Background: an optimization exercise with open tools, aiming at small area. Do not read the settings as production practice.
At most, simulation tests tie the RTL to the original design; equivalence was not proved.
The series may have gaps, and a smaller design here may also do less where the tests do not look.
Only the layout flow was run in run 12; the RTL was not checked for function there.

[flow/config.mk]
export PLATFORM = sky130hd
export DESIGN_NAME = blinkingLeds
export DESIGN_NICKNAME = blinkingLeds
export VERILOG_FILES = /design/flow/design.v
export SDC_FILE = /design/flow/constraint.sdc
export NUM_CORES = 4
export LEC_CHECK = 0
export CAP_MARGIN = 20
export CORE_MARGIN = 2
export CORE_UTILIZATION = 40
export SLEW_MARGIN = 20
[flow/constraint.sdc]
create_clock -name core_clock -period 10.0 [get_ports {clk}]
set_input_delay 2.0000 -clock core_clock [delete_from_list [all_inputs] [get_ports {clk}]]
set_output_delay 2.0000 -clock core_clock [all_outputs]
set_load 0.01 [all_outputs]
[flow/design.v]
`timescale 1ns / 1ps
module t_ff(
    input  logic clk, reset,
    input  logic t,
    output logic q
    );
    always_ff@(posedge clk, posedge reset)
    begin
        if(reset)
            q <= 1'b0;
        else if(t)
            q <= ~q;
    end
endmodule
`timescale 1ns / 1ps
module timerMs_input
    #(parameter bits = 16)(
    input logic clk, reset,
    input logic [bits - 1:0] finalValue,
    output logic done
    );
    logic [2*bits-1:0] r_reg, r_next;
    always_ff@(posedge clk, posedge reset)
    begin
        if(reset)
            r_reg <= 0;
        else
            r_reg <= r_next;
    end
    assign r_next = (r_reg == finalValue * 1_000_000)? 1 : r_reg + 1;
    assign done = (r_reg == finalValue * 1_000_000);
endmodule
`timescale 1ns / 1ps
module singleLedBlink
    #(parameter bits = 16)(
    input logic clk, reset,
    input logic [bits - 1:0] finalValue,
    output logic led
    );
    logic timerOut;
    timerMs_input #(.bits(bits)) timer (
        .clk(clk),
        .reset(reset),
        .finalValue(finalValue),
        .done(timerOut)
    );
    t_ff TFF (
        .clk(clk),
        .reset(reset),
        .t(timerOut),
        .q(led)
    );
endmodule
`timescale 1ns / 1ps
module blinkingLeds
    #(parameter W = 4)(  
    input logic clk, reset,
    input  logic cs,
    input  logic read,
    input  logic write,
    input  logic [4:0] addr,
    input  logic [31:0] wr_data,
    output logic [31:0] rd_data,
    output logic [W-1:0] LED
    );
    logic [15:0] led_reg [3:0]; 
    logic wr_en;
    generate
        genvar i;
        for(i=0; i<4; i=i+1)
        begin: blinkingCircuit
            singleLedBlink #(.bits(16)) blink (
                .clk(clk),
                .reset(reset),
                .finalValue(led_reg[i]),
                .led(LED[i])
            );
        end
    endgenerate
    always_ff@(posedge clk, posedge reset)
    begin
        if(reset)
        begin
            led_reg[0] <= 0;
            led_reg[1] <= 0;
            led_reg[2] <= 0;
            led_reg[3] <= 0;
        end
        else
        begin
            if(wr_en)
            begin
                if(addr[1:0] == 2'b00)
                    led_reg[0] <= wr_data[15:0];   
                if(addr[1:0] == 2'b01)
                    led_reg[1] <= wr_data[15:0];   
                if(addr[1:0] == 2'b10)
                    led_reg[2] <= wr_data[15:0];   
                if(addr[1:0] == 2'b11)
                    led_reg[3] <= wr_data[15:0];   
            end
        end
    end
    assign wr_en = write && cs && (addr <= 3);
    assign rd_data = 0;
endmodule
[flow/run.sh]
#!/bin/bash
# synth_recipe.tcl (not shown) runs the flow's synth.tcl, then flattens the netlist and writes it again
# the make line also repeats each setting of config.mk as NAME=value (left out here)
make -C /OpenROAD-flow-scripts/flow DESIGN_CONFIG=/design/flow/config.mk WORK_HOME=/design/flow/orfs CLKGATE_MAP_FILE= SYNTH_SCRIPT=/design/flow/synth_recipe.tcl finish
==> run_1/met3.png <==
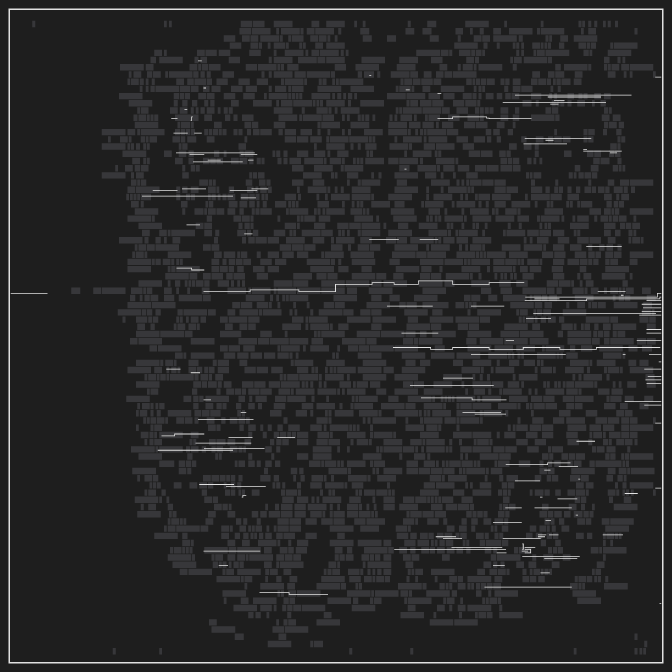
The longest straight run is 49.7 um. The layer carries 1640 um of wire. The wires run mostly horizontal. 99 nets have wire on it. The layer holds 3.2% of the routed length.
routed via count: 16600
WL final: 51600 um
met3 Usage GRT: 0.0234

==> run_1/wire_density.png <==
Bar = 50 um. 25 x 25 tiles, from dark blue (low) to red (high), scaled to the fullest tile. Values are wire area over tile area, all layers added.
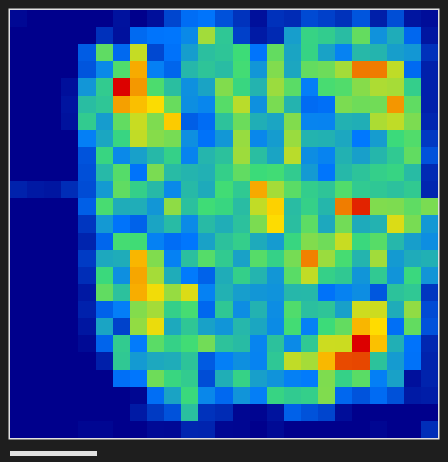
The fullest tile reaches 0.42. The emptiest ninth of the die: south-west. 22% of the tiles are over half the peak. The mean over all tiles is 0.13.

==> metrics.yaml, run 1 <==
finish:
  design_area_sq_mm: 0.0250
  antenna_cells: 0
worst_hold_path:
  hold_depth: 1
  hold_class: "reg2reg"
critical_path:
  endpoint_kind: "flip-flop"
  cp_common_cell: "fa_1"
  startpoint_type: "flip-flop"
  criticalPathCategory: "reg2reg"
  regToRegSetupSlack_ns: 2.86
  critPathCapture: "blinkingCircuit[3].blink.TFF.q"
  slowest_delay_ns: 0.58
timing:
  hold_viol: 0
  max_freq_mhz: 140
  holdWs_ns: 0.467
  slew_headroom: 0.433
place:
  port_buffers: 28
  dpl.hpwl_um: 42000
  gp_congestion: 0.891
status:
  status: "finished clean"
logic_synthesis:
  synthTopCellsByArea: "dfrtp_1, ha_1, fa_1, inv_1, xnor2_1"
  synth_most_common_cell: "inv_1"
  seq_area_frac_synth: 0.209
  synth_cell_types: 71
  synth-main-ff-cell: "dfrtp_1"
  synth_edf_count: 0
routing:
  ant_nets: 0
global_route:
  grt-ovfl-total: 0
  globalRouteTotalUtil: 0.181
die:
  ios: 78
clock_network:
  clk_pin_slew_ns: 0.08
  postCtsSetupBuffers: 0
  cts_tree: "built"
==> run_1/final_clocks.png <==
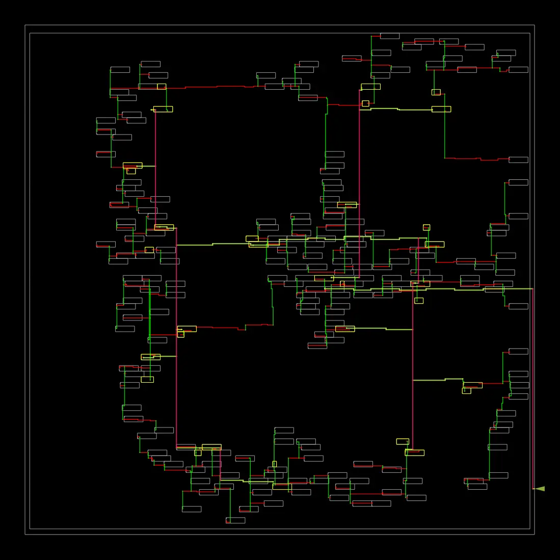
Clock Skew: 0.0183 ns
Clock Sinks: 196

==> run 1: cells by family (layout without fill, tap and decap cells) <==
group,after synthesis,count (layout),share of synthesized area
AOI/OAI and AO/OA,291,291,0.0816
xor gates and xnor gates,292,292,0.110
muxes,71,71,0.0335
adders and majority gates,536,536,0.352
and+or+nand+nor,593,593,0.123
other,1,32,0.000160
buffers and inverters,529,524,0.0910
DFF,196,196,0.209
==> run 1: worst register-to-register path: stages (launching register included) <==
cell	delay [ns]
dfrtp_1	0.53
fa_1	0.58
inv_1	0.05
fa_1	0.49
fa_1	0.44
fa_1	0.49
inv_1	0.04
ha_1	0.28
fa_1	0.44
ha_1	0.37
xnor2_1	0.42
nor3_1	0.13
or4_1	0.50
nor4_1	0.33
o2111ai_1	0.15
or4_1	0.42
or4b_1	0.55
a2111oi_4	0.29
buf_4	0.37
xor2_1	0.20
==> run 1: metal layers <==
| layer | wire length, um | GRT usage | vias to the layer above |
|---|---|---|---|
| li1 | - | - | 8208 |
| met4 | 824 | 0.0506 | 2 |
| met2 | 24600 | 0.306 | 206 |
| met3 | 1630 | 0.0234 | 49 |
| met1 | 24500 | 0.243 | 8184 |
| met5 | 8 | 0 | - |
==> run 1: cell usage in the layout (no fill, tap or decap), drive strengths merged, types with 20 or more instances in the layout <==
master	count
fa	204
ha	332
nor3	30
mux2	60
nand2b	23
inv	466
nor2	195
clkdlybuf4s50	28
o21ai	63
nand3	67
a21o	20
nand4	40
xnor2	184
a21oi	75
and3	35
conb	32
xor2	107
nand2	113
dfrtp	196
==> run 1: metrics by stage <==
stage / instances / util
floorplan: 2540 / -
global placement: 3267 / 0.423
detailed placement: 3267 / 0.423
CTS: 3299 / 0.433
global route: 3300 / 0.433
finish: 3300 / 0.433
==> run 1: layout make-up <==
cell class,count,share of cell area
sequential,196,0.196
clock buffer,17,0.0170
tap,765,0.0382
inverter,458,0.0689
timing repair buffer,34,0.0138
multi-input combinational,1815,0.660
clock inverter,15,0.00644
==> run_1/gate_families.png <==
Bar = 50 um.
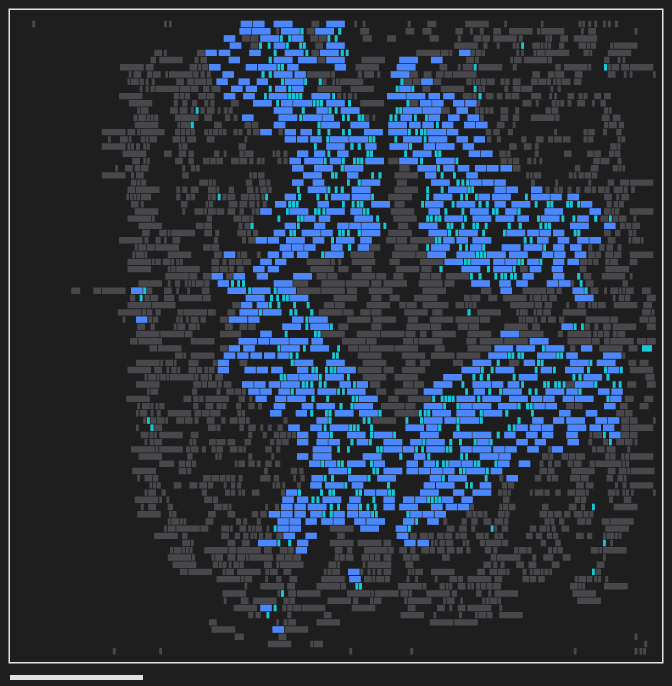

==> run 2, diff against run 1 <==
--- a/flow/design.v
+++ b/flow/design.v
@@ -19,16 +19,16 @@
     input logic [bits - 1:0] finalValue,
     output logic done
     );
-    logic [2*bits-1:0] r_reg, r_next;
+    localparam logic [31:0] INV = 32'h68c26139;  
+    logic [31:0] s_reg;
+    assign done = (s_reg == {{(26-bits){1'b0}}, finalValue, 6'b0});
     always_ff@(posedge clk, posedge reset)
     begin
         if(reset)
-            r_reg <= 0;
+            s_reg <= 0;
         else
-            r_reg <= r_next;
+            s_reg <= (done ? 32'd0 : s_reg) + INV;
     end
-    assign r_next = (r_reg == finalValue * 1_000_000)? 1 : r_reg + 1;
-    assign done = (r_reg == finalValue * 1_000_000);
 endmodule
 `timescale 1ns / 1ps
 module singleLedBlink
==> run_2/gate_families.png <==
Bar = 50 um.
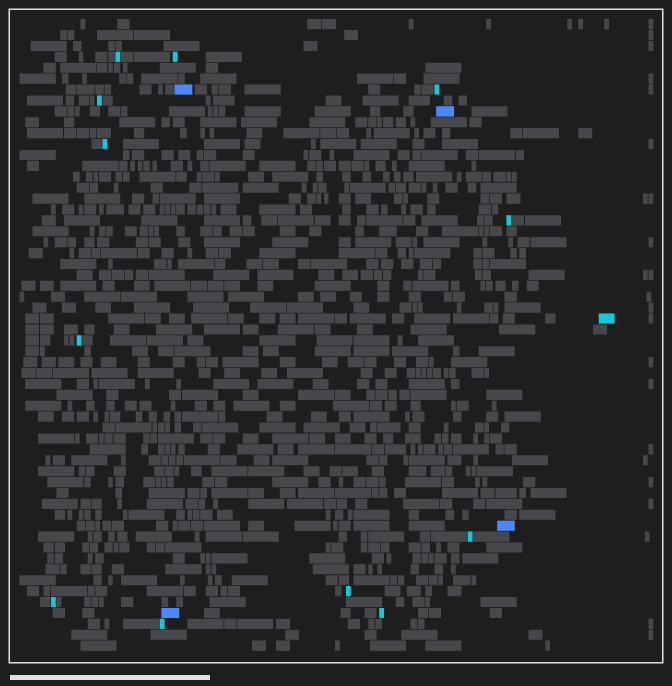
adder and majority cells: shown in blue, cells 4, most used ha_1. inverters: shown in cyan, cells 13, most used inv_1, where all over the die.

==> run_2/final_clocks.png <==
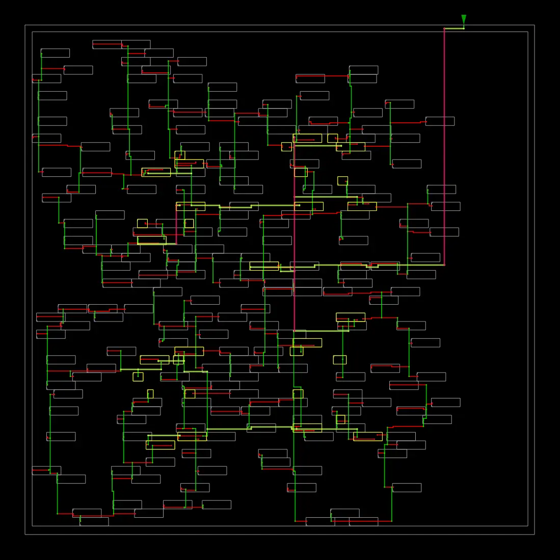
CLK BUF: 17
Num CTS Buffers: 17
flip-flop and latch count: 196

==> run 2 against run 1 <==
Still clean on timing, DRC and antenna. Worst hold slack improved by 0.0037 ns. Maximum frequency increased by 85%. Sequential cell count unchanged. Cell area decreased by 56%. Via count decreased by 59%. Critical path depth decreased by 14. Critical endpoint is now led_reg[3][7].
==> metrics.yaml, run 2 <==
status:
  status: "finished clean"
logic_synthesis:
  synth_fa_ha_area_frac: 0.00497  # -0.347
  synth_most_common_cell: "dfrtp_1"
  synth-simple-area-share: 0.145  # +0.0219
  synth-main-ff-cell: "dfrtp_1"
  synthCells: 957
  synthTopCellsByArea: "dfrtp_1, xnor2_1, mux2_2, xor2_1, nor2_1"
  synthMuxAreaShare: 0.0716  # +0.0380
  synth_top_family_by_area: "simple AND/OR/NAND/NOR gates"
  synth_xor_area_frac: 0.141  # +0.0312
clock_network:
  clk_pin_slew_ns: 0.08  # about the same
  cts_tree: "built"
  cts.sinks: 196  # unchanged
finish:
  final_cells: 1302  # -61%
  antenna_cells: 0  # unchanged
  design_area_sq_mm: 0.0110  # -56%
  final_common_cell: "dfrtp_1"
place:
  port_buffers: 28  # unchanged
  dpl.hpwl_um: 13800  # -67%
  gp_congestion: 0.768  # -14%
global_route:
  grt-ovfl-total: 0  # unchanged
routing:
  ant_nets: 0  # unchanged
timing:
  hold_viol: 0  # unchanged
  slew_headroom: 0.367  # -0.0666
critical_path:
  startpoint_type: "input pin"
  criticalPathCategory: "in2reg"
==> run_2/wire_density.png <==
Bar = 50 um. 33 x 33 tiles, from dark blue (low) to red (high), scaled to the fullest tile. Values are wire area over tile area, all layers added.
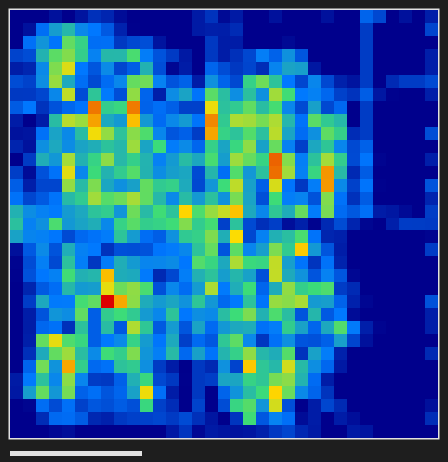
23% of the tiles are nearly empty. The densest ninth of the die: center. The fullest tile reaches 0.49. The mean over all tiles is 0.12.
routed via count: 6813
routed len/inst: 15.4 um
gr usage total: 0.160
WL final: 20100 um

==> run_2/met3.png <==
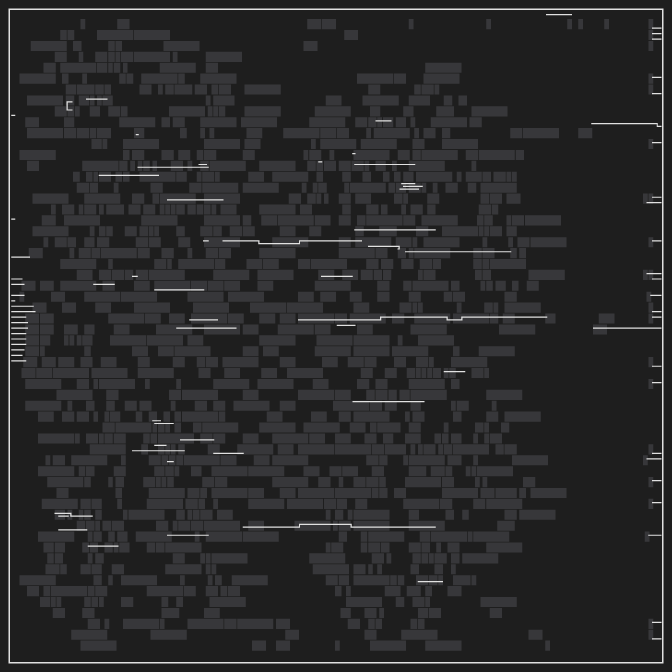
71 nets have wire on it. The longest straight run is 26.2 um. The wires run mostly horizontal. The layer holds 3.0% of the routed length.
met3 Usage GRT: 0.0288

run 2: cell count changes after synthesis, sizes merged, moves of 31 or more:
cell	before	now
xnor2	184	90
nand3	67	21
a21oi	75	29
o21ai	63	30
nor2	195	86
and3	35	4
nand2	113	64
inv	458	13
ha	332	4
fa	204	0
xor2	107	72
run 2: per-layer routing:
layer | vias up | wire length (um) | track usage
met5 | - | 0 | 0
li1 | 3293 | - | -
met3 | 14 | 601 | 0.0288
met1 | 3380 | 9930 | 0.230
met2 | 126 | 9340 | 0.248
met4 | 0 | 213 | 0.0463
run 2: critical path, cell delays in order:
cell	delay [ns]
clkdlybuf4s50_1	0.39
or4_1	0.58
inv_1	0.10
nand3_1	0.60
mux2_2	0.52
run 2: layout make-up:
class | instances | area [sq um] | area share
multi-input combinational | 699 | 4790 | 0.434
tap | 330 | 413 | 0.0374
inverter | 13 | 56.3 | 0.00510
sequential | 196 | 4900 | 0.444
timing repair buffer | 32 | 318 | 0.0288
clock buffer | 17 | 425 | 0.0385
clock inverter | 15 | 133 | 0.0120
run 2: stage by stage:
step	utilization	hold slack (ns)	setup WS (ns)
floorplan	-	0.428	2.66
global placement	0.419	0.458	5.66
detailed placement	0.419	0.463	5.67
CTS	0.442	0.478	6.14
global route	0.442	0.500	6.02
finish	0.442	0.471	6.14
run 2: final timing paths:
kind / endpoint / slack (ns) / cells past startpoint
hold / removal: blinkingCircuit[3].blink.TFF.q / 0.47 / 1
min in group asynchronous: blinkingCircuit[3].blink.timer.s_reg[9] / 2.18 / 2
setup / recovery: led_reg[3][7] / 6.14 / 5
max in group asynchronous: blinkingCircuit[0].blink.timer.s_reg[1] / 6.49 / 3
setup reg to reg: blinkingCircuit[3].blink.timer.s_reg[30] / 7.24 / 7
hold reg to reg: blinkingCircuit[3].blink.TFF.q / 0.47 / 1
==> run_2/cts_layout.png <==
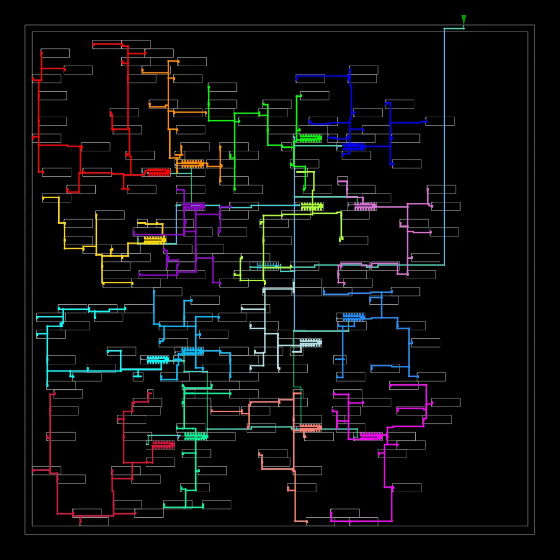

==> run 3, diff against run 2 <==
--- a/flow/design.v
+++ b/flow/design.v
@@ -16,24 +16,28 @@
 module timerMs_input
     #(parameter bits = 16)(
     input logic clk, reset,
+    input logic phase_zero, phase_wrap,
     input logic [bits - 1:0] finalValue,
     output logic done
     );
-    localparam logic [31:0] INV = 32'h68c26139;  
-    logic [31:0] s_reg;
-    assign done = (s_reg == {{(26-bits){1'b0}}, finalValue, 6'b0});
+    localparam logic [25:0] INV = 26'h0c26139;  
+    logic [25:0] w_reg;
+    assign done = phase_zero && (w_reg == {{(26-bits){1'b0}}, finalValue});
     always_ff@(posedge clk, posedge reset)
     begin
         if(reset)
-            s_reg <= 0;
-        else
-            s_reg <= (done ? 32'd0 : s_reg) + INV;
+            w_reg <= 0;
+        else if(done)
+            w_reg <= 0;
+        else if(phase_wrap)
+            w_reg <= w_reg + INV;
     end
 endmodule
 `timescale 1ns / 1ps
 module singleLedBlink
     #(parameter bits = 16)(
     input logic clk, reset,
+    input logic phase_zero, phase_wrap,
     input logic [bits - 1:0] finalValue,
     output logic led
     );
@@ -41,6 +45,8 @@
     timerMs_input #(.bits(bits)) timer (
         .clk(clk),
         .reset(reset),
+        .phase_zero(phase_zero),
+        .phase_wrap(phase_wrap),
         .finalValue(finalValue),
         .done(timerOut)
     );
@@ -63,8 +69,19 @@
     output logic [31:0] rd_data,
     output logic [W-1:0] LED
     );
-    logic [15:0] led_reg [3:0]; 
+    logic [15:0] led_reg [3:0];
     logic wr_en;
+    logic [5:0] phase;
+    logic phase_zero, phase_wrap;
+    always_ff@(posedge clk, posedge reset)
+    begin
+        if(reset)
+            phase <= 0;
+        else
+            phase <= phase + 1;
+    end
+    assign phase_zero = (phase == 6'd0);
+    assign phase_wrap = (phase == 6'd63);
     generate
         genvar i;
         for(i=0; i<4; i=i+1)
@@ -72,6 +89,8 @@
             singleLedBlink #(.bits(16)) blink (
                 .clk(clk),
                 .reset(reset),
+                .phase_zero(phase_zero),
+                .phase_wrap(phase_wrap),
                 .finalValue(led_reg[i]),
                 .led(LED[i])
             );
@@ -91,13 +110,13 @@
             if(wr_en)
             begin
                 if(addr[1:0] == 2'b00)
-                    led_reg[0] <= wr_data[15:0];   
+                    led_reg[0] <= wr_data[15:0];
                 if(addr[1:0] == 2'b01)
-                    led_reg[1] <= wr_data[15:0];   
+                    led_reg[1] <= wr_data[15:0];
                 if(addr[1:0] == 2'b10)
-                    led_reg[2] <= wr_data[15:0];   
+                    led_reg[2] <= wr_data[15:0];
                 if(addr[1:0] == 2'b11)
-                    led_reg[3] <= wr_data[15:0];   
+                    led_reg[3] <= wr_data[15:0];
             end
         end
     end
--- a/flow/config.mk
+++ b/flow/config.mk
@@ -7,5 +7,7 @@
 export LEC_CHECK = 0
 export CAP_MARGIN = 20
 export CORE_MARGIN = 2
-export CORE_UTILIZATION = 40
+export CORE_UTILIZATION = 70
+export CTS_BUF_LIST = sky130_fd_sc_hd__clkbuf_8
+export PLACE_DENSITY = 0.8
 export SLEW_MARGIN = 20
==> run_3/cts_layout.png <==
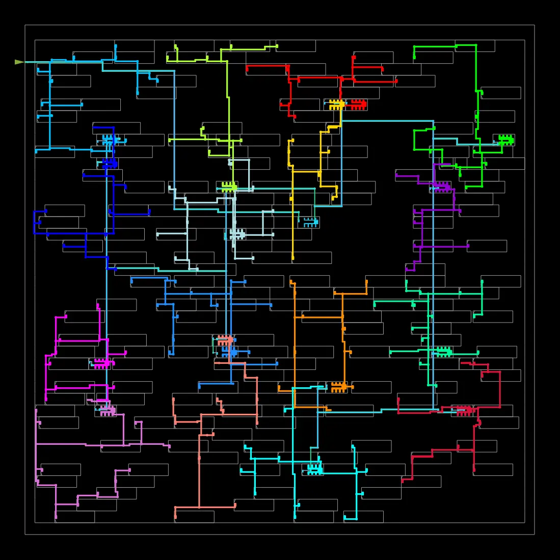
Clock Sinks: 178
flip-flop and latch count: 178
htree depth: 4
CTS Root Cell: clkbuf_8

==> run_3/final_clocks.png <==
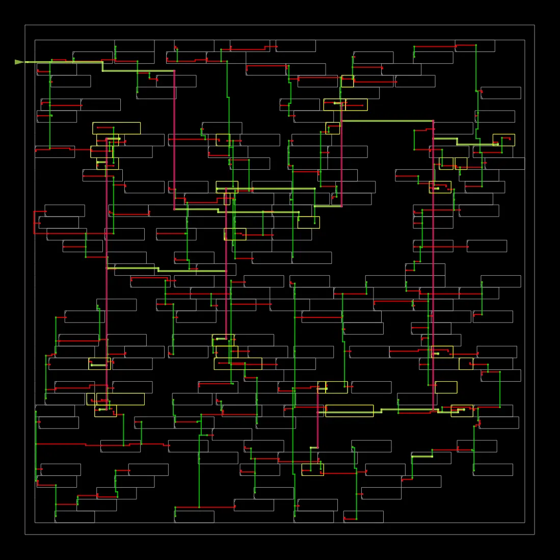
Clock Latency Late Sink: 0.48 ns
Clock Skew: 0.0113 ns
CLK BUF: 19

==> run_3/met1.png <==
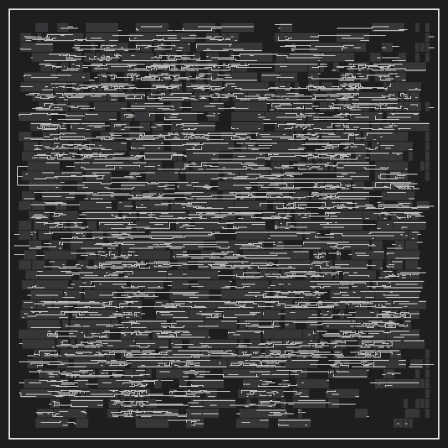
The longest straight run is 53.8 um. The layer carries 8000 um of wire. The wires run mostly horizontal. 780 nets have wire on it. The layer holds 44% of the routed length.
routed via count: 6091
WL final: 18100 um
GR met1 Demand/Resource: 0.376

==> run_3/met3.png <==
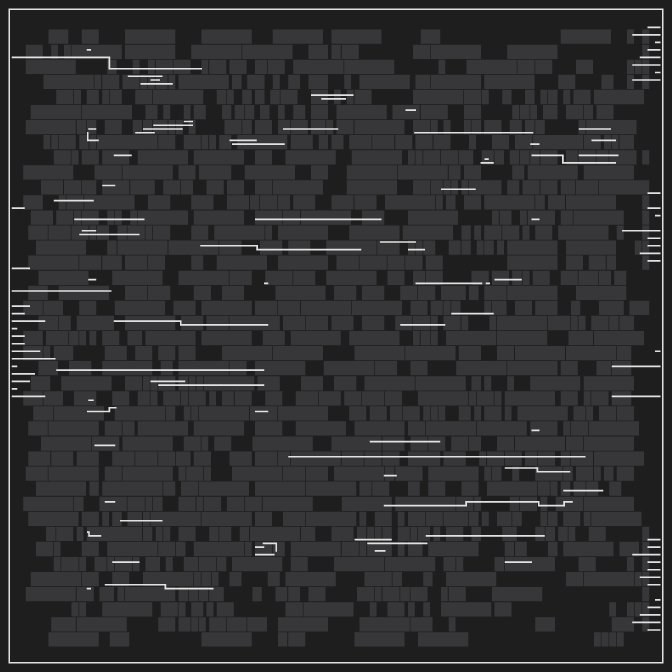
88 nets have wire on it. The wires run mostly horizontal.

==> run 3 against run 2 <==
Still clean on timing, DRC and antenna. Worst hold slack lost 0.0040 ns. Sequential share of layout area grew 1.5 points. Cell area shrank 12%. Synthesized cell count shrank 12%. Count of clock-buffer cells in the layout grew 2. Area after synthesis shrank 10%. Critical path type unchanged.
==> metrics.yaml, run 3 <==
status:
  status: "finished clean"
finish:
  antenna_cells: 0  # unchanged
  final_cells: 1032  # -21%
  multiInputGateArea_sq_mm: 0.00425  # -11%
  ff_latch_area_sq_mm: 0.00445  # -9.2%
  final_common_cell: "dfrtp_1"
clock_network:
  cts_tree: "built"
  cts_buffer_depth: 2
  cts_resized: 0
  clk_pin_slew_ns: 0.09  # about the same
  cts_buffers: 17  # unchanged
logic_synthesis:
  synthCells: 841  # -12%
  synth-main-ff-cell: "dfrtp_1"
  synth_most_common_cell: "dfrtp_1"
critical_path:
  regToRegSetupSlack_ns: 7.56  # +0.32 ns
  crit_buf_inv: 1  # -1
  slowest_delay_ns: 0.66  # +0.06 ns
  criticalPathCategory: "in2reg"
  path_cells: "clkdlybuf4s50_1, nand2_1, nor4_1, nand3_1, mux2_2"
  cp_slowest_cell: "nand3_1"
  crit_family: "simple AND/OR/NAND/NOR gates"
  r2r_end: "blinkingCircuit[0].blink.TFF.q"
  endpoint_kind: "flip-flop"
  r2r_cells: 6  # -1
routing:
  ant_nets: 0  # unchanged
  wire_per_inst_um: 17.5  # +14%
worst_hold_path:
  hold_depth: 1  # unchanged
timing:
  holdWs_ns: 0.467  # -0.00401 ns
  slew_headroom: 0.433  # +0.0666
  hold_viol: 0  # unchanged
place:
  gp_congestion: 0.855  # +11%
  port_buffers: 28  # unchanged
  dpl.hpwl_um: 12200  # -12%
global_route:
  grt-ovfl-total: 0  # unchanged
  globalRouteTotalUtil: 0.276  # +0.116
[run 3: kinds of logic (layout without fill, tap and decap cells)]
group	count (synthesis)	count (layout)	share of synthesized area
compound gates	86	86	0.0622
simple gates	257	257	0.140
buf+inv	79	67	0.0524
other cells	1	32	0.000414
fa+ha+maj	6	6	0.00830
mux	64	64	0.0796
xor+xnor	170	170	0.165
flops	178	178	0.492
[run 3: worst max-delay path by stage]
stage	from	end	slack [ns]	cells after the start
finish	write	led_reg[3][1]	6.28	5
global route	write	led_reg[3][8]	6.06	5
CTS	write	led_reg[0][14]	6.28	5
detailed placement	write	led_reg[0][14]	5.79	5
global placement	write	led_reg[0][15]	5.56	5
floorplan	reset	blinkingCircuit[0].blink.TFF.q	3.17	1
[run 3: per-stage QoR]
stage | worst slack, ns | cell area (sq um)
2_1_floorplan | 3.17 | 9170
3_3_place_gp | 5.56 | 9240
3_5_place_dp | 5.79 | 9240
4_1_cts | 6.28 | 9690
5_1_grt | 6.06 | 9690
6_report | 6.28 | 9690
[run 3: routing by layer]
metal	share of wire	track usage
met2	0.50	0.447
met3	0.043	0.0514
met4	0.018	0.102
met5	0	0
met1	0.44	0.376
[run 3: final cells by class]
class,count,share of cell area
Clock buffer,19,0.0270
Sequential cell,178,0.460
Tap cell,172,0.0222
Timing Repair Buffer,31,0.0312
Multi-Input combinational cell,615,0.439
Inverter,4,0.00232
Clock inverter,13,0.0190
==> run_3/gate_families.png <==
Bar = 20 um.
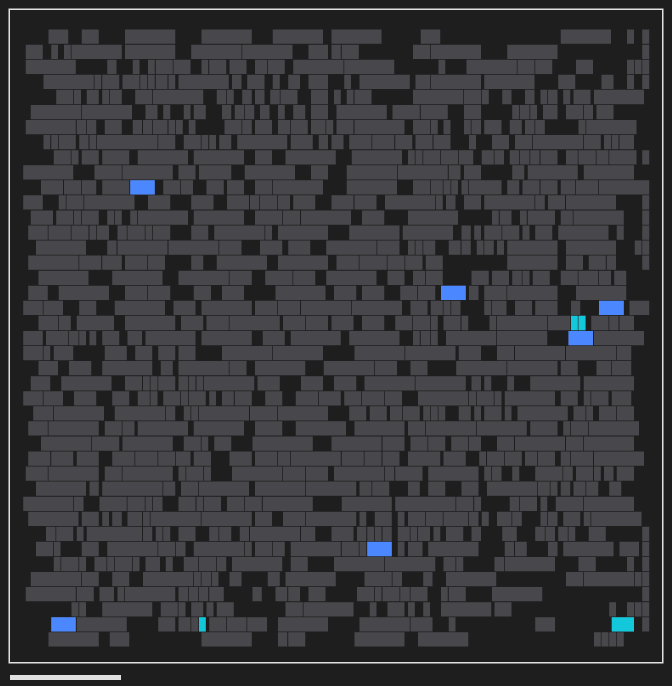

==> run 4, diff against run 3 <==
--- a/flow/config.mk
+++ b/flow/config.mk
@@ -7,7 +7,5 @@
 export LEC_CHECK = 0
 export CAP_MARGIN = 20
 export CORE_MARGIN = 2
-export CORE_UTILIZATION = 70
-export CTS_BUF_LIST = sky130_fd_sc_hd__clkbuf_8
-export PLACE_DENSITY = 0.8
+export CORE_UTILIZATION = 40
 export SLEW_MARGIN = 20
==> run_4/gate_families.png <==
Bar = 50 um.
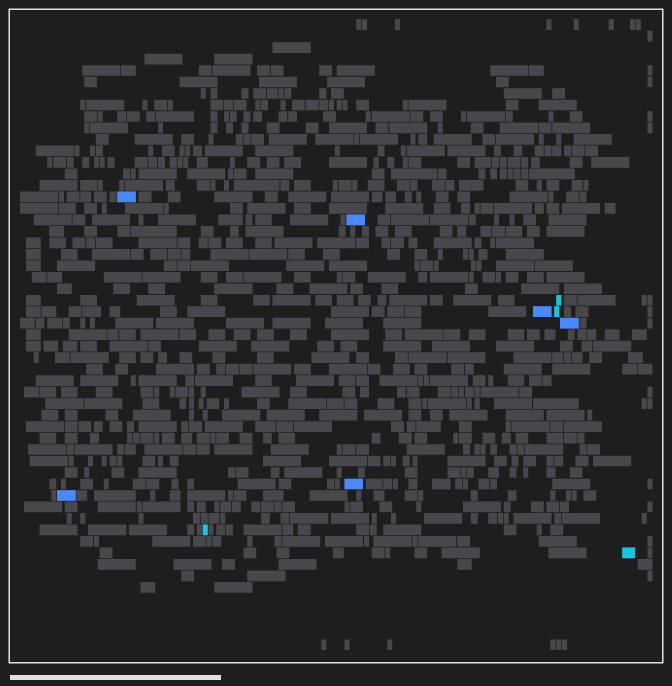
inverters: shown in cyan, cells 4, most used inv_1. adder and majority cells: shown in blue, cells 6, most used ha_1.
commonest non-fill, non-tap cell in the layout: dfrtp_1
Layout Cells excl Fill: 1148
fraction of area in multi-input gates: 0.422

==> run_4/met3.png <==
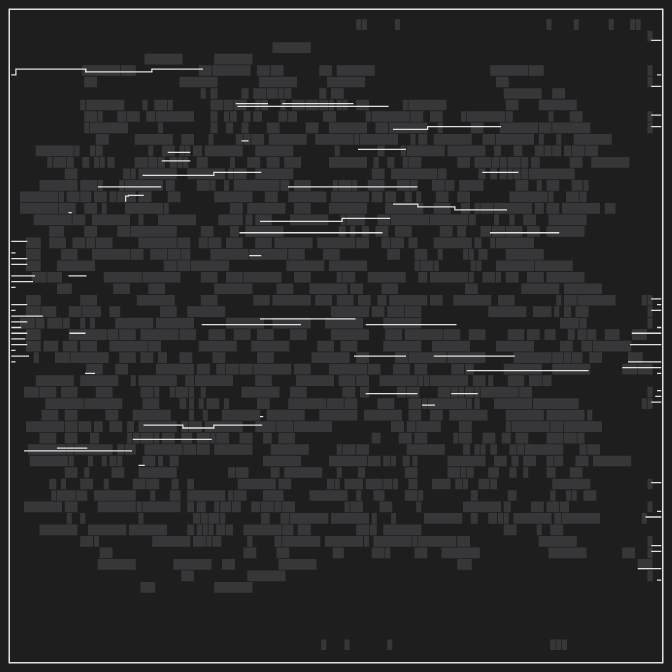
The layer holds 3.9% of the routed length. The layer carries 713 um of wire. The longest straight run is 35.4 um. 59 nets have wire on it.
routed via count: 5914
WL final: 18400 um

==> run 4 against run 3 <==
Count of clock-buffer cells in the layout is 1 higher. Register-to-register slack about the same. Worst setup slack got worse by 0.024 ns. Critical path type unchanged.
==> metrics.yaml, run 4 <==
place:
  dpl.hpwl_um: 12400  # +1.7%
  preCtsSetupSlack_ns: 5.82  # +0.0240 ns
  port_buffers: 28  # unchanged
routing:
  wire_per_inst_um: 16.0  # -8.6%
  ant_nets: 0  # unchanged
global_route:
  grt-ovfl-total: 0  # unchanged
  globalRouteTotalUtil: 0.164  # -0.112
critical_path:
  cp_slowest_cell: "nand3_1"
  slowest_delay_ns: 0.65  # about the same
  criticalPathCategory: "in2reg"
  regToRegSetupSlack_ns: 7.57  # about the same
  r2r_end: "blinkingCircuit[1].blink.timer.w_reg[9]"
  endpoint_kind: "flip-flop"
  startpoint: "write"
  critPathCapture: "led_reg[3][12]"
  r2r_cells: 6  # unchanged
logic_synthesis:
  synth_most_common_cell: "dfrtp_1"
  synth-main-ff-cell: "dfrtp_1"
  synthCells: 841  # unchanged
clock_network:
  cts_resized: 0  # unchanged
  cts_tree: "built"
  clk_pin_slew_ns: 0.06  # -0.03 ns
  cts.sinks: 178  # unchanged
  cts_buffers: 17  # unchanged
  htree_levels: 4  # unchanged
status:
  status: "finished clean"
finish:
  antenna_cells: 0  # unchanged
timing:
  slew_headroom: 0.472  # +0.0383
  post-route-worst-setup-slack_ns: 6.25  # -0.0245 ns
==> run_4/final_clocks.png <==
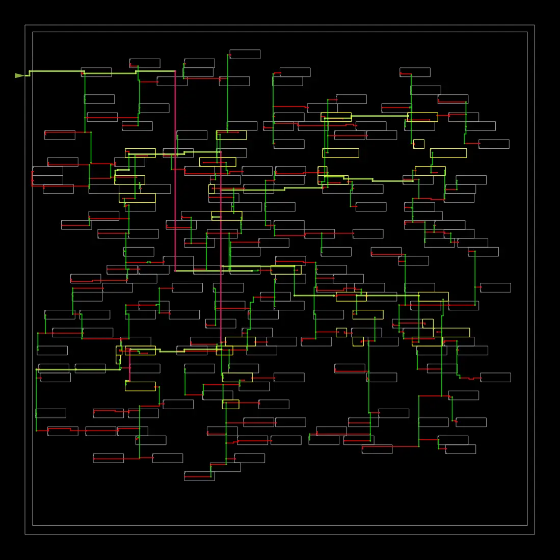
CLK BUF: 20
Clock Latency Late Sink: 0.43 ns
Clock Skew: 0.0106 ns

==> run_4/met1.png <==
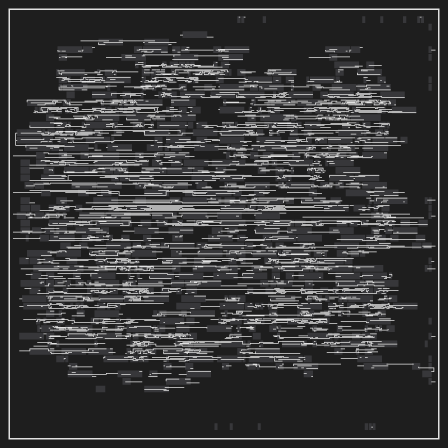
The layer holds 51% of the routed length. The layer carries 9340 um of wire. The longest straight run is 65.3 um. 789 nets have wire on it. The wires run mostly horizontal.

==> run 4: per-layer routing <==
layer / wire length, um / GRT usage / share of wire / vias up
met4: 179 / 0.0450 / 0.0097 / 0
met5: 0 / 0 / 0 / -
met3: 713 / 0.0339 / 0.039 / 13
met2: 8180 / 0.249 / 0.44 / 111
met1: 9340 / 0.238 / 0.51 / 2961
li1: - / - / - / 2829
==> run 4: worst max-delay path, delay by kind of cell <==
kind          cells  cell delay, ns
simple gates      3            1.10
mux               1            0.49
buf+inv           1            0.46
==> run 4: cells by family after synthesis <==
kind of cell / count (synthesis) / share of synthesized area
muxes: 64 / 0.0796
DFF: 178 / 0.492
adders and majority gates: 6 / 0.00830
other: 1 / 0.000414
xor gates and xnor gates: 170 / 0.165
buffers and inverters: 79 / 0.0524
and+or+nand+nor: 257 / 0.140
AOI/OAI and AO/OA: 86 / 0.0622
==> run 4: per-stage QoR <==
stage	cell area, sq um	cells	hold WS (ns)
6_report	10100	1148	0.463
3_3_place_gp	9400	1116	0.456
2_1_floorplan	9170	872	0.443
4_1_cts	10100	1148	0.469
5_1_grt	10100	1148	0.485
3_5_place_dp	9400	1116	0.457
==> run 4: worst min-delay path by stage <==
stage / from / end / cells past startpoint
after CTS: blinkingCircuit[0].blink.TFF.q / blinkingCircuit[0].blink.TFF.q / 1
after global placement: blinkingCircuit[1].blink.TFF.q / blinkingCircuit[1].blink.TFF.q / 1
after global routing: blinkingCircuit[0].blink.timer.w_reg[25] / blinkingCircuit[0].blink.timer.w_reg[25] / 1
after detailed placement: blinkingCircuit[0].blink.TFF.q / blinkingCircuit[0].blink.TFF.q / 1
final: blinkingCircuit[0].blink.TFF.q / blinkingCircuit[0].blink.TFF.q / 1
after floorplan: blinkingCircuit[0].blink.TFF.q / blinkingCircuit[0].blink.TFF.q / 1
==> run 4: area by class of cell <==
cell class / count / area (sq um)
clock buffers: 20 / 457
multi-input cells: 615 / 4240
fillers: 2110 / 12400
repair buffers: 34 / 325
clock inverters: 12 / 203
inverters: 4 / 20.0
flip-flops and latches: 178 / 4450
well taps: 285 / 357
==> run_4/wire_density.png <==
Bar = 50 um. 31 x 31 tiles, from dark blue (low) to red (high), scaled to the fullest tile. Values are wire area over tile area, all layers added.
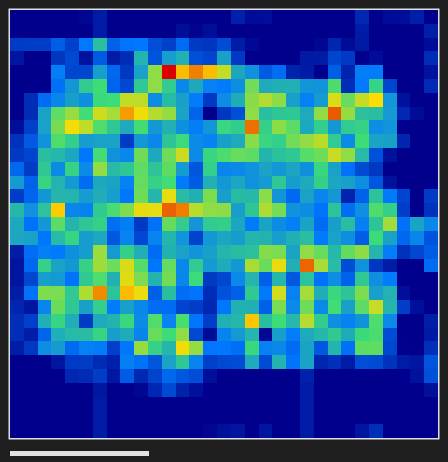

==> run 5, diff against run 4 <==
--- a/flow/design.v
+++ b/flow/design.v
@@ -21,16 +21,33 @@
     output logic done
     );
     localparam logic [25:0] INV = 26'h0c26139;  
-    logic [25:0] w_reg;
+    logic [25:0] w_reg, w_keep, w_next;
+    logic [26:0] carry;   
     assign done = phase_zero && (w_reg == {{(26-bits){1'b0}}, finalValue});
+    assign w_keep = done ? 26'd0 : w_reg;
+    always_comb
+    begin
+        carry[0] = 1'b0;
+        for (int k = 0; k < 26; k++)
+        begin
+            if (INV[k])
+            begin
+                w_next[k]  = w_keep[k] ^ (phase_wrap & ~carry[k]);
+                carry[k+1] = carry[k] | (phase_wrap & w_reg[k]);
+            end
+            else
+            begin
+                w_next[k]  = w_keep[k] ^ carry[k];
+                carry[k+1] = carry[k] & w_reg[k];
+            end
+        end
+    end
     always_ff@(posedge clk, posedge reset)
     begin
         if(reset)
             w_reg <= 0;
-        else if(done)
-            w_reg <= 0;
-        else if(phase_wrap)
-            w_reg <= w_reg + INV;
+        else
+            w_reg <= w_next;
     end
 endmodule
 `timescale 1ns / 1ps
==> flow/flow/run.sh (new file) <==
#!/bin/bash
# Own layout flow: the standard ORFS flow (standard.sh) with
#  - synthesis through synth_area.tcl (area-oriented ABC mapping),
#  - port buffers of the smallest buffer cell,
#  - CTS without dummy loads,
#  - power/area recovery (downsizing of non-critical gates) after global routing.
set -euo pipefail
here=$(cd "$(dirname "$0")" && pwd)
bash standard.sh \
  SYNTH_SCRIPT="$here/synth_area.tcl" \
  BUFFER_PORTS_ARGS="-buffer_cell sky130_fd_sc_hd__buf_1" \
  CTS_ARGS="-sink_clustering_enable -repair_clock_nets -dont_use_dummy_load -buf_list sky130_fd_sc_hd__clkbuf_8" \
  RECOVER_POWER=100 \
  finish > make_flow.log 2>&1
==> flow/flow/area.abc (new file) <==
strash
&get -n
&fraig -x
&put
dc2
strash
&get -n
&dch -f
&nf -R 1000 -p
&put
strash
&get -n
&dch -f
&nf -R 1000 -p
&put
==> flow/flow/synth_area.tcl (new file) <==
# The standard synthesis script (synth_recipe.tcl), with one change: ABC
# maps the combinational logic with an area-oriented script (area.abc)
# instead of ORFS's delay-oriented one. Registers are mapped before ABC runs,
# so they come out exactly as in the standard synthesis.
set area_abc_script [file join [file dirname [file normalize [info script]]] area.abc]
proc synth {args} { yosys synth -nofsm -noshare {*}$args }
proc abc {args} {
  set i [lsearch -exact $args -script]
  lset args [expr {$i + 1}] $::area_abc_script
  yosys abc {*}$args
}
source $::env(SCRIPTS_DIR)/synth.tcl
# left out here: clear keep_hierarchy, flatten, clean up, hide names made inside functions, write 1_2_yosys.v
==> flow/standard.sh (new file) <==
#!/bin/bash
# synth_recipe.tcl (not shown) runs the flow's synth.tcl, then flattens the netlist and writes it again
# the make line also repeats each setting of config.mk as NAME=value (left out here)
make -C /OpenROAD-flow-scripts/flow DESIGN_CONFIG=/design/flow/config.mk WORK_HOME=/design/flow/orfs CLKGATE_MAP_FILE= SYNTH_SCRIPT=/design/flow/synth_recipe.tcl "${@:-finish}"
--- a/flow/config.mk
+++ b/flow/config.mk
@@ -7,5 +7,6 @@
 export LEC_CHECK = 0
 export CAP_MARGIN = 20
 export CORE_MARGIN = 2
-export CORE_UTILIZATION = 40
+export CORE_UTILIZATION = 70
+export PLACE_DENSITY = 0.8
 export SLEW_MARGIN = 20
removed: flow/run.sh
==> run_5/wire_density.png <==
Bar = 20 um. 22 x 22 tiles, from dark blue (low) to red (high), scaled to the fullest tile. Values are wire area over tile area, all layers added.
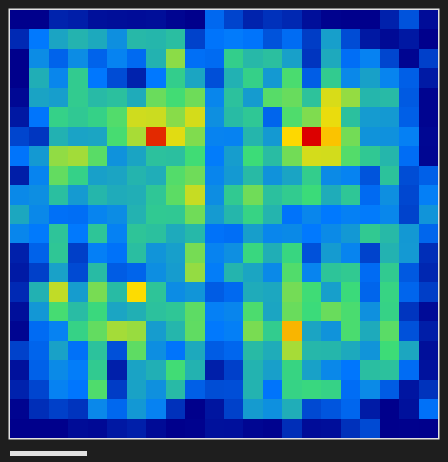
The densest ninth of the die: center. 6.4% of the tiles are nearly empty. The mean over all tiles is 0.20. The fullest tile reaches 0.64. 14% of the tiles are over half the peak.

==> run_5/met3.png <==
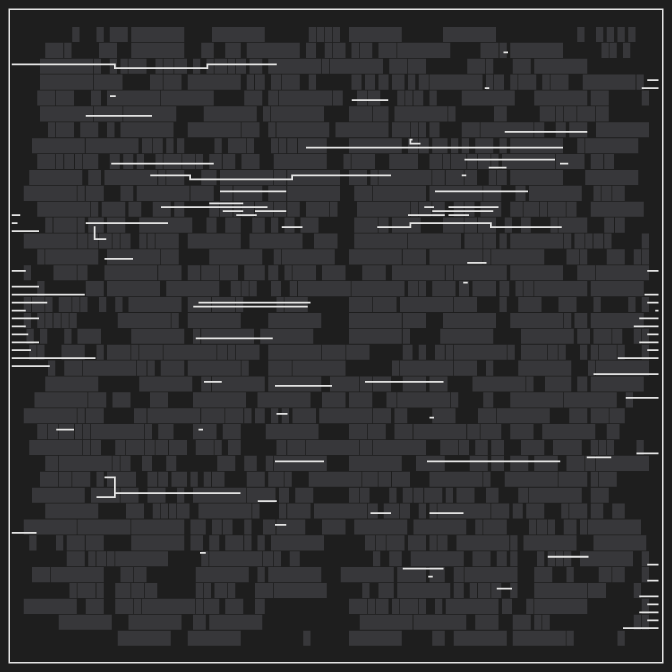
The layer carries 671 um of wire. 71 nets have wire on it. The wires run mostly horizontal. The layer holds 4.3% of the routed length. The longest straight run is 43.7 um.
met3 Usage GRT: 0.0533
WL final: 15800 um

==> run_5/gate_families.png <==
Bar = 20 um.
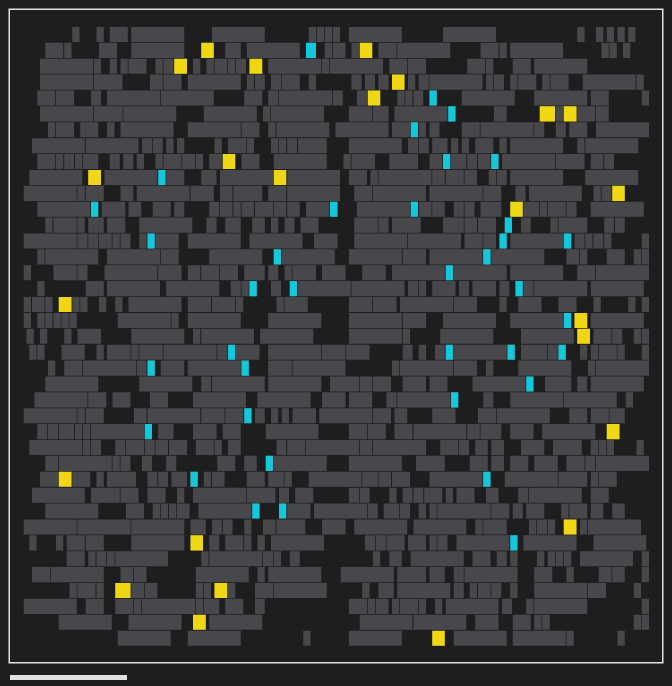
inverters: shown in cyan, cells 37, most used clkinv_1. AND and OR gates: shown in yellow, cells 24, most used and3_1, where all over the die.
Layout Cells excl Fill: 940
fraction of area in multi-input gates: 0.395

==> run_5/cts_layout.png <==
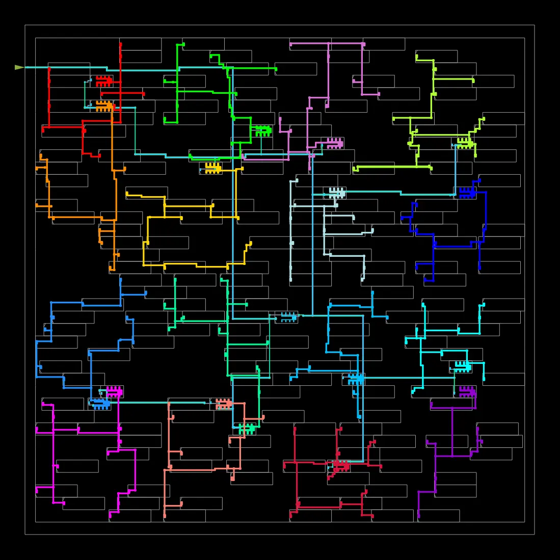

==> run 5 against run 4 <==
Cell area is 15% lower. First-iteration DRC count increased by 29%. Critical path depth grew 17. Maximum frequency is 25% lower. Clock skew up 0.0073 ns. Register-to-register slack worse by 2.6 ns. Worst hold slack better by 0.0069 ns. Largest cell class unchanged. The layout now fails its checks (capacitance limit, slew limit). Worst setup slack got worse by 1.2 ns. Global-route usage rose by 11 points. Die area fell by 48%. Routed wire length decreased by 14%.
==> metrics.yaml, run 5 <==
worst_hold_path:
  hold_depth: 1  # unchanged
  min-delay-start: "blinkingCircuit[1].blink.TFF.q"
status:
  violations: "capacitance limit, slew limit"
  status: "failed layout checks"
critical_path:
  slowest_delay_ns: 0.72  # +0.07 ns
  cp_slowest_cell: "nand4_1"
  endpoint_kind: "flip-flop"
  crit_buf_inv: 1  # unchanged
  criticalPathCategory: "reg2reg"
timing:
  slew_headroom: -1.52  # -1.99
  maxSlewViolCount: 90
  fin_skew_ns: 0.0180  # +0.00734 ns
  post-route-worst-setup-slack_ns: 5.01  # -1.24 ns
  holdWs_ns: 0.470  # +0.00687 ns
finish:
  final_common_cell: "dfrtp_1"
  design_area_sq_mm: 0.00850  # -15%
  antenna_cells: 0  # unchanged
global_route:
  globalRouteTotalUtil: 0.276  # +0.113
  grt-ovfl-total: 0  # unchanged
logic_synthesis:
  synth-main-ff-cell: "dfrtp_1"
  synth_most_common_cell: "dfrtp_1"
  synthCells: 753  # -10%
place:
  placed_cells: 923  # -17%
  port_buffers: 28  # unchanged
  dpl.hpwl_um: 11200  # -9.1%
clock_network:
  cts_resized: 0  # unchanged
  clk_latency_ns: 0.45  # +0.02 ns
  htree_levels: 4  # unchanged
  cts_buffers: 17  # unchanged
routing:
  vias: 5570  # -5.8%
  wire_per_inst_um: 16.8  # +4.7%
flow_run:
  drv_cap: 1
-- run 5: cell types whose count changed after synthesis, moves of 37 or more --
| cell | change |
|---|---|
| nor2_1 | -47 |
| xnor2_1 | -39 |
| mux2_1 | +46 |
| xor2_1 | -38 |
| mux2_2 | -64 |
| clkinv_1 | +37 |
-- run 5: metal layers --
layer | part of all wire | global-route usage | wire length [um]
met5 | 0 | 0 | 0
met3 | 0.042 | 0.0533 | 670
met4 | 0.020 | 0.0979 | 317
met1 | 0.45 | 0.388 | 7060
met2 | 0.49 | 0.438 | 7740
-- run 5: layout make-up --
cell class | count | area (sq um) | area share
Inverter | 37 | 140 | 0.0165
Timing Repair Buffer | 32 | 131 | 0.0155
Sequential cell | 178 | 4450 | 0.524
Clock buffer | 17 | 234 | 0.0275
Tap cell | 143 | 179 | 0.0210
Multi-Input combinational cell | 533 | 3360 | 0.395
-- run 5: cell families (layout without fill, tap and decap cells) --
logic type,after synthesis,after routing,share of synthesized area
AO/OA/AOI/OAI,141,141,0.107
XOR/XNOR,93,93,0.100
adder cells (fa/ha/maj),2,2,0.00309
buffers and inverters,73,86,0.0505
flip-flops,178,178,0.549
multiplexers,46,46,0.0639
other,1,32,0.000462
AND/OR/NAND/NOR,219,219,0.125
-- run 5: worst register-to-register path, stage by stage, from the launching register on --
cell	delay, ns
dfrtp_1	0.40
clkinv_1	0.07
ha_1	0.14
nand3_1	0.27
a2111oi_0	0.47
nand4_1	0.72
nand2_1	0.35
nor2_1	0.09
a21oi_1	0.17
nor2b_1	0.11
nand2_1	0.12
a21boi_0	0.19
and3_1	0.30
nand2_1	0.08
nand2_1	0.09
and3_1	0.23
a21o_1	0.16
and2_0	0.20
and3_1	0.24
nand2_1	0.10
nand2_1	0.09
nor2_1	0.17
xor2_1	0.17
-- run 5: how the worst max path moves through the flow --
stage	from	to	slack, ns	cells after the start
after floorplan	reset	blinkingCircuit[0].blink.TFF.q	4.80	1
after global placement	phase[0]	blinkingCircuit[0].blink.timer.w_reg[23]	5.22	22
after detailed placement	phase[0]	blinkingCircuit[0].blink.timer.w_reg[23]	5.14	22
after CTS	phase[0]	blinkingCircuit[0].blink.timer.w_reg[23]	5.09	22
after global routing	phase[0]	blinkingCircuit[0].blink.timer.w_reg[23]	4.51	22
final	phase[0]	blinkingCircuit[0].blink.timer.w_reg[23]	5.01	22
==> run_5/met1.png <==
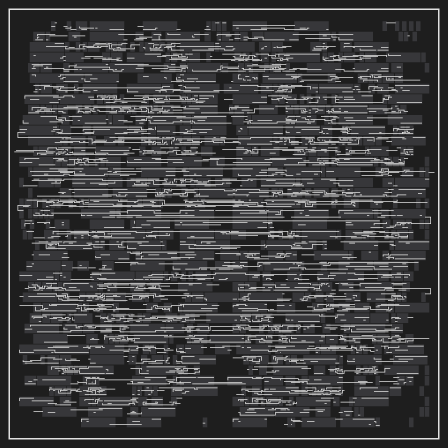

==> run 6, diff against run 5 <==
==> flow/flow/run.sh (replaced) <==
#!/bin/bash
# Own layout flow: the standard ORFS flow (standard.sh) with
#  - synthesis through synth_area.tcl (area-oriented ABC mapping),
#  - port buffers of the smallest buffer cell,
#  - CTS without dummy loads,
set -euo pipefail
here=$(cd "$(dirname "$0")" && pwd)
bash standard.sh \
  SYNTH_SCRIPT="$here/synth_area.tcl" \
  BUFFER_PORTS_ARGS="-buffer_cell sky130_fd_sc_hd__buf_1" \
  CTS_ARGS="-sink_clustering_enable -repair_clock_nets -dont_use_dummy_load -buf_list sky130_fd_sc_hd__clkbuf_8" \
  SKIP_REPAIR_TIE_FANOUT=1 \
  finish > make_flow.log 2>&1
==> run_6/met1.png <==
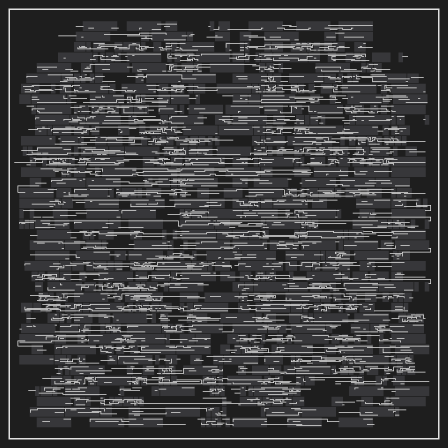
The layer holds 42% of the routed length. 731 nets have wire on it.
GR met1 Demand/Resource: 0.366
routed via count: 5528
WL final: 16300 um

==> run_6/final_clocks.png <==
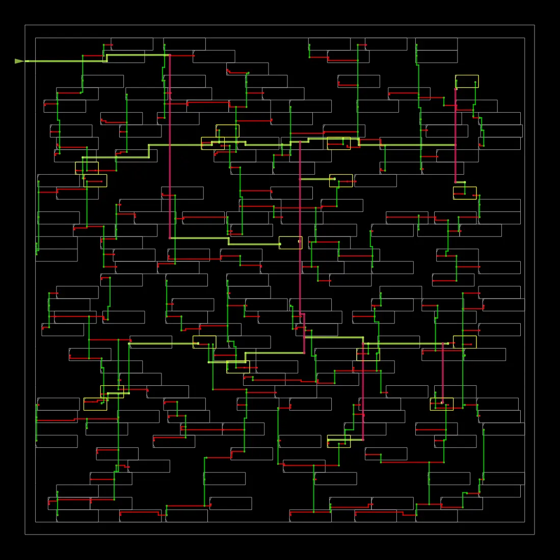
Clock Latency Late Sink: 0.46 ns

==> run_6/met3.png <==
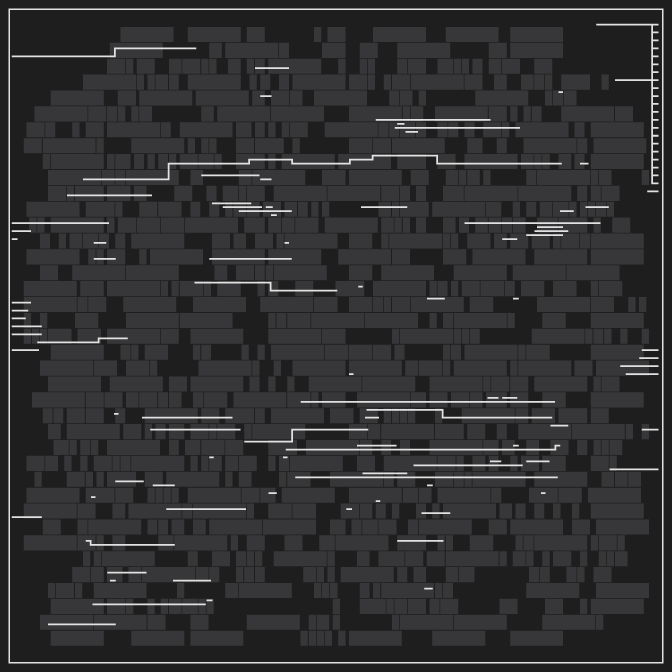
The wires run mostly horizontal. The layer carries 845 um of wire. 60 nets have wire on it.

==> run_6/gate_families.png <==
Bar = 20 um.
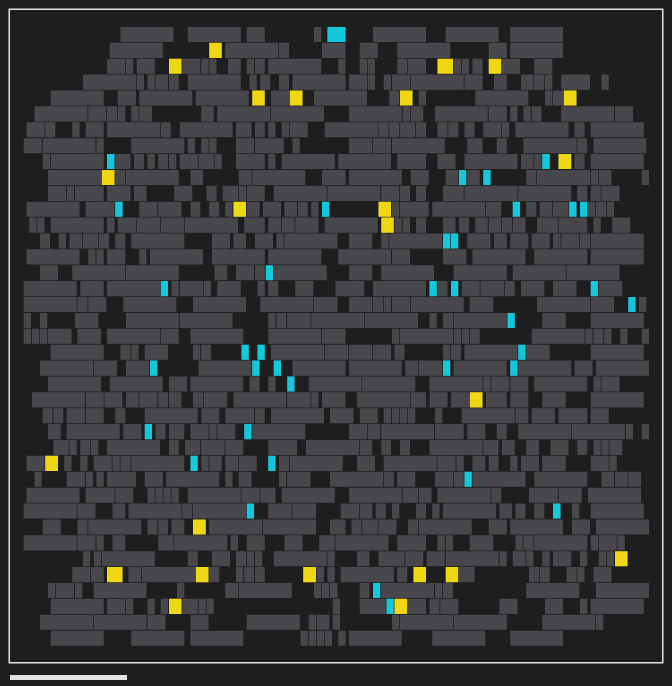
inverters: shown in cyan, cells 37, most used clkinv_1. AND and OR gates: shown in yellow, cells 24, most used and3_1, where all over the die.
fraction of area in multi-input gates: 0.387
Layout Cells excl Fill: 909

==> run 6 against run 5 <==
Now clean on timing, DRC and antenna. Non-clock buffer count is the same. Area after synthesis stayed put. Highest routed layer unchanged. Utilization fell by 0.92 points. Maximum frequency down 1.4%.
==> metrics.yaml, run 6 <==
status:
  status: "finished clean"
critical_path:
  criticalPathCategory: "reg2reg"
  regToRegSetupSlack_ns: 4.94
  startpoint: "phase[0]"
  endpoint_kind: "flip-flop"
  critPathCapture: "blinkingCircuit[0].blink.timer.w_reg[23]"
  r2r_end: "blinkingCircuit[0].blink.timer.w_reg[23]"
global_route:
  grt.busiest_layer: "met2"
  globalRouteTotalUtil: 0.278  # +0.00218
  use_met2: 0.451  # +0.0137
  antenna_found_initial: 0
  grt-ovfl-total: 0  # unchanged
  grt_pass1_vias: 5688
  grt_start_max_net_pins: 94
  grt_use_met3: 0.0675  # +0.0142
logic_synthesis:
  synthTopCellsByArea: "dfrtp_1, mux2_1, xnor2_1, xor2_1, nand2_1"
  synth_most_common_cell: "dfrtp_1"
  syn_area_sq_mm: 0.00811
  synth_common_cells: "dfrtp_1, nand2_1, a21oi_1"
  seq_area_frac_synth: 0.549
  ys_ff_latch: 178
  async_flop_share: 1.00
  synth_cell_types: 38
  synth-main-ff-cell: "dfrtp_1"
  synthCells: 753  # unchanged
  yosys_warnings: 5
clock_network:
  cts_resized: 0  # unchanged
  htree_levels: 4  # unchanged
  cts_root_buf: "clkbuf_8"
  cts_buffers: 17  # unchanged
  cts_tree: "built"
place:
  port_buffers: 28  # unchanged
  dpl.hpwl_um: 11500  # +2.0%
  preCtsSetupSlack_ns: 5.04
  gp_congestion: 0.871
  placed_cells: 892  # -3.4%
worst_hold_path:
  min-delay-start: "blinkingCircuit[2].blink.timer.w_reg[25]"
routing:
  wire_per_inst_um: 18.0  # +7.0%
  initialDrtViolationCount: 374
  ant_nets: 0
  drt-pass1-iter-count: 5
finish:
  final_common_cell: "dfrtp_1"
  antenna_cells: 0  # unchanged
  drive_above_1_share: 0.0287
  mostFrequentLayoutCells: "dfrtp_1, nand2_1, a21oi_1, xnor2_1"
  nNetsFinal: 812
  largest_reg_flops: 104
timing:
  post-route-worst-setup-slack_ns: 4.94  # -0.0711 ns
  finalWorstPathRequiredPeriod_ns: 5.06
  slew_headroom: 0.417  # +1.93
  timing.final.crit_share: 0.506
  fin_skew_ns: 0.0189  # +0.000988 ns
  maxSlewViolCount: 0  # -100%
die:
  chipWidth_um: 112
  die_h_um: 112
  die_area_sq_mm: 0.0125
flow_run:
  drv_cap: 0  # -1
[run 6: layout make-up]
type,count,area (sq um),share of cell area
Clock buffer,17,234,0.0279
Inverter,37,144,0.0171
Multi-Input combinational cell,502,3250,0.387
Sequential cell,178,4450,0.531
Tap cell,143,179,0.0213
Timing Repair Buffer,32,139,0.0165
[run 6: worst max-delay path, cell delays in order, from the launching register on]
cell and delay (ns):
dfrtp_1 0.40, clkinv_1 0.07, ha_1 0.14, nand3_1 0.28, a2111oi_0 0.47, nand4_1 0.71
nand2_1 0.34, nor2_1 0.10, a21oi_1 0.19, nor2b_1 0.12, nand2_1 0.12, a21boi_0 0.20
and3_1 0.30, nand2_1 0.08, nand2_1 0.09, and3_1 0.24, a21o_1 0.17, and2_0 0.21
and3_1 0.24, nand2_1 0.09, nand2_1 0.09, nor2_1 0.16, xor2_1 0.17
[run 6: layer usage]
layer / part of all wire / up-vias
li1: - / 2580
met1: 0.42 / 2763
met2: 0.50 / 141
met3: 0.052 / 44
met4: 0.027 / 0
met5: 0 / -
[run 6: cells by family after synthesis]
group           synth area share
simple gates               0.125
mux                       0.0639
flops                      0.549
compound gates             0.107
xor+xnor                   0.100
fa+ha+maj                0.00309
buf+inv                   0.0505
other cells             0.000462
[run 6: worst min-delay path by stage]
stage | slack (ns) | end | depth (start not counted)
6_report | 0.47 | blinkingCircuit[2].blink.timer.w_reg[25] | 1
5_1_grt | 0.49 | blinkingCircuit[1].blink.timer.w_reg[23] | 1
4_1_cts | 0.47 | blinkingCircuit[2].blink.timer.w_reg[25] | 1
3_5_place_dp | 0.45 | blinkingCircuit[2].blink.timer.w_reg[25] | 1
3_3_place_gp | 0.45 | blinkingCircuit[2].blink.timer.w_reg[25] | 1
2_1_floorplan | 0.44 | blinkingCircuit[2].blink.timer.w_reg[25] | 1
[run 6: per-stage QoR]
stage | hold WS [ns] | utilization | instance area, sq um
global route | 0.490 | 0.738 | 8400
finish | 0.469 | 0.738 | 8400
floorplan | 0.438 | - | 8110
CTS | 0.470 | 0.738 | 8390
detailed placement | 0.455 | 0.718 | 8160
global placement | 0.453 | 0.718 | 8160
==> run_6/wire_density.png <==
Bar = 20 um. 22 x 22 tiles, from dark blue (low) to red (high), scaled to the fullest tile. Values are wire area over tile area, all layers added.
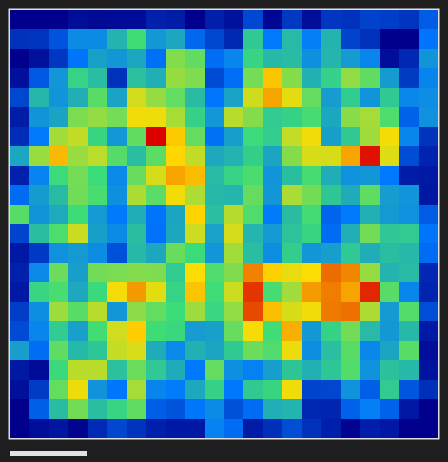

==> run 7, diff against run 6 <==
--- a/flow/flow/run.sh
+++ b/flow/flow/run.sh
@@ -9,5 +9,4 @@
   SYNTH_SCRIPT="$here/synth_area.tcl" \
   BUFFER_PORTS_ARGS="-buffer_cell sky130_fd_sc_hd__buf_1" \
   CTS_ARGS="-sink_clustering_enable -repair_clock_nets -dont_use_dummy_load -buf_list sky130_fd_sc_hd__clkbuf_8" \
-  SKIP_REPAIR_TIE_FANOUT=1 \
   finish > make_flow.log 2>&1
==> run_7/wire_density.png <==
Bar = 20 um. 22 x 22 tiles, from dark blue (low) to red (high), scaled to the fullest tile. Values are wire area over tile area, all layers added.
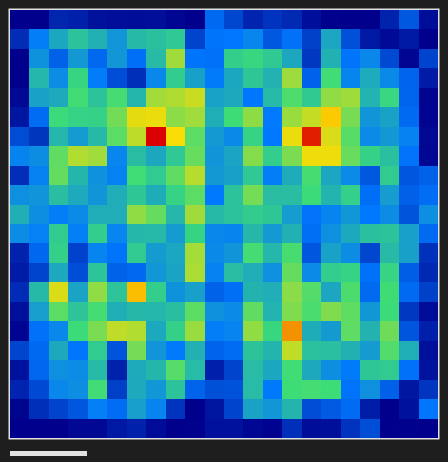
18% of the tiles are over half the peak. 6.6% of the tiles are nearly empty. The densest ninth of the die: center. The mean over all tiles is 0.20.

==> run_7/met3.png <==
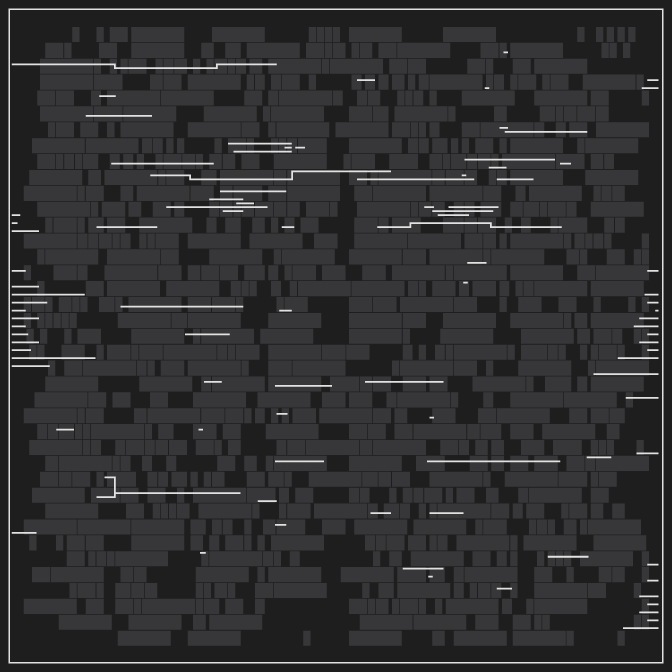
The longest straight run is 22.5 um. The layer carries 613 um of wire. 71 nets have wire on it.

==> run_7/met1.png <==
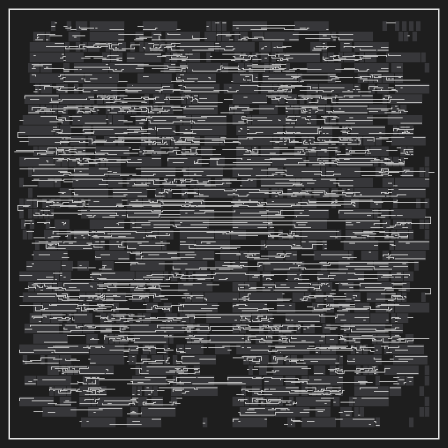
The layer holds 45% of the routed length. The longest straight run is 60.3 um. The layer carries 7140 um of wire.
GR met1 Demand/Resource: 0.388
WL final: 15800 um
routed via count: 5564

==> run_7/cts_layout.png <==
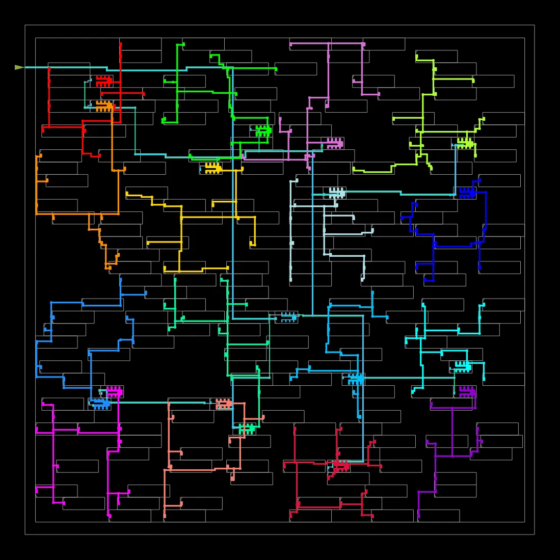

==> run 7 against run 6 <==
Still clean. Maximum frequency is 1.6% higher. Synthesized cell count stayed put. Final cell count is 3.4% higher. Routed wire length is 3.0% lower. Die area stayed put. Register-to-register slack better by 0.08 ns. Count of clock-buffer cells in the layout stayed put. First-iteration DRC count is 8.3% higher. Clock skew is 0.0011 ns lower.
==> metrics.yaml, run 7 <==
die:
  die_area_sq_mm: 0.0125  # unchanged
  chipWidth_um: 112  # unchanged
finish:
  nNetsFinal: 843  # +3.8%
  final_common_cell: "dfrtp_1"
  mostFrequentLayoutCells: "dfrtp_1, nand2_1, a21oi_1, xnor2_1"
  drive_above_1_share: 0.0276  # -0.00112
  largest_reg_flops: 104  # unchanged
  ff_latch_area_sq_mm: 0.00445  # unchanged
routing:
  ant_nets: 0  # unchanged
  drt-pass1-iter-count: 4  # -1
  initialDrtViolationCount: 405  # +8.3%
logic_synthesis:
  syn_area_sq_mm: 0.00811  # unchanged
  yosys_warnings: 5  # unchanged
  async_flop_share: 1.00  # unchanged
  synth_top_family_by_area: "simple AND/OR/NAND/NOR gates"
  synth-simple-area-share: 0.125  # unchanged
critical_path:
  regToRegSetupSlack_ns: 5.02  # +0.08 ns
  slowest_delay_ns: 0.71  # about the same
  path_cells: "clkinv_1, ha_1, nand3_1, a2111oi_0, nand4_1, nand2_1, nor2_1, a21oi_1, nor2b_1, nand2_1, a21boi_0, and3_1, nand2_1, nand2_1, and3_1, a21o_1, and2_0, and3_1, nand2_1, nand2_1, nor2_1, xor2_1"
  crit_family: "simple AND/OR/NAND/NOR gates"
  endpoint_kind: "flip-flop"
  cp_common_cell: "nand2_1"
  cp_slowest_cell: "nand4_1"
status:
  status: "finished clean"
clock_network:
  cts_buffers: 17  # unchanged
  cts_tree: "built"
  cts_resized: 0  # unchanged
worst_hold_path:
  hold_depth: 1  # unchanged
place:
  gp_congestion: 0.844  # -3.1%
-- run 7: routing by layer --
layer	routed length, um	vias to the layer above	global-route usage	part of all wire
met5	0	-	0	0
met4	314	0	0.0979	0.020
met3	612	29	0.0533	0.039
met2	7780	136	0.438	0.49
met1	7140	2783	0.388	0.45
li1	-	2616	-	-
-- run 7: how the worst max path moves through the flow --
stage,endpoint,depth (start not counted),startpoint,slack (ns)
2_1_floorplan,blinkingCircuit[0].blink.TFF.q,1,reset,4.80
3_3_place_gp,blinkingCircuit[0].blink.timer.w_reg[23],22,phase[0],5.22
3_5_place_dp,blinkingCircuit[0].blink.timer.w_reg[23],22,phase[0],5.14
4_1_cts,blinkingCircuit[0].blink.timer.w_reg[23],22,phase[0],5.09
5_1_grt,blinkingCircuit[0].blink.timer.w_reg[23],22,phase[0],4.51
6_report,blinkingCircuit[0].blink.timer.w_reg[23],22,phase[0],5.02
-- run 7: cell type report --
class	instances	area share
Clock buffer	17	0.0275
Sequential cell	178	0.523
Tap cell	143	0.0210
Multi-Input combinational cell	533	0.395
Inverter	37	0.0169
Timing Repair Buffer	32	0.0163
-- run 7: logic make-up after synthesis --
| group | Yosys count |
|---|---|
| xor+xnor | 93 |
| flops | 178 |
| mux | 46 |
| fa+ha+maj | 2 |
| simple gates | 219 |
| other cells | 1 |
| buf+inv | 73 |
| compound gates | 141 |
-- run 7: per-stage QoR --
| step | worst slack [ns] | instance area, sq um | utilization | hold WS (ns) |
|---|---|---|---|---|
| after global routing | 4.51 | 8510 | 0.749 | 0.495 |
| after floorplan | 4.80 | 8230 | - | 0.438 |
| after detailed placement | 5.14 | 8270 | 0.728 | 0.458 |
| after CTS | 5.09 | 8510 | 0.748 | 0.474 |
| final | 5.02 | 8510 | 0.749 | 0.470 |
| after global placement | 5.22 | 8270 | 0.728 | 0.454 |
==> run 8, diff against run 7 <==
--- a/flow/flow/run.sh
+++ b/flow/flow/run.sh
@@ -8,5 +8,5 @@
 bash standard.sh \
   SYNTH_SCRIPT="$here/synth_area.tcl" \
   BUFFER_PORTS_ARGS="-buffer_cell sky130_fd_sc_hd__buf_1" \
-  CTS_ARGS="-sink_clustering_enable -repair_clock_nets -dont_use_dummy_load -buf_list sky130_fd_sc_hd__clkbuf_8" \
+  CTS_ARGS="-sink_clustering_enable -repair_clock_nets -dont_use_dummy_load -buf_list sky130_fd_sc_hd__clkbuf_8 -sink_clustering_size 24 -sink_clustering_max_diameter 80" \
   finish > make_flow.log 2>&1
==> run_8/gate_families.png <==
Bar = 20 um.
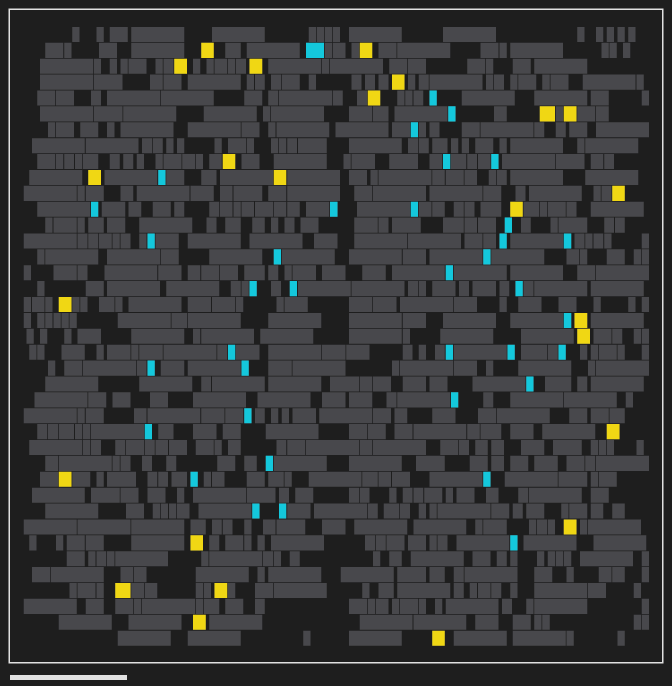
AND and OR gates: shown in yellow, cells 24, most used and3_1, where all over the die. inverters: shown in cyan, cells 37, most used clkinv_1.
fraction of area in multi-input gates: 0.395
Layout Cells excl Fill: 940

==> run_8/final_clocks.png <==
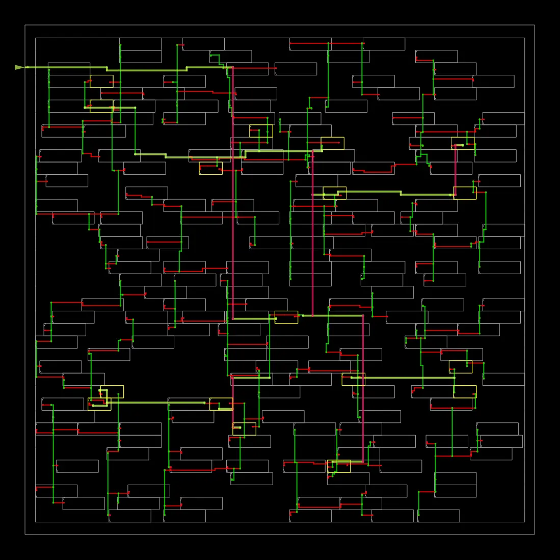
CLK BUF: 17
Clock Latency Late Sink: 0.45 ns

==> run 8 against run 7 <==
Highest routed layer unchanged. Global-route usage is the same. Utilization is the same. Critical endpoint unchanged. Critical path type unchanged. Final cell count is the same. First-iteration DRC count is the same. Sequential share of layout area is the same.
==> metrics.yaml, run 8 <==
critical_path:
  startpoint: "phase[0]"
  path_cells: "clkinv_1, ha_1, nand3_1, a2111oi_0, nand4_1, nand2_1, nor2_1, a21oi_1, nor2b_1, nand2_1, a21boi_0, and3_1, nand2_1, nand2_1, and3_1, a21o_1, and2_0, and3_1, nand2_1, nand2_1, nor2_1, xor2_1"
  endpoint_kind: "flip-flop"
  slowest_delay_ns: 0.71  # about the same
  criticalPathCategory: "reg2reg"
  cp_slowest_cell: "nand4_1"
  regToRegSetupSlack_ns: 5.02  # about the same
  cp_common_cell: "nand2_1"
logic_synthesis:
  synth_top_cell_area_share: 0.549
  async_flop_share: 1.00  # unchanged
  synthTopCellsByArea: "dfrtp_1, mux2_1, xnor2_1, xor2_1, nand2_1"
  syn_area_sq_mm: 0.00811  # unchanged
  yosys_warnings: 5  # unchanged
  synth_edf_count: 0
timing:
  setup_viol_count_final: 0
  holdWs_ns: 0.470  # unchanged
global_route:
  grt_use_met3: 0.0533  # unchanged
  use_met2: 0.438  # unchanged
  grt_pass1_wl_um: 27200
  grt_pass1_vias: 5643
  grt.busiest_layer: "met2"
  globalRouteMet1Util: 0.388  # unchanged
  grt_start_max_net_pins: 91
  globalRouteTotalUtil: 0.276
finish:
  largest_reg_flops: 104  # unchanged
  nNetsFinal: 843  # unchanged
  drive_above_1_share: 0.0276  # unchanged
  final_common_cell: "dfrtp_1"
  mostFrequentLayoutCells: "dfrtp_1, nand2_1, a21oi_1, xnor2_1"
  area_growth_pct: 4.97
routing:
  finalWirelength_um: 15800  # unchanged
  ant_nets: 0  # unchanged
  drt-pass1-iter-count: 4  # unchanged
  vias: 5564  # unchanged
  initialDrtViolationCount: 405  # unchanged
status:
  status: "finished clean"
clock_network:
  cts_tree: "built"
  cts_resized: 0  # unchanged
  cts_buffers: 17  # unchanged
  cts.sinks: 178
  cts_buffer_depth: 2
die:
  fp-row-count: 39
  die_area_sq_mm: 0.0125  # unchanged
  chipWidth_um: 112  # unchanged
place:
  gp_congestion: 0.844  # unchanged
==> run 8: cell counts in the layout (fill, tap and decap cells not counted) <==
Identical to the previous run, type by type.
==> run 8: final cells by class <==
class | count | area [sq um] | share of cell area
tap | 143 | 179 | 0.0210
timing repair buffer | 32 | 139 | 0.0163
sequential | 178 | 4450 | 0.523
clock buffer | 17 | 234 | 0.0275
inverter | 37 | 144 | 0.0169
multi-input combinational | 533 | 3360 | 0.395
==> run 8: per-layer routing <==
layer	vias to the layer above	wire [um]
li1	2616	-
met2	136	7780
met4	0	314
met3	29	612
met5	-	0
met1	2783	7140
==> run 8: metrics by stage <==
stage                     instance area (sq um)  cells  setup slack (ns)  utilization
final                                      8510    940              5.02        0.749
after global routing                       8510    940              4.51        0.749
after CTS                                  8510    940              5.09        0.748
after detailed placement                   8270    923              5.14        0.728
after global placement                     8270    923              5.22        0.728
after floorplan                            8230    784              4.80            -
==> run 8: worst max-delay path: cells and delay by family (launching register included) <==
kind / cells / cell delay (ns)
buf+inv: 1 / 0.07
fa+ha+maj: 1 / 0.14
compound gates: 4 / 0.98
xor+xnor: 1 / 0.17
flops: 1 / 0.40
simple gates: 15 / 3.15
==> run 8: final timing paths <==
path | end | depth (start not counted)
max | blinkingCircuit[0].blink.timer.w_reg[23] | 22
min | blinkingCircuit[1].blink.TFF.q | 1
max reg2reg | blinkingCircuit[0].blink.timer.w_reg[23] | 22
min reg2reg | blinkingCircuit[1].blink.TFF.q | 1
max in group asynchronous | blinkingCircuit[3].blink.timer.w_reg[16] | 3
min in group asynchronous | blinkingCircuit[0].blink.timer.w_reg[17] | 2
==> run 8: cell families (layout without fill, tap and decap cells) <==
group | Yosys count | count (layout) | synth area share
AOI/OAI and AO/OA | 141 | 141 | 0.107
adders and majority gates | 2 | 2 | 0.00309
xor gates and xnor gates | 93 | 93 | 0.100
buffers and inverters | 73 | 86 | 0.0505
other | 1 | 32 | 0.000462
and+or+nand+nor | 219 | 219 | 0.125
muxes | 46 | 46 | 0.0639
DFF | 178 | 178 | 0.549
==> run 9, diff against run 8 <==
--- a/flow/flow/run.sh
+++ b/flow/flow/run.sh
@@ -8,5 +8,6 @@
 bash standard.sh \
   SYNTH_SCRIPT="$here/synth_area.tcl" \
   BUFFER_PORTS_ARGS="-buffer_cell sky130_fd_sc_hd__buf_1" \
-  CTS_ARGS="-sink_clustering_enable -repair_clock_nets -dont_use_dummy_load -buf_list sky130_fd_sc_hd__clkbuf_8 -sink_clustering_size 24 -sink_clustering_max_diameter 80" \
+  CTS_ARGS="-sink_clustering_enable -repair_clock_nets -dont_use_dummy_load -buf_list sky130_fd_sc_hd__clkbuf_8 -sink_clustering_size 30 -sink_clustering_max_diameter 100 -sink_clustering_levels 1" \
+  SKIP_REPAIR_TIE_FANOUT=1 \
   finish > make_flow.log 2>&1
==> run_9/cts_layout.png <==
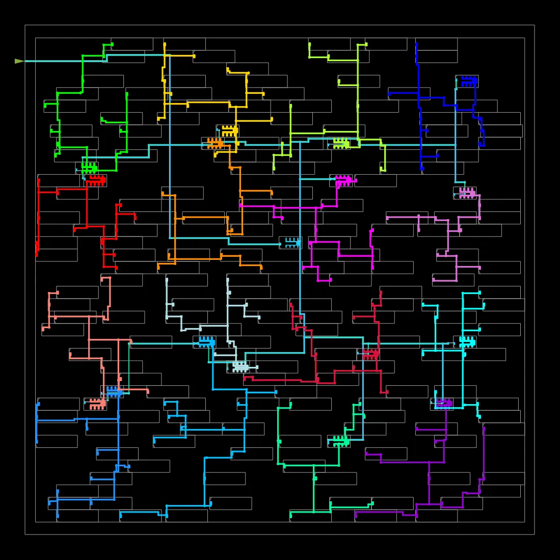

==> run 9 against run 8 <==
Die area stayed put. Non-clock buffer count unchanged. Cell area fell by 1.4%. Largest cell class unchanged.
==> metrics.yaml, run 9 <==
timing:
  post-route-worst-setup-slack_ns: 4.94  # -0.0805 ns
  holdWs_ns: 0.469  # -0.00119 ns
  setup_viol_count_final: 0  # unchanged
logic_synthesis:
  synth_top_family_by_area: "simple AND/OR/NAND/NOR gates"
  synth_compound_area_frac: 0.107  # unchanged
  async_flop_share: 1.00  # unchanged
  synth-simple-area-share: 0.125  # unchanged
  yosys_warnings: 5  # unchanged
  synth_top_cell_area_share: 0.549  # unchanged
  synth_xor_area_frac: 0.100  # unchanged
  synth_edf_count: 0  # unchanged
  syn_area_sq_mm: 0.00811  # unchanged
  synth_fa_ha_area_frac: 0.00309  # unchanged
  synthMuxAreaShare: 0.0639  # unchanged
worst_hold_path:
  hold_end: "blinkingCircuit[2].blink.timer.w_reg[25]"
  hold_depth: 1  # unchanged
routing:
  initialDrtViolationCount: 374  # -7.7%
  ant_nets: 0  # unchanged
  drt-pass1-iter-count: 5  # +1
critical_path:
  regToRegSetupSlack_ns: 4.94  # -0.08 ns
  criticalPathCategory: "reg2reg"
  endpoint_kind: "flip-flop"
  r2r_cells: 22  # unchanged
die:
  chipWidth_um: 112  # unchanged
  die_area_sq_mm: 0.0125  # unchanged
  fp-row-count: 39  # unchanged
finish:
  nNetsFinal: 812  # -3.7%
  largest_reg_flops: 104  # unchanged
  area_growth_pct: 3.53
  final_cells: 909  # -3.3%
  final_common_cell: "dfrtp_1"
  drive_above_1_share: 0.0287  # +0.00112
place:
  dpl-instance-area_sq_mm: 0.00816  # -1.4%
  placed_cells: 892  # -3.4%
  gp_congestion: 0.871  # +3.2%
global_route:
  grt_pass1_vias: 5688  # +0.80%
  globalRouteTotalUtil: 0.278  # +0.00218
  grt_start_max_net_pins: 94  # +3.3%
  grt_pass1_wl_um: 27200  # about the same
clock_network:
  cts.sinks: 178  # unchanged
  clk_latency_ns: 0.46  # about the same
  cts_tree: "built"
  cts_resized: 0  # unchanged
  cts_buffer_depth: 2  # unchanged
status:
  status: "finished clean"
run 9: worst max-delay path, cell delays in order (launching register included):
cell and delay (ns):
dfrtp_1 0.40, clkinv_1 0.07, ha_1 0.14, nand3_1 0.28, a2111oi_0 0.47, nand4_1 0.71
nand2_1 0.34, nor2_1 0.10, a21oi_1 0.19, nor2b_1 0.12, nand2_1 0.12, a21boi_0 0.20
and3_1 0.30, nand2_1 0.08, nand2_1 0.09, and3_1 0.24, a21o_1 0.17, and2_0 0.21
and3_1 0.24, nand2_1 0.09, nand2_1 0.09, nor2_1 0.16, xor2_1 0.17
run 9: area by class of cell:
type	count	area, sq um	area share
sequential	178	4450	0.531
multi-input combinational	502	3250	0.387
clock buffer	17	234	0.0279
tap	143	179	0.0213
inverter	37	144	0.0171
timing repair buffer	32	139	0.0165
run 9: how the worst max path moves through the flow:
stage | start | to | slack [ns] | cells after the start
2_1_floorplan | reset | blinkingCircuit[0].blink.TFF.q | 4.80 | 1
4_1_cts | phase[0] | blinkingCircuit[0].blink.timer.w_reg[23] | 5.00 | 22
3_5_place_dp | phase[0] | blinkingCircuit[0].blink.timer.w_reg[23] | 5.04 | 22
6_report | phase[0] | blinkingCircuit[0].blink.timer.w_reg[23] | 4.94 | 22
5_1_grt | phase[0] | blinkingCircuit[0].blink.timer.w_reg[23] | 4.48 | 22
3_3_place_gp | phase[0] | blinkingCircuit[0].blink.timer.w_reg[23] | 5.22 | 22
run 9: metal layers:
layer | global-route usage | share of wire | wire (um)
met5 | 0 | 0 | 0
met4 | 0.113 | 0.027 | 434
met3 | 0.0675 | 0.052 | 844
met2 | 0.451 | 0.50 | 8150
met1 | 0.366 | 0.42 | 6910
run 9: kinds of logic (layout without fill, tap and decap cells):
| family | Yosys count | in the layout |
|---|---|---|
| flip-flops | 178 | 178 |
| buffers and inverters | 73 | 86 |
| other | 1 | 1 |
| multiplexers | 46 | 46 |
| XOR/XNOR | 93 | 93 |
| AO/OA/AOI/OAI | 141 | 141 |
| AND/OR/NAND/NOR | 219 | 219 |
| adder cells (fa/ha/maj) | 2 | 2 |
==> run 10, diff against run 9 <==
--- a/flow/flow/run.sh
+++ b/flow/flow/run.sh
@@ -8,6 +8,6 @@
 bash standard.sh \
   SYNTH_SCRIPT="$here/synth_area.tcl" \
   BUFFER_PORTS_ARGS="-buffer_cell sky130_fd_sc_hd__buf_1" \
-  CTS_ARGS="-sink_clustering_enable -repair_clock_nets -dont_use_dummy_load -buf_list sky130_fd_sc_hd__clkbuf_8 -sink_clustering_size 30 -sink_clustering_max_diameter 100 -sink_clustering_levels 1" \
+  CTS_ARGS="-sink_clustering_enable -repair_clock_nets -dont_use_dummy_load -buf_list {sky130_fd_sc_hd__clkbuf_4 sky130_fd_sc_hd__clkbuf_8 sky130_fd_sc_hd__clkbuf_16}" \
   SKIP_REPAIR_TIE_FANOUT=1 \
   finish > make_flow.log 2>&1
==> run_10/cts_layout.png <==
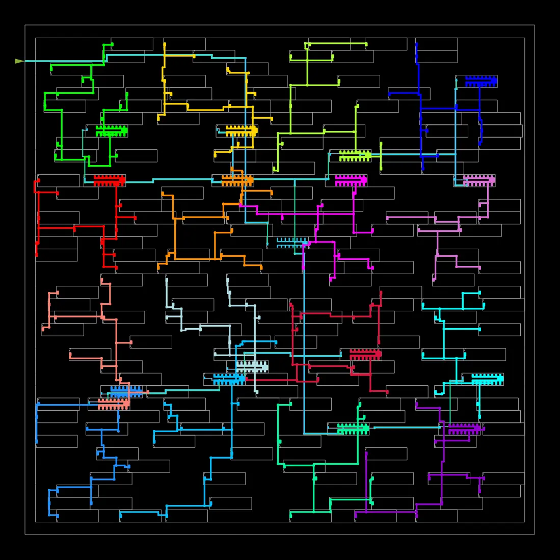
CTS Root Cell: clkbuf_16

==> run_10/wire_density.png <==
Bar = 20 um. 22 x 22 tiles, from dark blue (low) to red (high), scaled to the fullest tile. Values are wire area over tile area, all layers added.
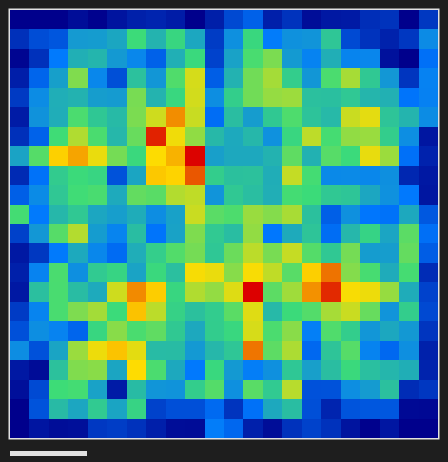
29% of the tiles are over half the peak. 3.1% of the tiles are nearly empty. The densest ninth of the die: center. The fullest tile reaches 0.56. The mean over all tiles is 0.21.

==> run 10 against run 9 <==
Routed wire length up 2.9%. Final cell count unchanged. Non-clock buffer count unchanged. First-iteration DRC count up 14%. Die area unchanged. Via count up 0.51%. Cell area up 2.3%. Highest routed layer unchanged. Still clean.
==> metrics.yaml, run 10 <==
status:
  status: "finished clean"
die:
  chipWidth_um: 112  # unchanged
  fp-row-count: 39  # unchanged
  initial_core_util: 0.713
  die_area_sq_mm: 0.0125  # unchanged
timing:
  hold_viol: 0
  holdWs_ns: 0.465  # -0.00396 ns
  rsz0062_at_grt: "no"
  setup_viol_count_final: 0  # unchanged
  post-route-worst-setup-slack_ns: 4.59  # -0.349 ns
  timing.final.crit_share: 0.541
critical_path:
  endpoint_kind: "flip-flop"
  worstPathArrival_ns: 5.75
  criticalPathCategory: "reg2reg"
  r2r_cells: 22  # unchanged
  regToRegSetupSlack_ns: 4.59  # -0.35 ns
clock_network:
  cts_resized: 0  # unchanged
  cts.sinks: 178  # unchanged
  cts_buffer_depth: 2  # unchanged
  clk_latency_ns: 0.42  # -0.04 ns
  cts_tree: "built"
  cts_buffers: 17
finish:
  largest_reg_flops: 104  # unchanged
  ff_latch_area_sq_mm: 0.00445  # unchanged
  final_common_cell: "dfrtp_1"
  multiInputGateArea_sq_mm: 0.00325  # unchanged
  drive_above_1_share: 0.0287  # unchanged
global_route:
  grt_start_max_net_pins: 94  # unchanged
  grt_pass1_wl_um: 27900  # +2.5%
  globalRouteTotalUtil: 0.285  # +0.00710
  grt_pass1_vias: 5765  # +1.4%
  grt-ovfl-total: 0
worst_hold_path:
  hold_depth: 1  # unchanged
  hold_end: "blinkingCircuit[2].blink.timer.w_reg[25]"
place:
  gp_congestion: 0.871  # unchanged
  dpl.hpwl_um: 11500
logic_synthesis:
  async_flop_share: 1.00  # unchanged
  synth_edf_count: 0  # unchanged
  yosys_warnings: 5  # unchanged
  syn_area_sq_mm: 0.00811  # unchanged
  synth_top_cell_area_share: 0.549  # unchanged
routing:
  initialDrtViolationCount: 425  # +14%
==> run_10/met1.png <==
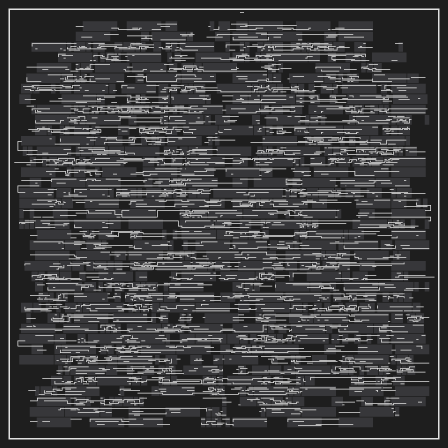
745 nets have wire on it. The layer carries 7110 um of wire. The layer holds 42% of the routed length.

==> run_10/met3.png <==
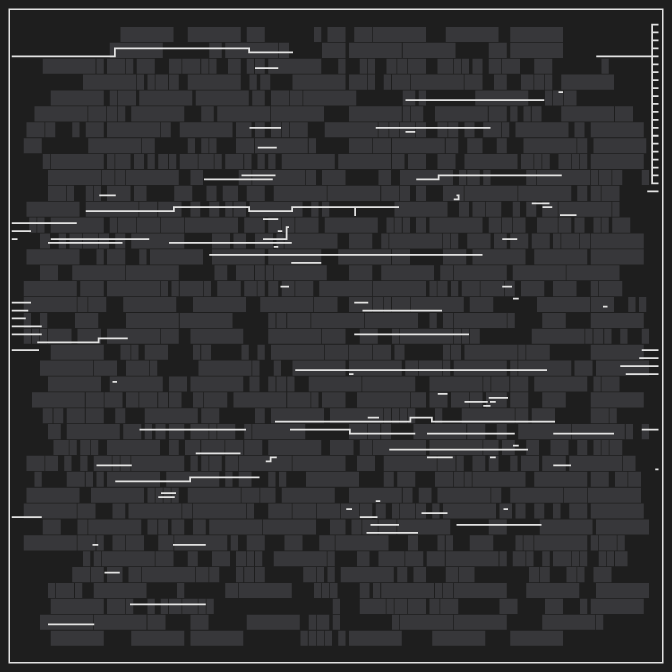
The wires run mostly horizontal. The longest straight run is 46.5 um. The layer holds 4.8% of the routed length. 61 nets have wire on it.
routed via count: 5556
WL final: 16800 um
met3 Usage GRT: 0.0626

run 10: layer usage:
metal  vias up  GRT usage  share of wire
met3        35     0.0626          0.048
li1       2583          -              -
met2       145      0.479           0.51
met5         -          0              0
met1      2793      0.374           0.42
met4         0     0.0963          0.020
run 10: logic make-up after synthesis:
group                    count (synthesis)  synth area share
AND/OR/NAND/NOR                        219             0.125
flip-flops                             178             0.549
AO/OA/AOI/OAI                          141             0.107
XOR/XNOR                                93             0.100
buffers and inverters                   73            0.0505
multiplexers                            46            0.0639
adder cells (fa/ha/maj)                  2           0.00309
other                                    1          0.000462
run 10: worst max path at each step:
stage                  start                                        to  slack (ns)
global route        phase[0]  blinkingCircuit[0].blink.timer.w_reg[23]        4.29
finish              phase[0]  blinkingCircuit[0].blink.timer.w_reg[23]        4.59
floorplan              reset            blinkingCircuit[0].blink.TFF.q        4.80
detailed placement  phase[0]  blinkingCircuit[0].blink.timer.w_reg[23]        5.04
global placement    phase[0]  blinkingCircuit[0].blink.timer.w_reg[23]        5.22
CTS                 phase[0]  blinkingCircuit[0].blink.timer.w_reg[23]        4.70
run 10: worst max-delay path, stage by stage, from the launching register on:
cell       delay, ns
dfrtp_1         0.40
clkinv_1        0.07
ha_1            0.14
nand3_1         0.29
a2111oi_0       0.67
nand4_1         0.82
nand2_1         0.35
nor2_1          0.10
a21oi_1         0.18
nor2b_1         0.11
nand2_1         0.12
a21boi_0        0.20
and3_1          0.30
nand2_1         0.08
nand2_1         0.09
and3_1          0.23
a21o_1          0.17
and2_0          0.21
and3_1          0.24
nand2_1         0.10
nand2_1         0.09
nor2_1          0.18
xor2_1          0.18
run 10: per-stage QoR:
stage	cell area [sq um]	cells
6_report	8590	909
5_1_grt	8590	909
4_1_cts	8580	909
3_5_place_dp	8160	892
3_3_place_gp	8160	892
2_1_floorplan	8110	753
run 10: area by class of cell:
cell class                      count  share of cell area
Clock buffer                       17              0.0495
Multi-Input combinational cell    502               0.378
Sequential cell                   178               0.519
Tap cell                          143              0.0208
Timing Repair Buffer               32              0.0162
Inverter                           37              0.0168
==> run_10/gate_families.png <==
Bar = 20 um.
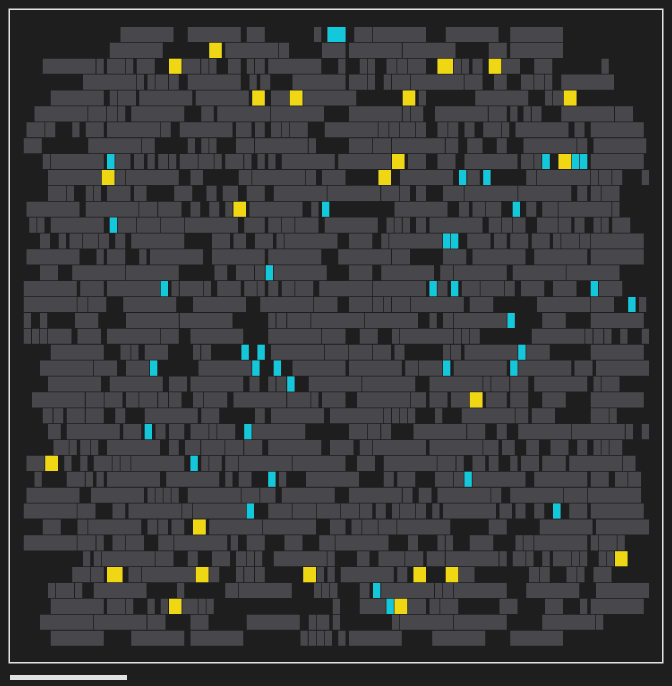

==> run 11, diff against run 10 <==
==> flow/flow/run.sh (replaced) <==
#!/bin/bash
# Own layout flow: the standard ORFS flow (standard.sh) with
#  - synthesis through synth_area.tcl (area-oriented ABC mapping),
#  - port buffers of the smallest buffer cell,
#  - CTS without dummy loads,
#  - one tie cell for all constant outputs (no tie fanout repair),
set -euo pipefail
here=$(cd "$(dirname "$0")" && pwd)
bash standard.sh \
  SYNTH_SCRIPT="$here/synth_area.tcl" \
  BUFFER_PORTS_ARGS="-buffer_cell sky130_fd_sc_hd__buf_1" \
  CTS_ARGS="-sink_clustering_enable -repair_clock_nets -dont_use_dummy_load -buf_list sky130_fd_sc_hd__clkbuf_8" \
  SKIP_REPAIR_TIE_FANOUT=1 \
  finish > make_flow.log 2>&1
==> flow/flow/mux_a22o.v (new file) <==
module sky130_fd_sc_hd__mux2_1 (input A0, input A1, input S, output X);
  wire s_n;
  sky130_fd_sc_hd__inv_1 sel_inv (.A(S), .Y(s_n));
  sky130_fd_sc_hd__a22o_1 _TECHMAP_REPLACE_ (.A1(S), .A2(A1), .B1(s_n), .B2(A0), .X(X));
endmodule
==> flow/flow/synth_area.tcl (replaced) <==
# The standard synthesis script (synth_recipe.tcl), with one change: ABC
# maps the combinational logic with an area-oriented script (area.abc)
# instead of ORFS's delay-oriented one, and mux2 cells become a22o cells
# (mux_a22o.v). Registers are mapped before ABC runs,
# so they come out exactly as in the standard synthesis.
set flow_dir [file dirname [file normalize [info script]]]
set area_abc_script [file join $flow_dir area.abc]
set mux_map [file join $flow_dir mux_a22o.v]
proc synth {args} { yosys synth -nofsm -noshare {*}$args }
proc abc {args} {
  set i [lsearch -exact $args -script]
  lset args [expr {$i + 1}] $::area_abc_script
  yosys abc {*}$args
  # 2:1 muxes on a shared select: a22o plus one shared inverter per select
  yosys techmap -map $::mux_map t:sky130_fd_sc_hd__mux2_1
  yosys opt_merge -share_all t:sky130_fd_sc_hd__inv_1
  yosys opt_clean
}
source $::env(SCRIPTS_DIR)/synth.tcl
# left out here: clear keep_hierarchy, flatten, clean up, hide names made inside functions, write 1_2_yosys.v
==> run_11/gate_families.png <==
Bar = 20 um.
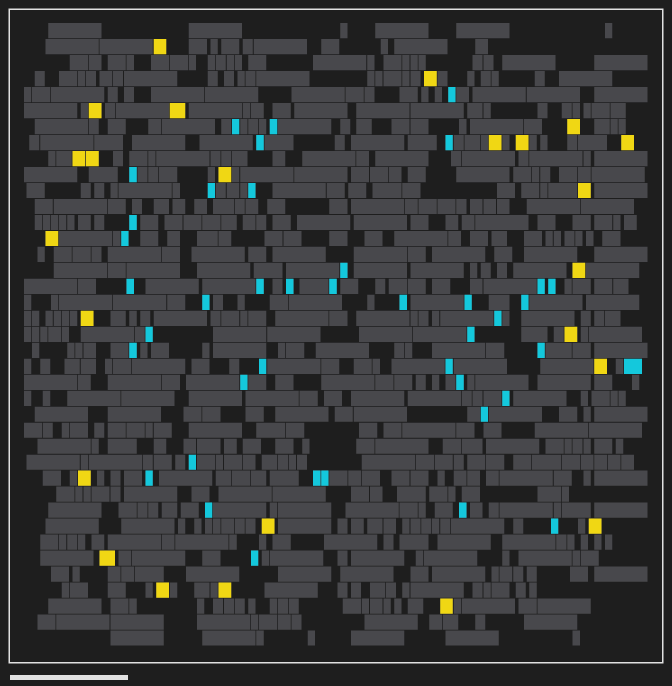
AND and OR gates: shown in yellow, cells 24, most used and3_1, where all over the die. inverters: shown in cyan, cells 41, most used clkinv_1.

==> run_11/final_clocks.png <==
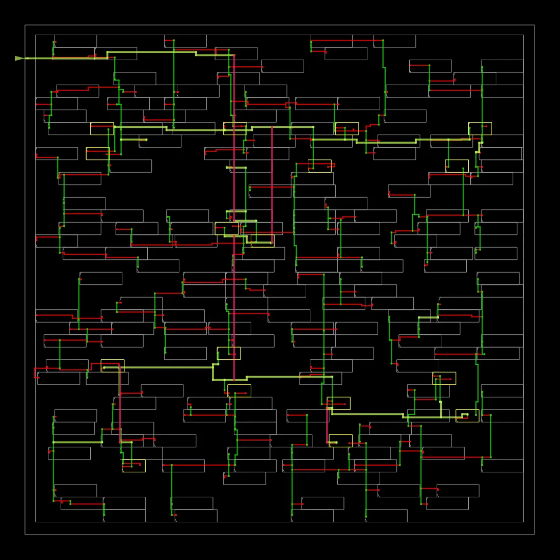
Clock Skew: 0.0150 ns

==> run 11 against run 10 <==
Sequential cell count unchanged. Worst hold slack better by 0.0068 ns. Maximum frequency grew 9.9%. Count of clock-buffer cells in the layout is the same. Critical endpoint unchanged. Area after synthesis fell by 1.2%. Non-clock buffer count up 1. Largest cell class unchanged. Worst setup slack better by 0.49 ns. Register-to-register slack improved by 0.49 ns. Global-route usage is 0.17 points lower. Sequential share of layout area is 1.8 points higher. Via count grew 1.9%. Still clean on timing, DRC and antenna.
==> metrics.yaml, run 11 <==
status:
  status: "finished clean"
logic_synthesis:
  synth_edf_count: 0  # unchanged
  async_flop_share: 1.00  # unchanged
  syn_area_sq_mm: 0.00801  # -1.2%
  synth_top_cell_area_share: 0.556  # +0.00687
  yosys_warnings: 5  # unchanged
finish:
  largest_reg_flops: 104  # unchanged
  final_cells: 914  # +0.55%
  design_area_sq_mm: 0.00830  # -3.3%
  drive_above_1_share: 0.0311  # +0.00241
die:
  die_area_sq_mm: 0.0123  # -1.2%
  initial_core_util: 0.711  # -0.00271
  fp-row-count: 39  # unchanged
  chipWidth_um: 111  # -0.60%
clock_network:
  cts_resized: 0  # unchanged
  cts_buffer_depth: 2  # unchanged
  clk_latency_ns: 0.45  # +0.03 ns
critical_path:
  criticalPathCategory: "reg2reg"
timing:
  holdWs_ns: 0.471  # +0.00676 ns
  setup_viol_count_final: 0  # unchanged
  rsz0062_at_grt: "no"
  timing.final.crit_share: 0.492  # -0.0489
global_route:
  grt-ovfl-total: 0  # unchanged
  globalRouteTotalUtil: 0.284  # -0.00168
  grt_pass1_vias: 5617  # -2.6%
  grt_start_max_net_pins: 74  # -21%
routing:
  initialDrtViolationCount: 432  # +1.6%
==> run_11/cts_layout.png <==
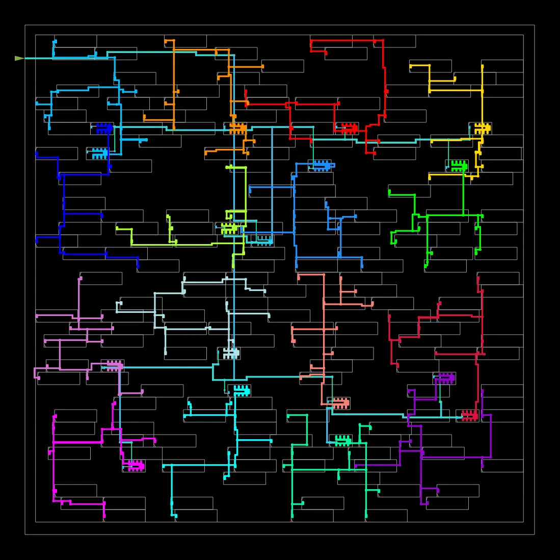
CTS Root Cell: clkbuf_8

==> run_11/wire_density.png <==
Bar = 20 um. 22 x 22 tiles, from dark blue (low) to red (high), scaled to the fullest tile. Values are wire area over tile area, all layers added.
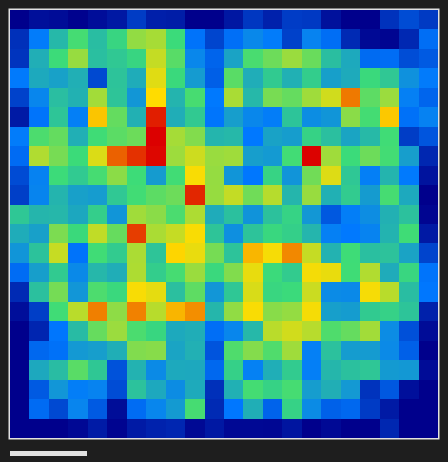
7.0% of the tiles are nearly empty. The fullest tile reaches 0.56. 30% of the tiles are over half the peak. The mean over all tiles is 0.22. The densest ninth of the die: center.
routed len/inst: 18.1 um
WL final: 16600 um
routed via count: 5659

run 11: cell types whose count changed in the layout (fill, tap and decap cells not counted):
cell       before  now
buf_4           3    5
nor2_1         45   44
mux2_1         46    0
a22o_1          2   48
nor2_2          0    1
buf_6           1    0
clkbuf_16      17    0
clkbuf_8        0   17
inv_1           0    4
run 11: layer usage:
layer | share of wire | up-vias | global-route usage
met4 | 0.013 | 0 | 0.0750
li1 | - | 2633 | -
met5 | 0 | - | 0
met1 | 0.44 | 2819 | 0.394
met2 | 0.48 | 188 | 0.458
met3 | 0.065 | 19 | 0.0672
run 11: worst paths after layout:
kind | from | endpoint | slack (ns) | cells after the start
setup / recovery | phase[2] | blinkingCircuit[0].blink.timer.w_reg[23] | 5.08 | 21
hold / removal | blinkingCircuit[1].blink.TFF.q | blinkingCircuit[1].blink.TFF.q | 0.47 | 1
setup reg to reg | phase[2] | blinkingCircuit[0].blink.timer.w_reg[23] | 5.08 | 21
hold reg to reg | blinkingCircuit[1].blink.TFF.q | blinkingCircuit[1].blink.TFF.q | 0.47 | 1
max in group asynchronous | reset | led_reg[1][10] | 6.48 | 4
min in group asynchronous | reset | phase[2] | 1.57 | 2
run 11: cell type report:
type                            count  area, sq um  area share
Clock buffer                       17          234      0.0282
Inverter                           41          159      0.0191
Multi-Input combinational cell    502         3130       0.377
Sequential cell                   178         4450       0.537
Tap cell                          143          179      0.0216
Timing Repair Buffer               33          143      0.0172
run 11: logic make-up after synthesis:
logic type	synth area share
and+or+nand+nor	0.127
buffers and inverters	0.0530
AOI/OAI and AO/OA	0.159
other	0.000468
xor gates and xnor gates	0.102
DFF	0.556
adders and majority gates	0.00312
run 11: critical path, cell delays in order, from the launching register on:
cell	delay, ns
dfrtp_1	0.43
nor2_1	0.13
nand3_1	0.28
a2111oi_0	0.49
nand4_1	0.69
nand2_1	0.33
nor2_1	0.09
a21oi_1	0.19
nor2b_1	0.11
nand2_1	0.12
a21boi_0	0.19
and3_1	0.29
nand2_1	0.08
nand2_1	0.09
and3_1	0.22
a21o_1	0.16
and2_0	0.22
and3_1	0.25
nand2_1	0.09
nand2_1	0.08
nor2_1	0.15
xor2_1	0.16
==> run_11/met1.png <==
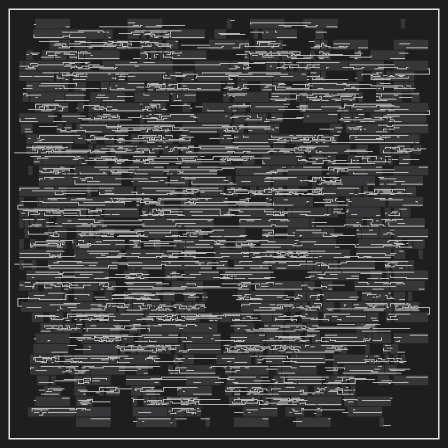

==> run 12, diff against run 11 <==
--- a/flow/design.v
+++ b/flow/design.v
@@ -21,10 +21,9 @@
     output logic done
     );
     localparam logic [25:0] INV = 26'h0c26139;  
-    logic [25:0] w_reg, w_keep, w_next;
+    logic [25:0] w_reg, w_next, toggle;
     logic [26:0] carry;   
     assign done = phase_zero && (w_reg == {{(26-bits){1'b0}}, finalValue});
-    assign w_keep = done ? 26'd0 : w_reg;
     always_comb
     begin
         carry[0] = 1'b0;
@@ -32,14 +31,15 @@
         begin
             if (INV[k])
             begin
-                w_next[k]  = w_keep[k] ^ (phase_wrap & ~carry[k]);
+                toggle[k]  = (phase_wrap & ~carry[k]) | (done & w_reg[k]);
                 carry[k+1] = carry[k] | (phase_wrap & w_reg[k]);
             end
             else
             begin
-                w_next[k]  = w_keep[k] ^ carry[k];
+                toggle[k]  = carry[k] | (done & w_reg[k]);
                 carry[k+1] = carry[k] & w_reg[k];
             end
+            w_next[k] = w_reg[k] ^ toggle[k];
         end
     end
     always_ff@(posedge clk, posedge reset)
==> run_12/met1.png <==
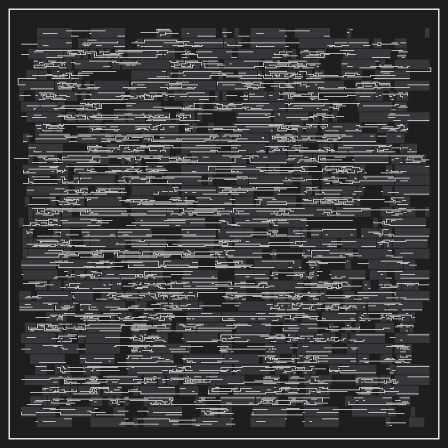
The layer holds 45% of the routed length. The wires run mostly horizontal. 730 nets have wire on it.
GR met1 Demand/Resource: 0.394
routed via count: 5725
WL final: 16400 um

==> run_12/wire_density.png <==
Bar = 20 um. 22 x 22 tiles, from dark blue (low) to red (high), scaled to the fullest tile. Values are wire area over tile area, all layers added.
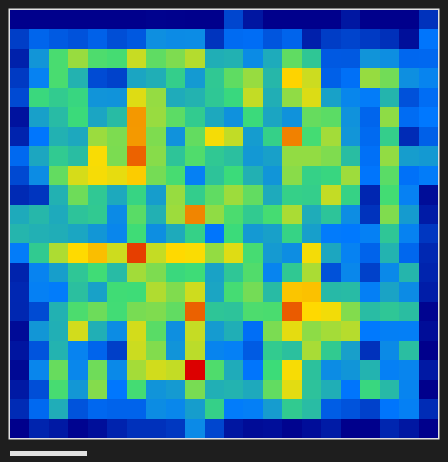
The mean over all tiles is 0.22. 29% of the tiles are over half the peak. The densest ninth of the die: center.

==> run 12 against run 11 <==
Register-to-register slack improved by 0.42 ns. Routed wire length decreased by 1.0%. Worst hold slack about the same. Area after synthesis decreased by 0.59%. Final cell count decreased by 1.3%. Clock skew increased by 0.0015 ns. First-iteration DRC count increased by 0.46%. Largest cell class unchanged. Highest routed layer unchanged.
==> metrics.yaml, run 12 <==
status:
  status: "finished clean"
logic_synthesis:
  async_flop_share: 1.00  # unchanged
  synth_top_cell_area_share: 0.559  # +0.00332
  synth_cell_types: 41
  syn_area_sq_mm: 0.00796  # -0.59%
  yosys_warnings: 5  # unchanged
  synthTopCellsByArea: "dfrtp_1, a22o_1, xnor2_1, xor2_1, buf_4"
  synthCells: 747
  synth_edf_count: 0  # unchanged
clock_network:
  cts.sinks: 178
  cts_root_buf: "clkbuf_8"
  cts_resized: 0  # unchanged
  postCtsSetupBuffers: 0
  cts_buffer_depth: 2  # unchanged
  clk_latency_ns: 0.45  # about the same
die:
  chipWidth_um: 111  # -0.29%
  initial_core_util: 0.725  # +0.0144
  die_area_sq_mm: 0.0122  # -0.58%
  fp-row-count: 38  # -2.6%
critical_path:
  crit_family: "simple AND/OR/NAND/NOR gates"
  crit_buf_inv: 1  # +1
  cp_slowest_cell: "a21boi_0"
  criticalPathCategory: "reg2reg"
  path_max_fanout: 53
  slowest_delay_ns: 0.53  # -0.16 ns
  path_cells: "ha_1, and3_1, and3_2, buf_4, o21ai_0, nand2b_1, nand2b_1, a21boi_0, and4_1, o21ai_0, nand2b_1, nand2_1, and2_0, and3_1, nand2_1, o21ai_0, nand2_1, xnor2_1"
global_route:
  grt.busiest_layer: "met2"
  grt_start_max_net_pins: 118  # +59%
  globalRouteTotalUtil: 0.284  # about the same
  grt-ovfl-total: 0  # unchanged
  grt_use_met3: 0.0549  # -0.0124
  use_met2: 0.445  # -0.0127
  grt_pass1_vias: 5678  # +1.1%
place:
  port_buffers: 28
routing:
  wire_per_inst_um: 18.2  # +0.32%
  initialDrtViolationCount: 434  # +0.46%
finish:
  drive_above_1_share: 0.0328  # +0.00168
  largest_reg_flops: 104  # unchanged
timing:
  setup_viol_count_final: 0  # unchanged
  timing.final.crit_share: 0.450  # -0.0423
  rsz0062_at_grt: "no"
flow_run:
  drv_cap: 0
==> run_12/gate_families.png <==
Bar = 20 um.
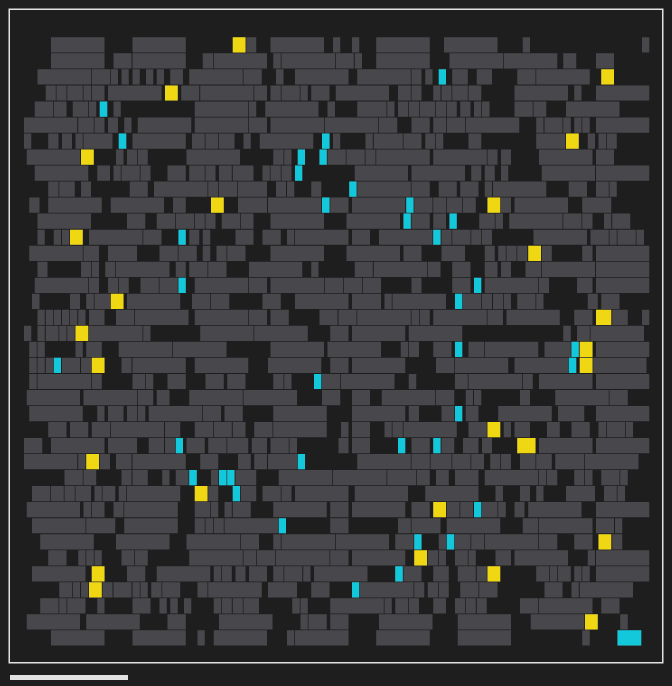
inverters: shown in cyan, cells 38, most used clkinv_1. AND and OR gates: shown in yellow, cells 26, most used and3_1, where all over the die.

==> run_12/final_clocks.png <==
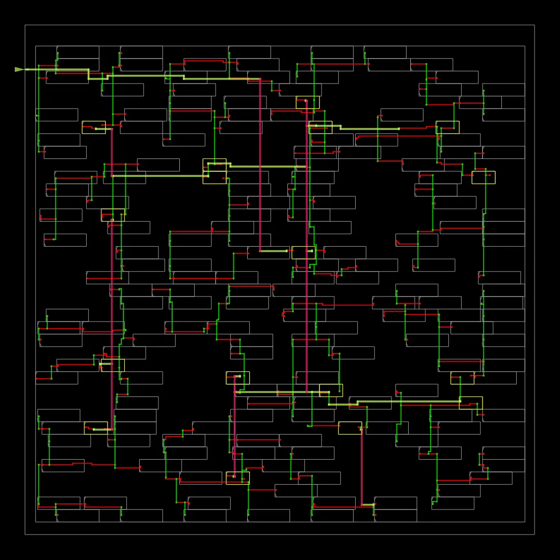
Clock Skew: 0.0165 ns

run 12: cell types whose count changed after synthesis, sizes merged, moves of 5 or more:
cell | previous run | this run
a21oi | 57 | 43
nand2b | 3 | 8
nand3 | 16 | 26
xnor2 | 47 | 42
xor2 | 46 | 32
nand2 | 89 | 68
o21ai | 26 | 38
nor2 | 45 | 50
or3 | 1 | 6
o211ai | 0 | 7
run 12: worst paths after layout:
| check | start | to | slack (ns) | depth (start not counted) |
|---|---|---|---|---|
| setup / recovery | phase[0] | blinkingCircuit[2].blink.timer.w_reg[25] | 5.50 | 18 |
| hold / removal | blinkingCircuit[3].blink.timer.w_reg[23] | blinkingCircuit[3].blink.timer.w_reg[23] | 0.47 | 1 |
| setup reg to reg | phase[0] | blinkingCircuit[2].blink.timer.w_reg[25] | 5.50 | 18 |
| hold reg to reg | blinkingCircuit[3].blink.timer.w_reg[23] | blinkingCircuit[3].blink.timer.w_reg[23] | 0.47 | 1 |
| max in group asynchronous | reset | led_reg[1][12] | 7.01 | 3 |
| min in group asynchronous | reset | blinkingCircuit[2].blink.timer.w_reg[18] | 1.74 | 2 |
run 12: through the flow:
step	util	cells	area (sq um)	hold slack, ns
after floorplan	-	747	7960	0.442
after CTS	0.752	902	8260	0.472
after global placement	0.730	885	8020	0.456
final	0.752	902	8260	0.471
after global routing	0.752	902	8260	0.492
after detailed placement	0.730	885	8020	0.458
run 12: cells by family (layout without fill, tap and decap cells):
kind of cell,Yosys count,after routing,synth area share
buf+inv,74,89,0.0519
flops,178,178,0.559
simple gates,214,214,0.127
compound gates,204,204,0.177
xor+xnor,74,74,0.0814
fa+ha+maj,2,2,0.00314
other cells,1,1,0.000471
run 12: area by class of cell:
class                           instances  area (sq um)  share of cell area
Sequential cell                       178          4450               0.539
Multi-Input combinational cell        495          3100               0.375
Clock buffer                           17           234              0.0283
Tap cell                              140           175              0.0212
Timing Repair Buffer                   34           150              0.0182
Inverter                               38           150              0.0182
run 12: metal layers:
metal / wire length [um] / share of wire
met5: 0 / 0
met4: 475 / 0.029
met3: 826 / 0.050
met2: 7770 / 0.47
met1: 7330 / 0.45

## Gallery

Clock tree after CTS.
picture 1
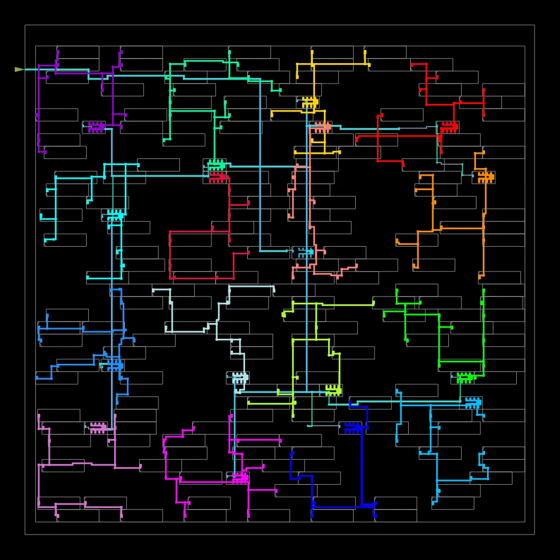
picture 2
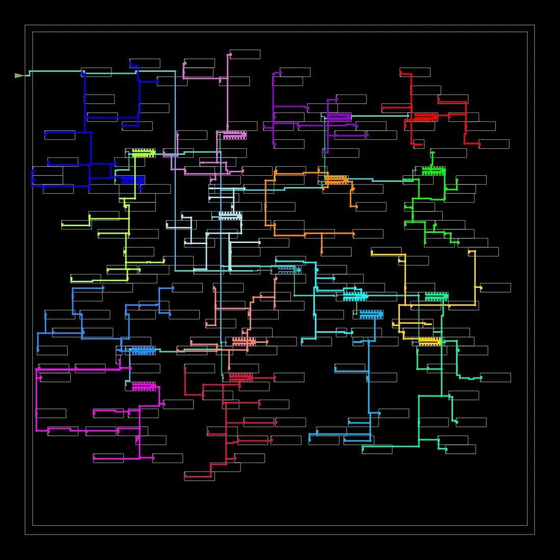
picture 3
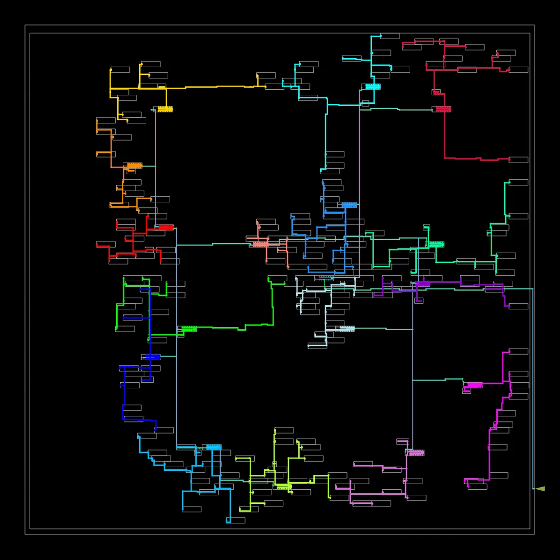
picture 2 -> run 4
picture 1 -> run 12
picture 3 -> run 1

re-timing with driven ports:
In the flow no input, the clock included, has a driving cell. The finished layouts below were timed again as built, in two steps. Step 1: set_driving_cell puts a clkbuf_16 on clk and a buf_2 on each other input, an assumption about the parent block. Step 2 times the ports against the registers' clock, not the clock port: input delays grow and output delays shrink by t, the midpoint of the rising clock arrivals with the driver on. Three values: ideal ports, drivers, drivers and shift; two values: the first two.
| run | shift t [ns] | setup WS [ns] | clock arrival spread, ns |
|---|---|---|---|
| run 1 | 0.548 | 2.862 / 2.862 / 2.862 | 0.021 / 0.021 |
| run 2 | 0.485 | 6.136 / 6.161 / 5.676 | 0.012 / 0.012 |
| run 3 | 0.513 | 6.279 / 6.288 / 5.775 | 0.012 / 0.012 |
| run 4 | 0.473 | 6.254 / 6.271 / 5.798 | 0.015 / 0.015 |
| run 5 | 0.481 | 5.012 / 5.012 / 4.955 | 0.019 / 0.019 |
| run 6 | 0.480 | 4.941 / 4.941 / 4.941 | 0.021 / 0.021 |
| run 7 | 0.481 | 5.021 / 5.021 / 5.021 | 0.019 / 0.019 |
| run 8 | 0.481 | 5.021 / 5.021 / 5.021 | 0.019 / 0.019 |
| run 9 | 0.480 | 4.941 / 4.941 / 4.941 | 0.021 / 0.021 |
| run 10 | 0.454 | 4.591 / 4.591 / 4.591 | 0.011 / 0.011 |
| run 11 | 0.480 | 5.080 / 5.080 / 5.080 | 0.015 / 0.015 |
| run 12 | 0.481 | 5.503 / 5.503 / 5.503 | 0.017 / 0.017 |
For run 3, which loses most, drivers alone change the setup slack by +0.009 ns; drivers and shift together by -0.504 ns. Setup slack includes reset recovery checks.
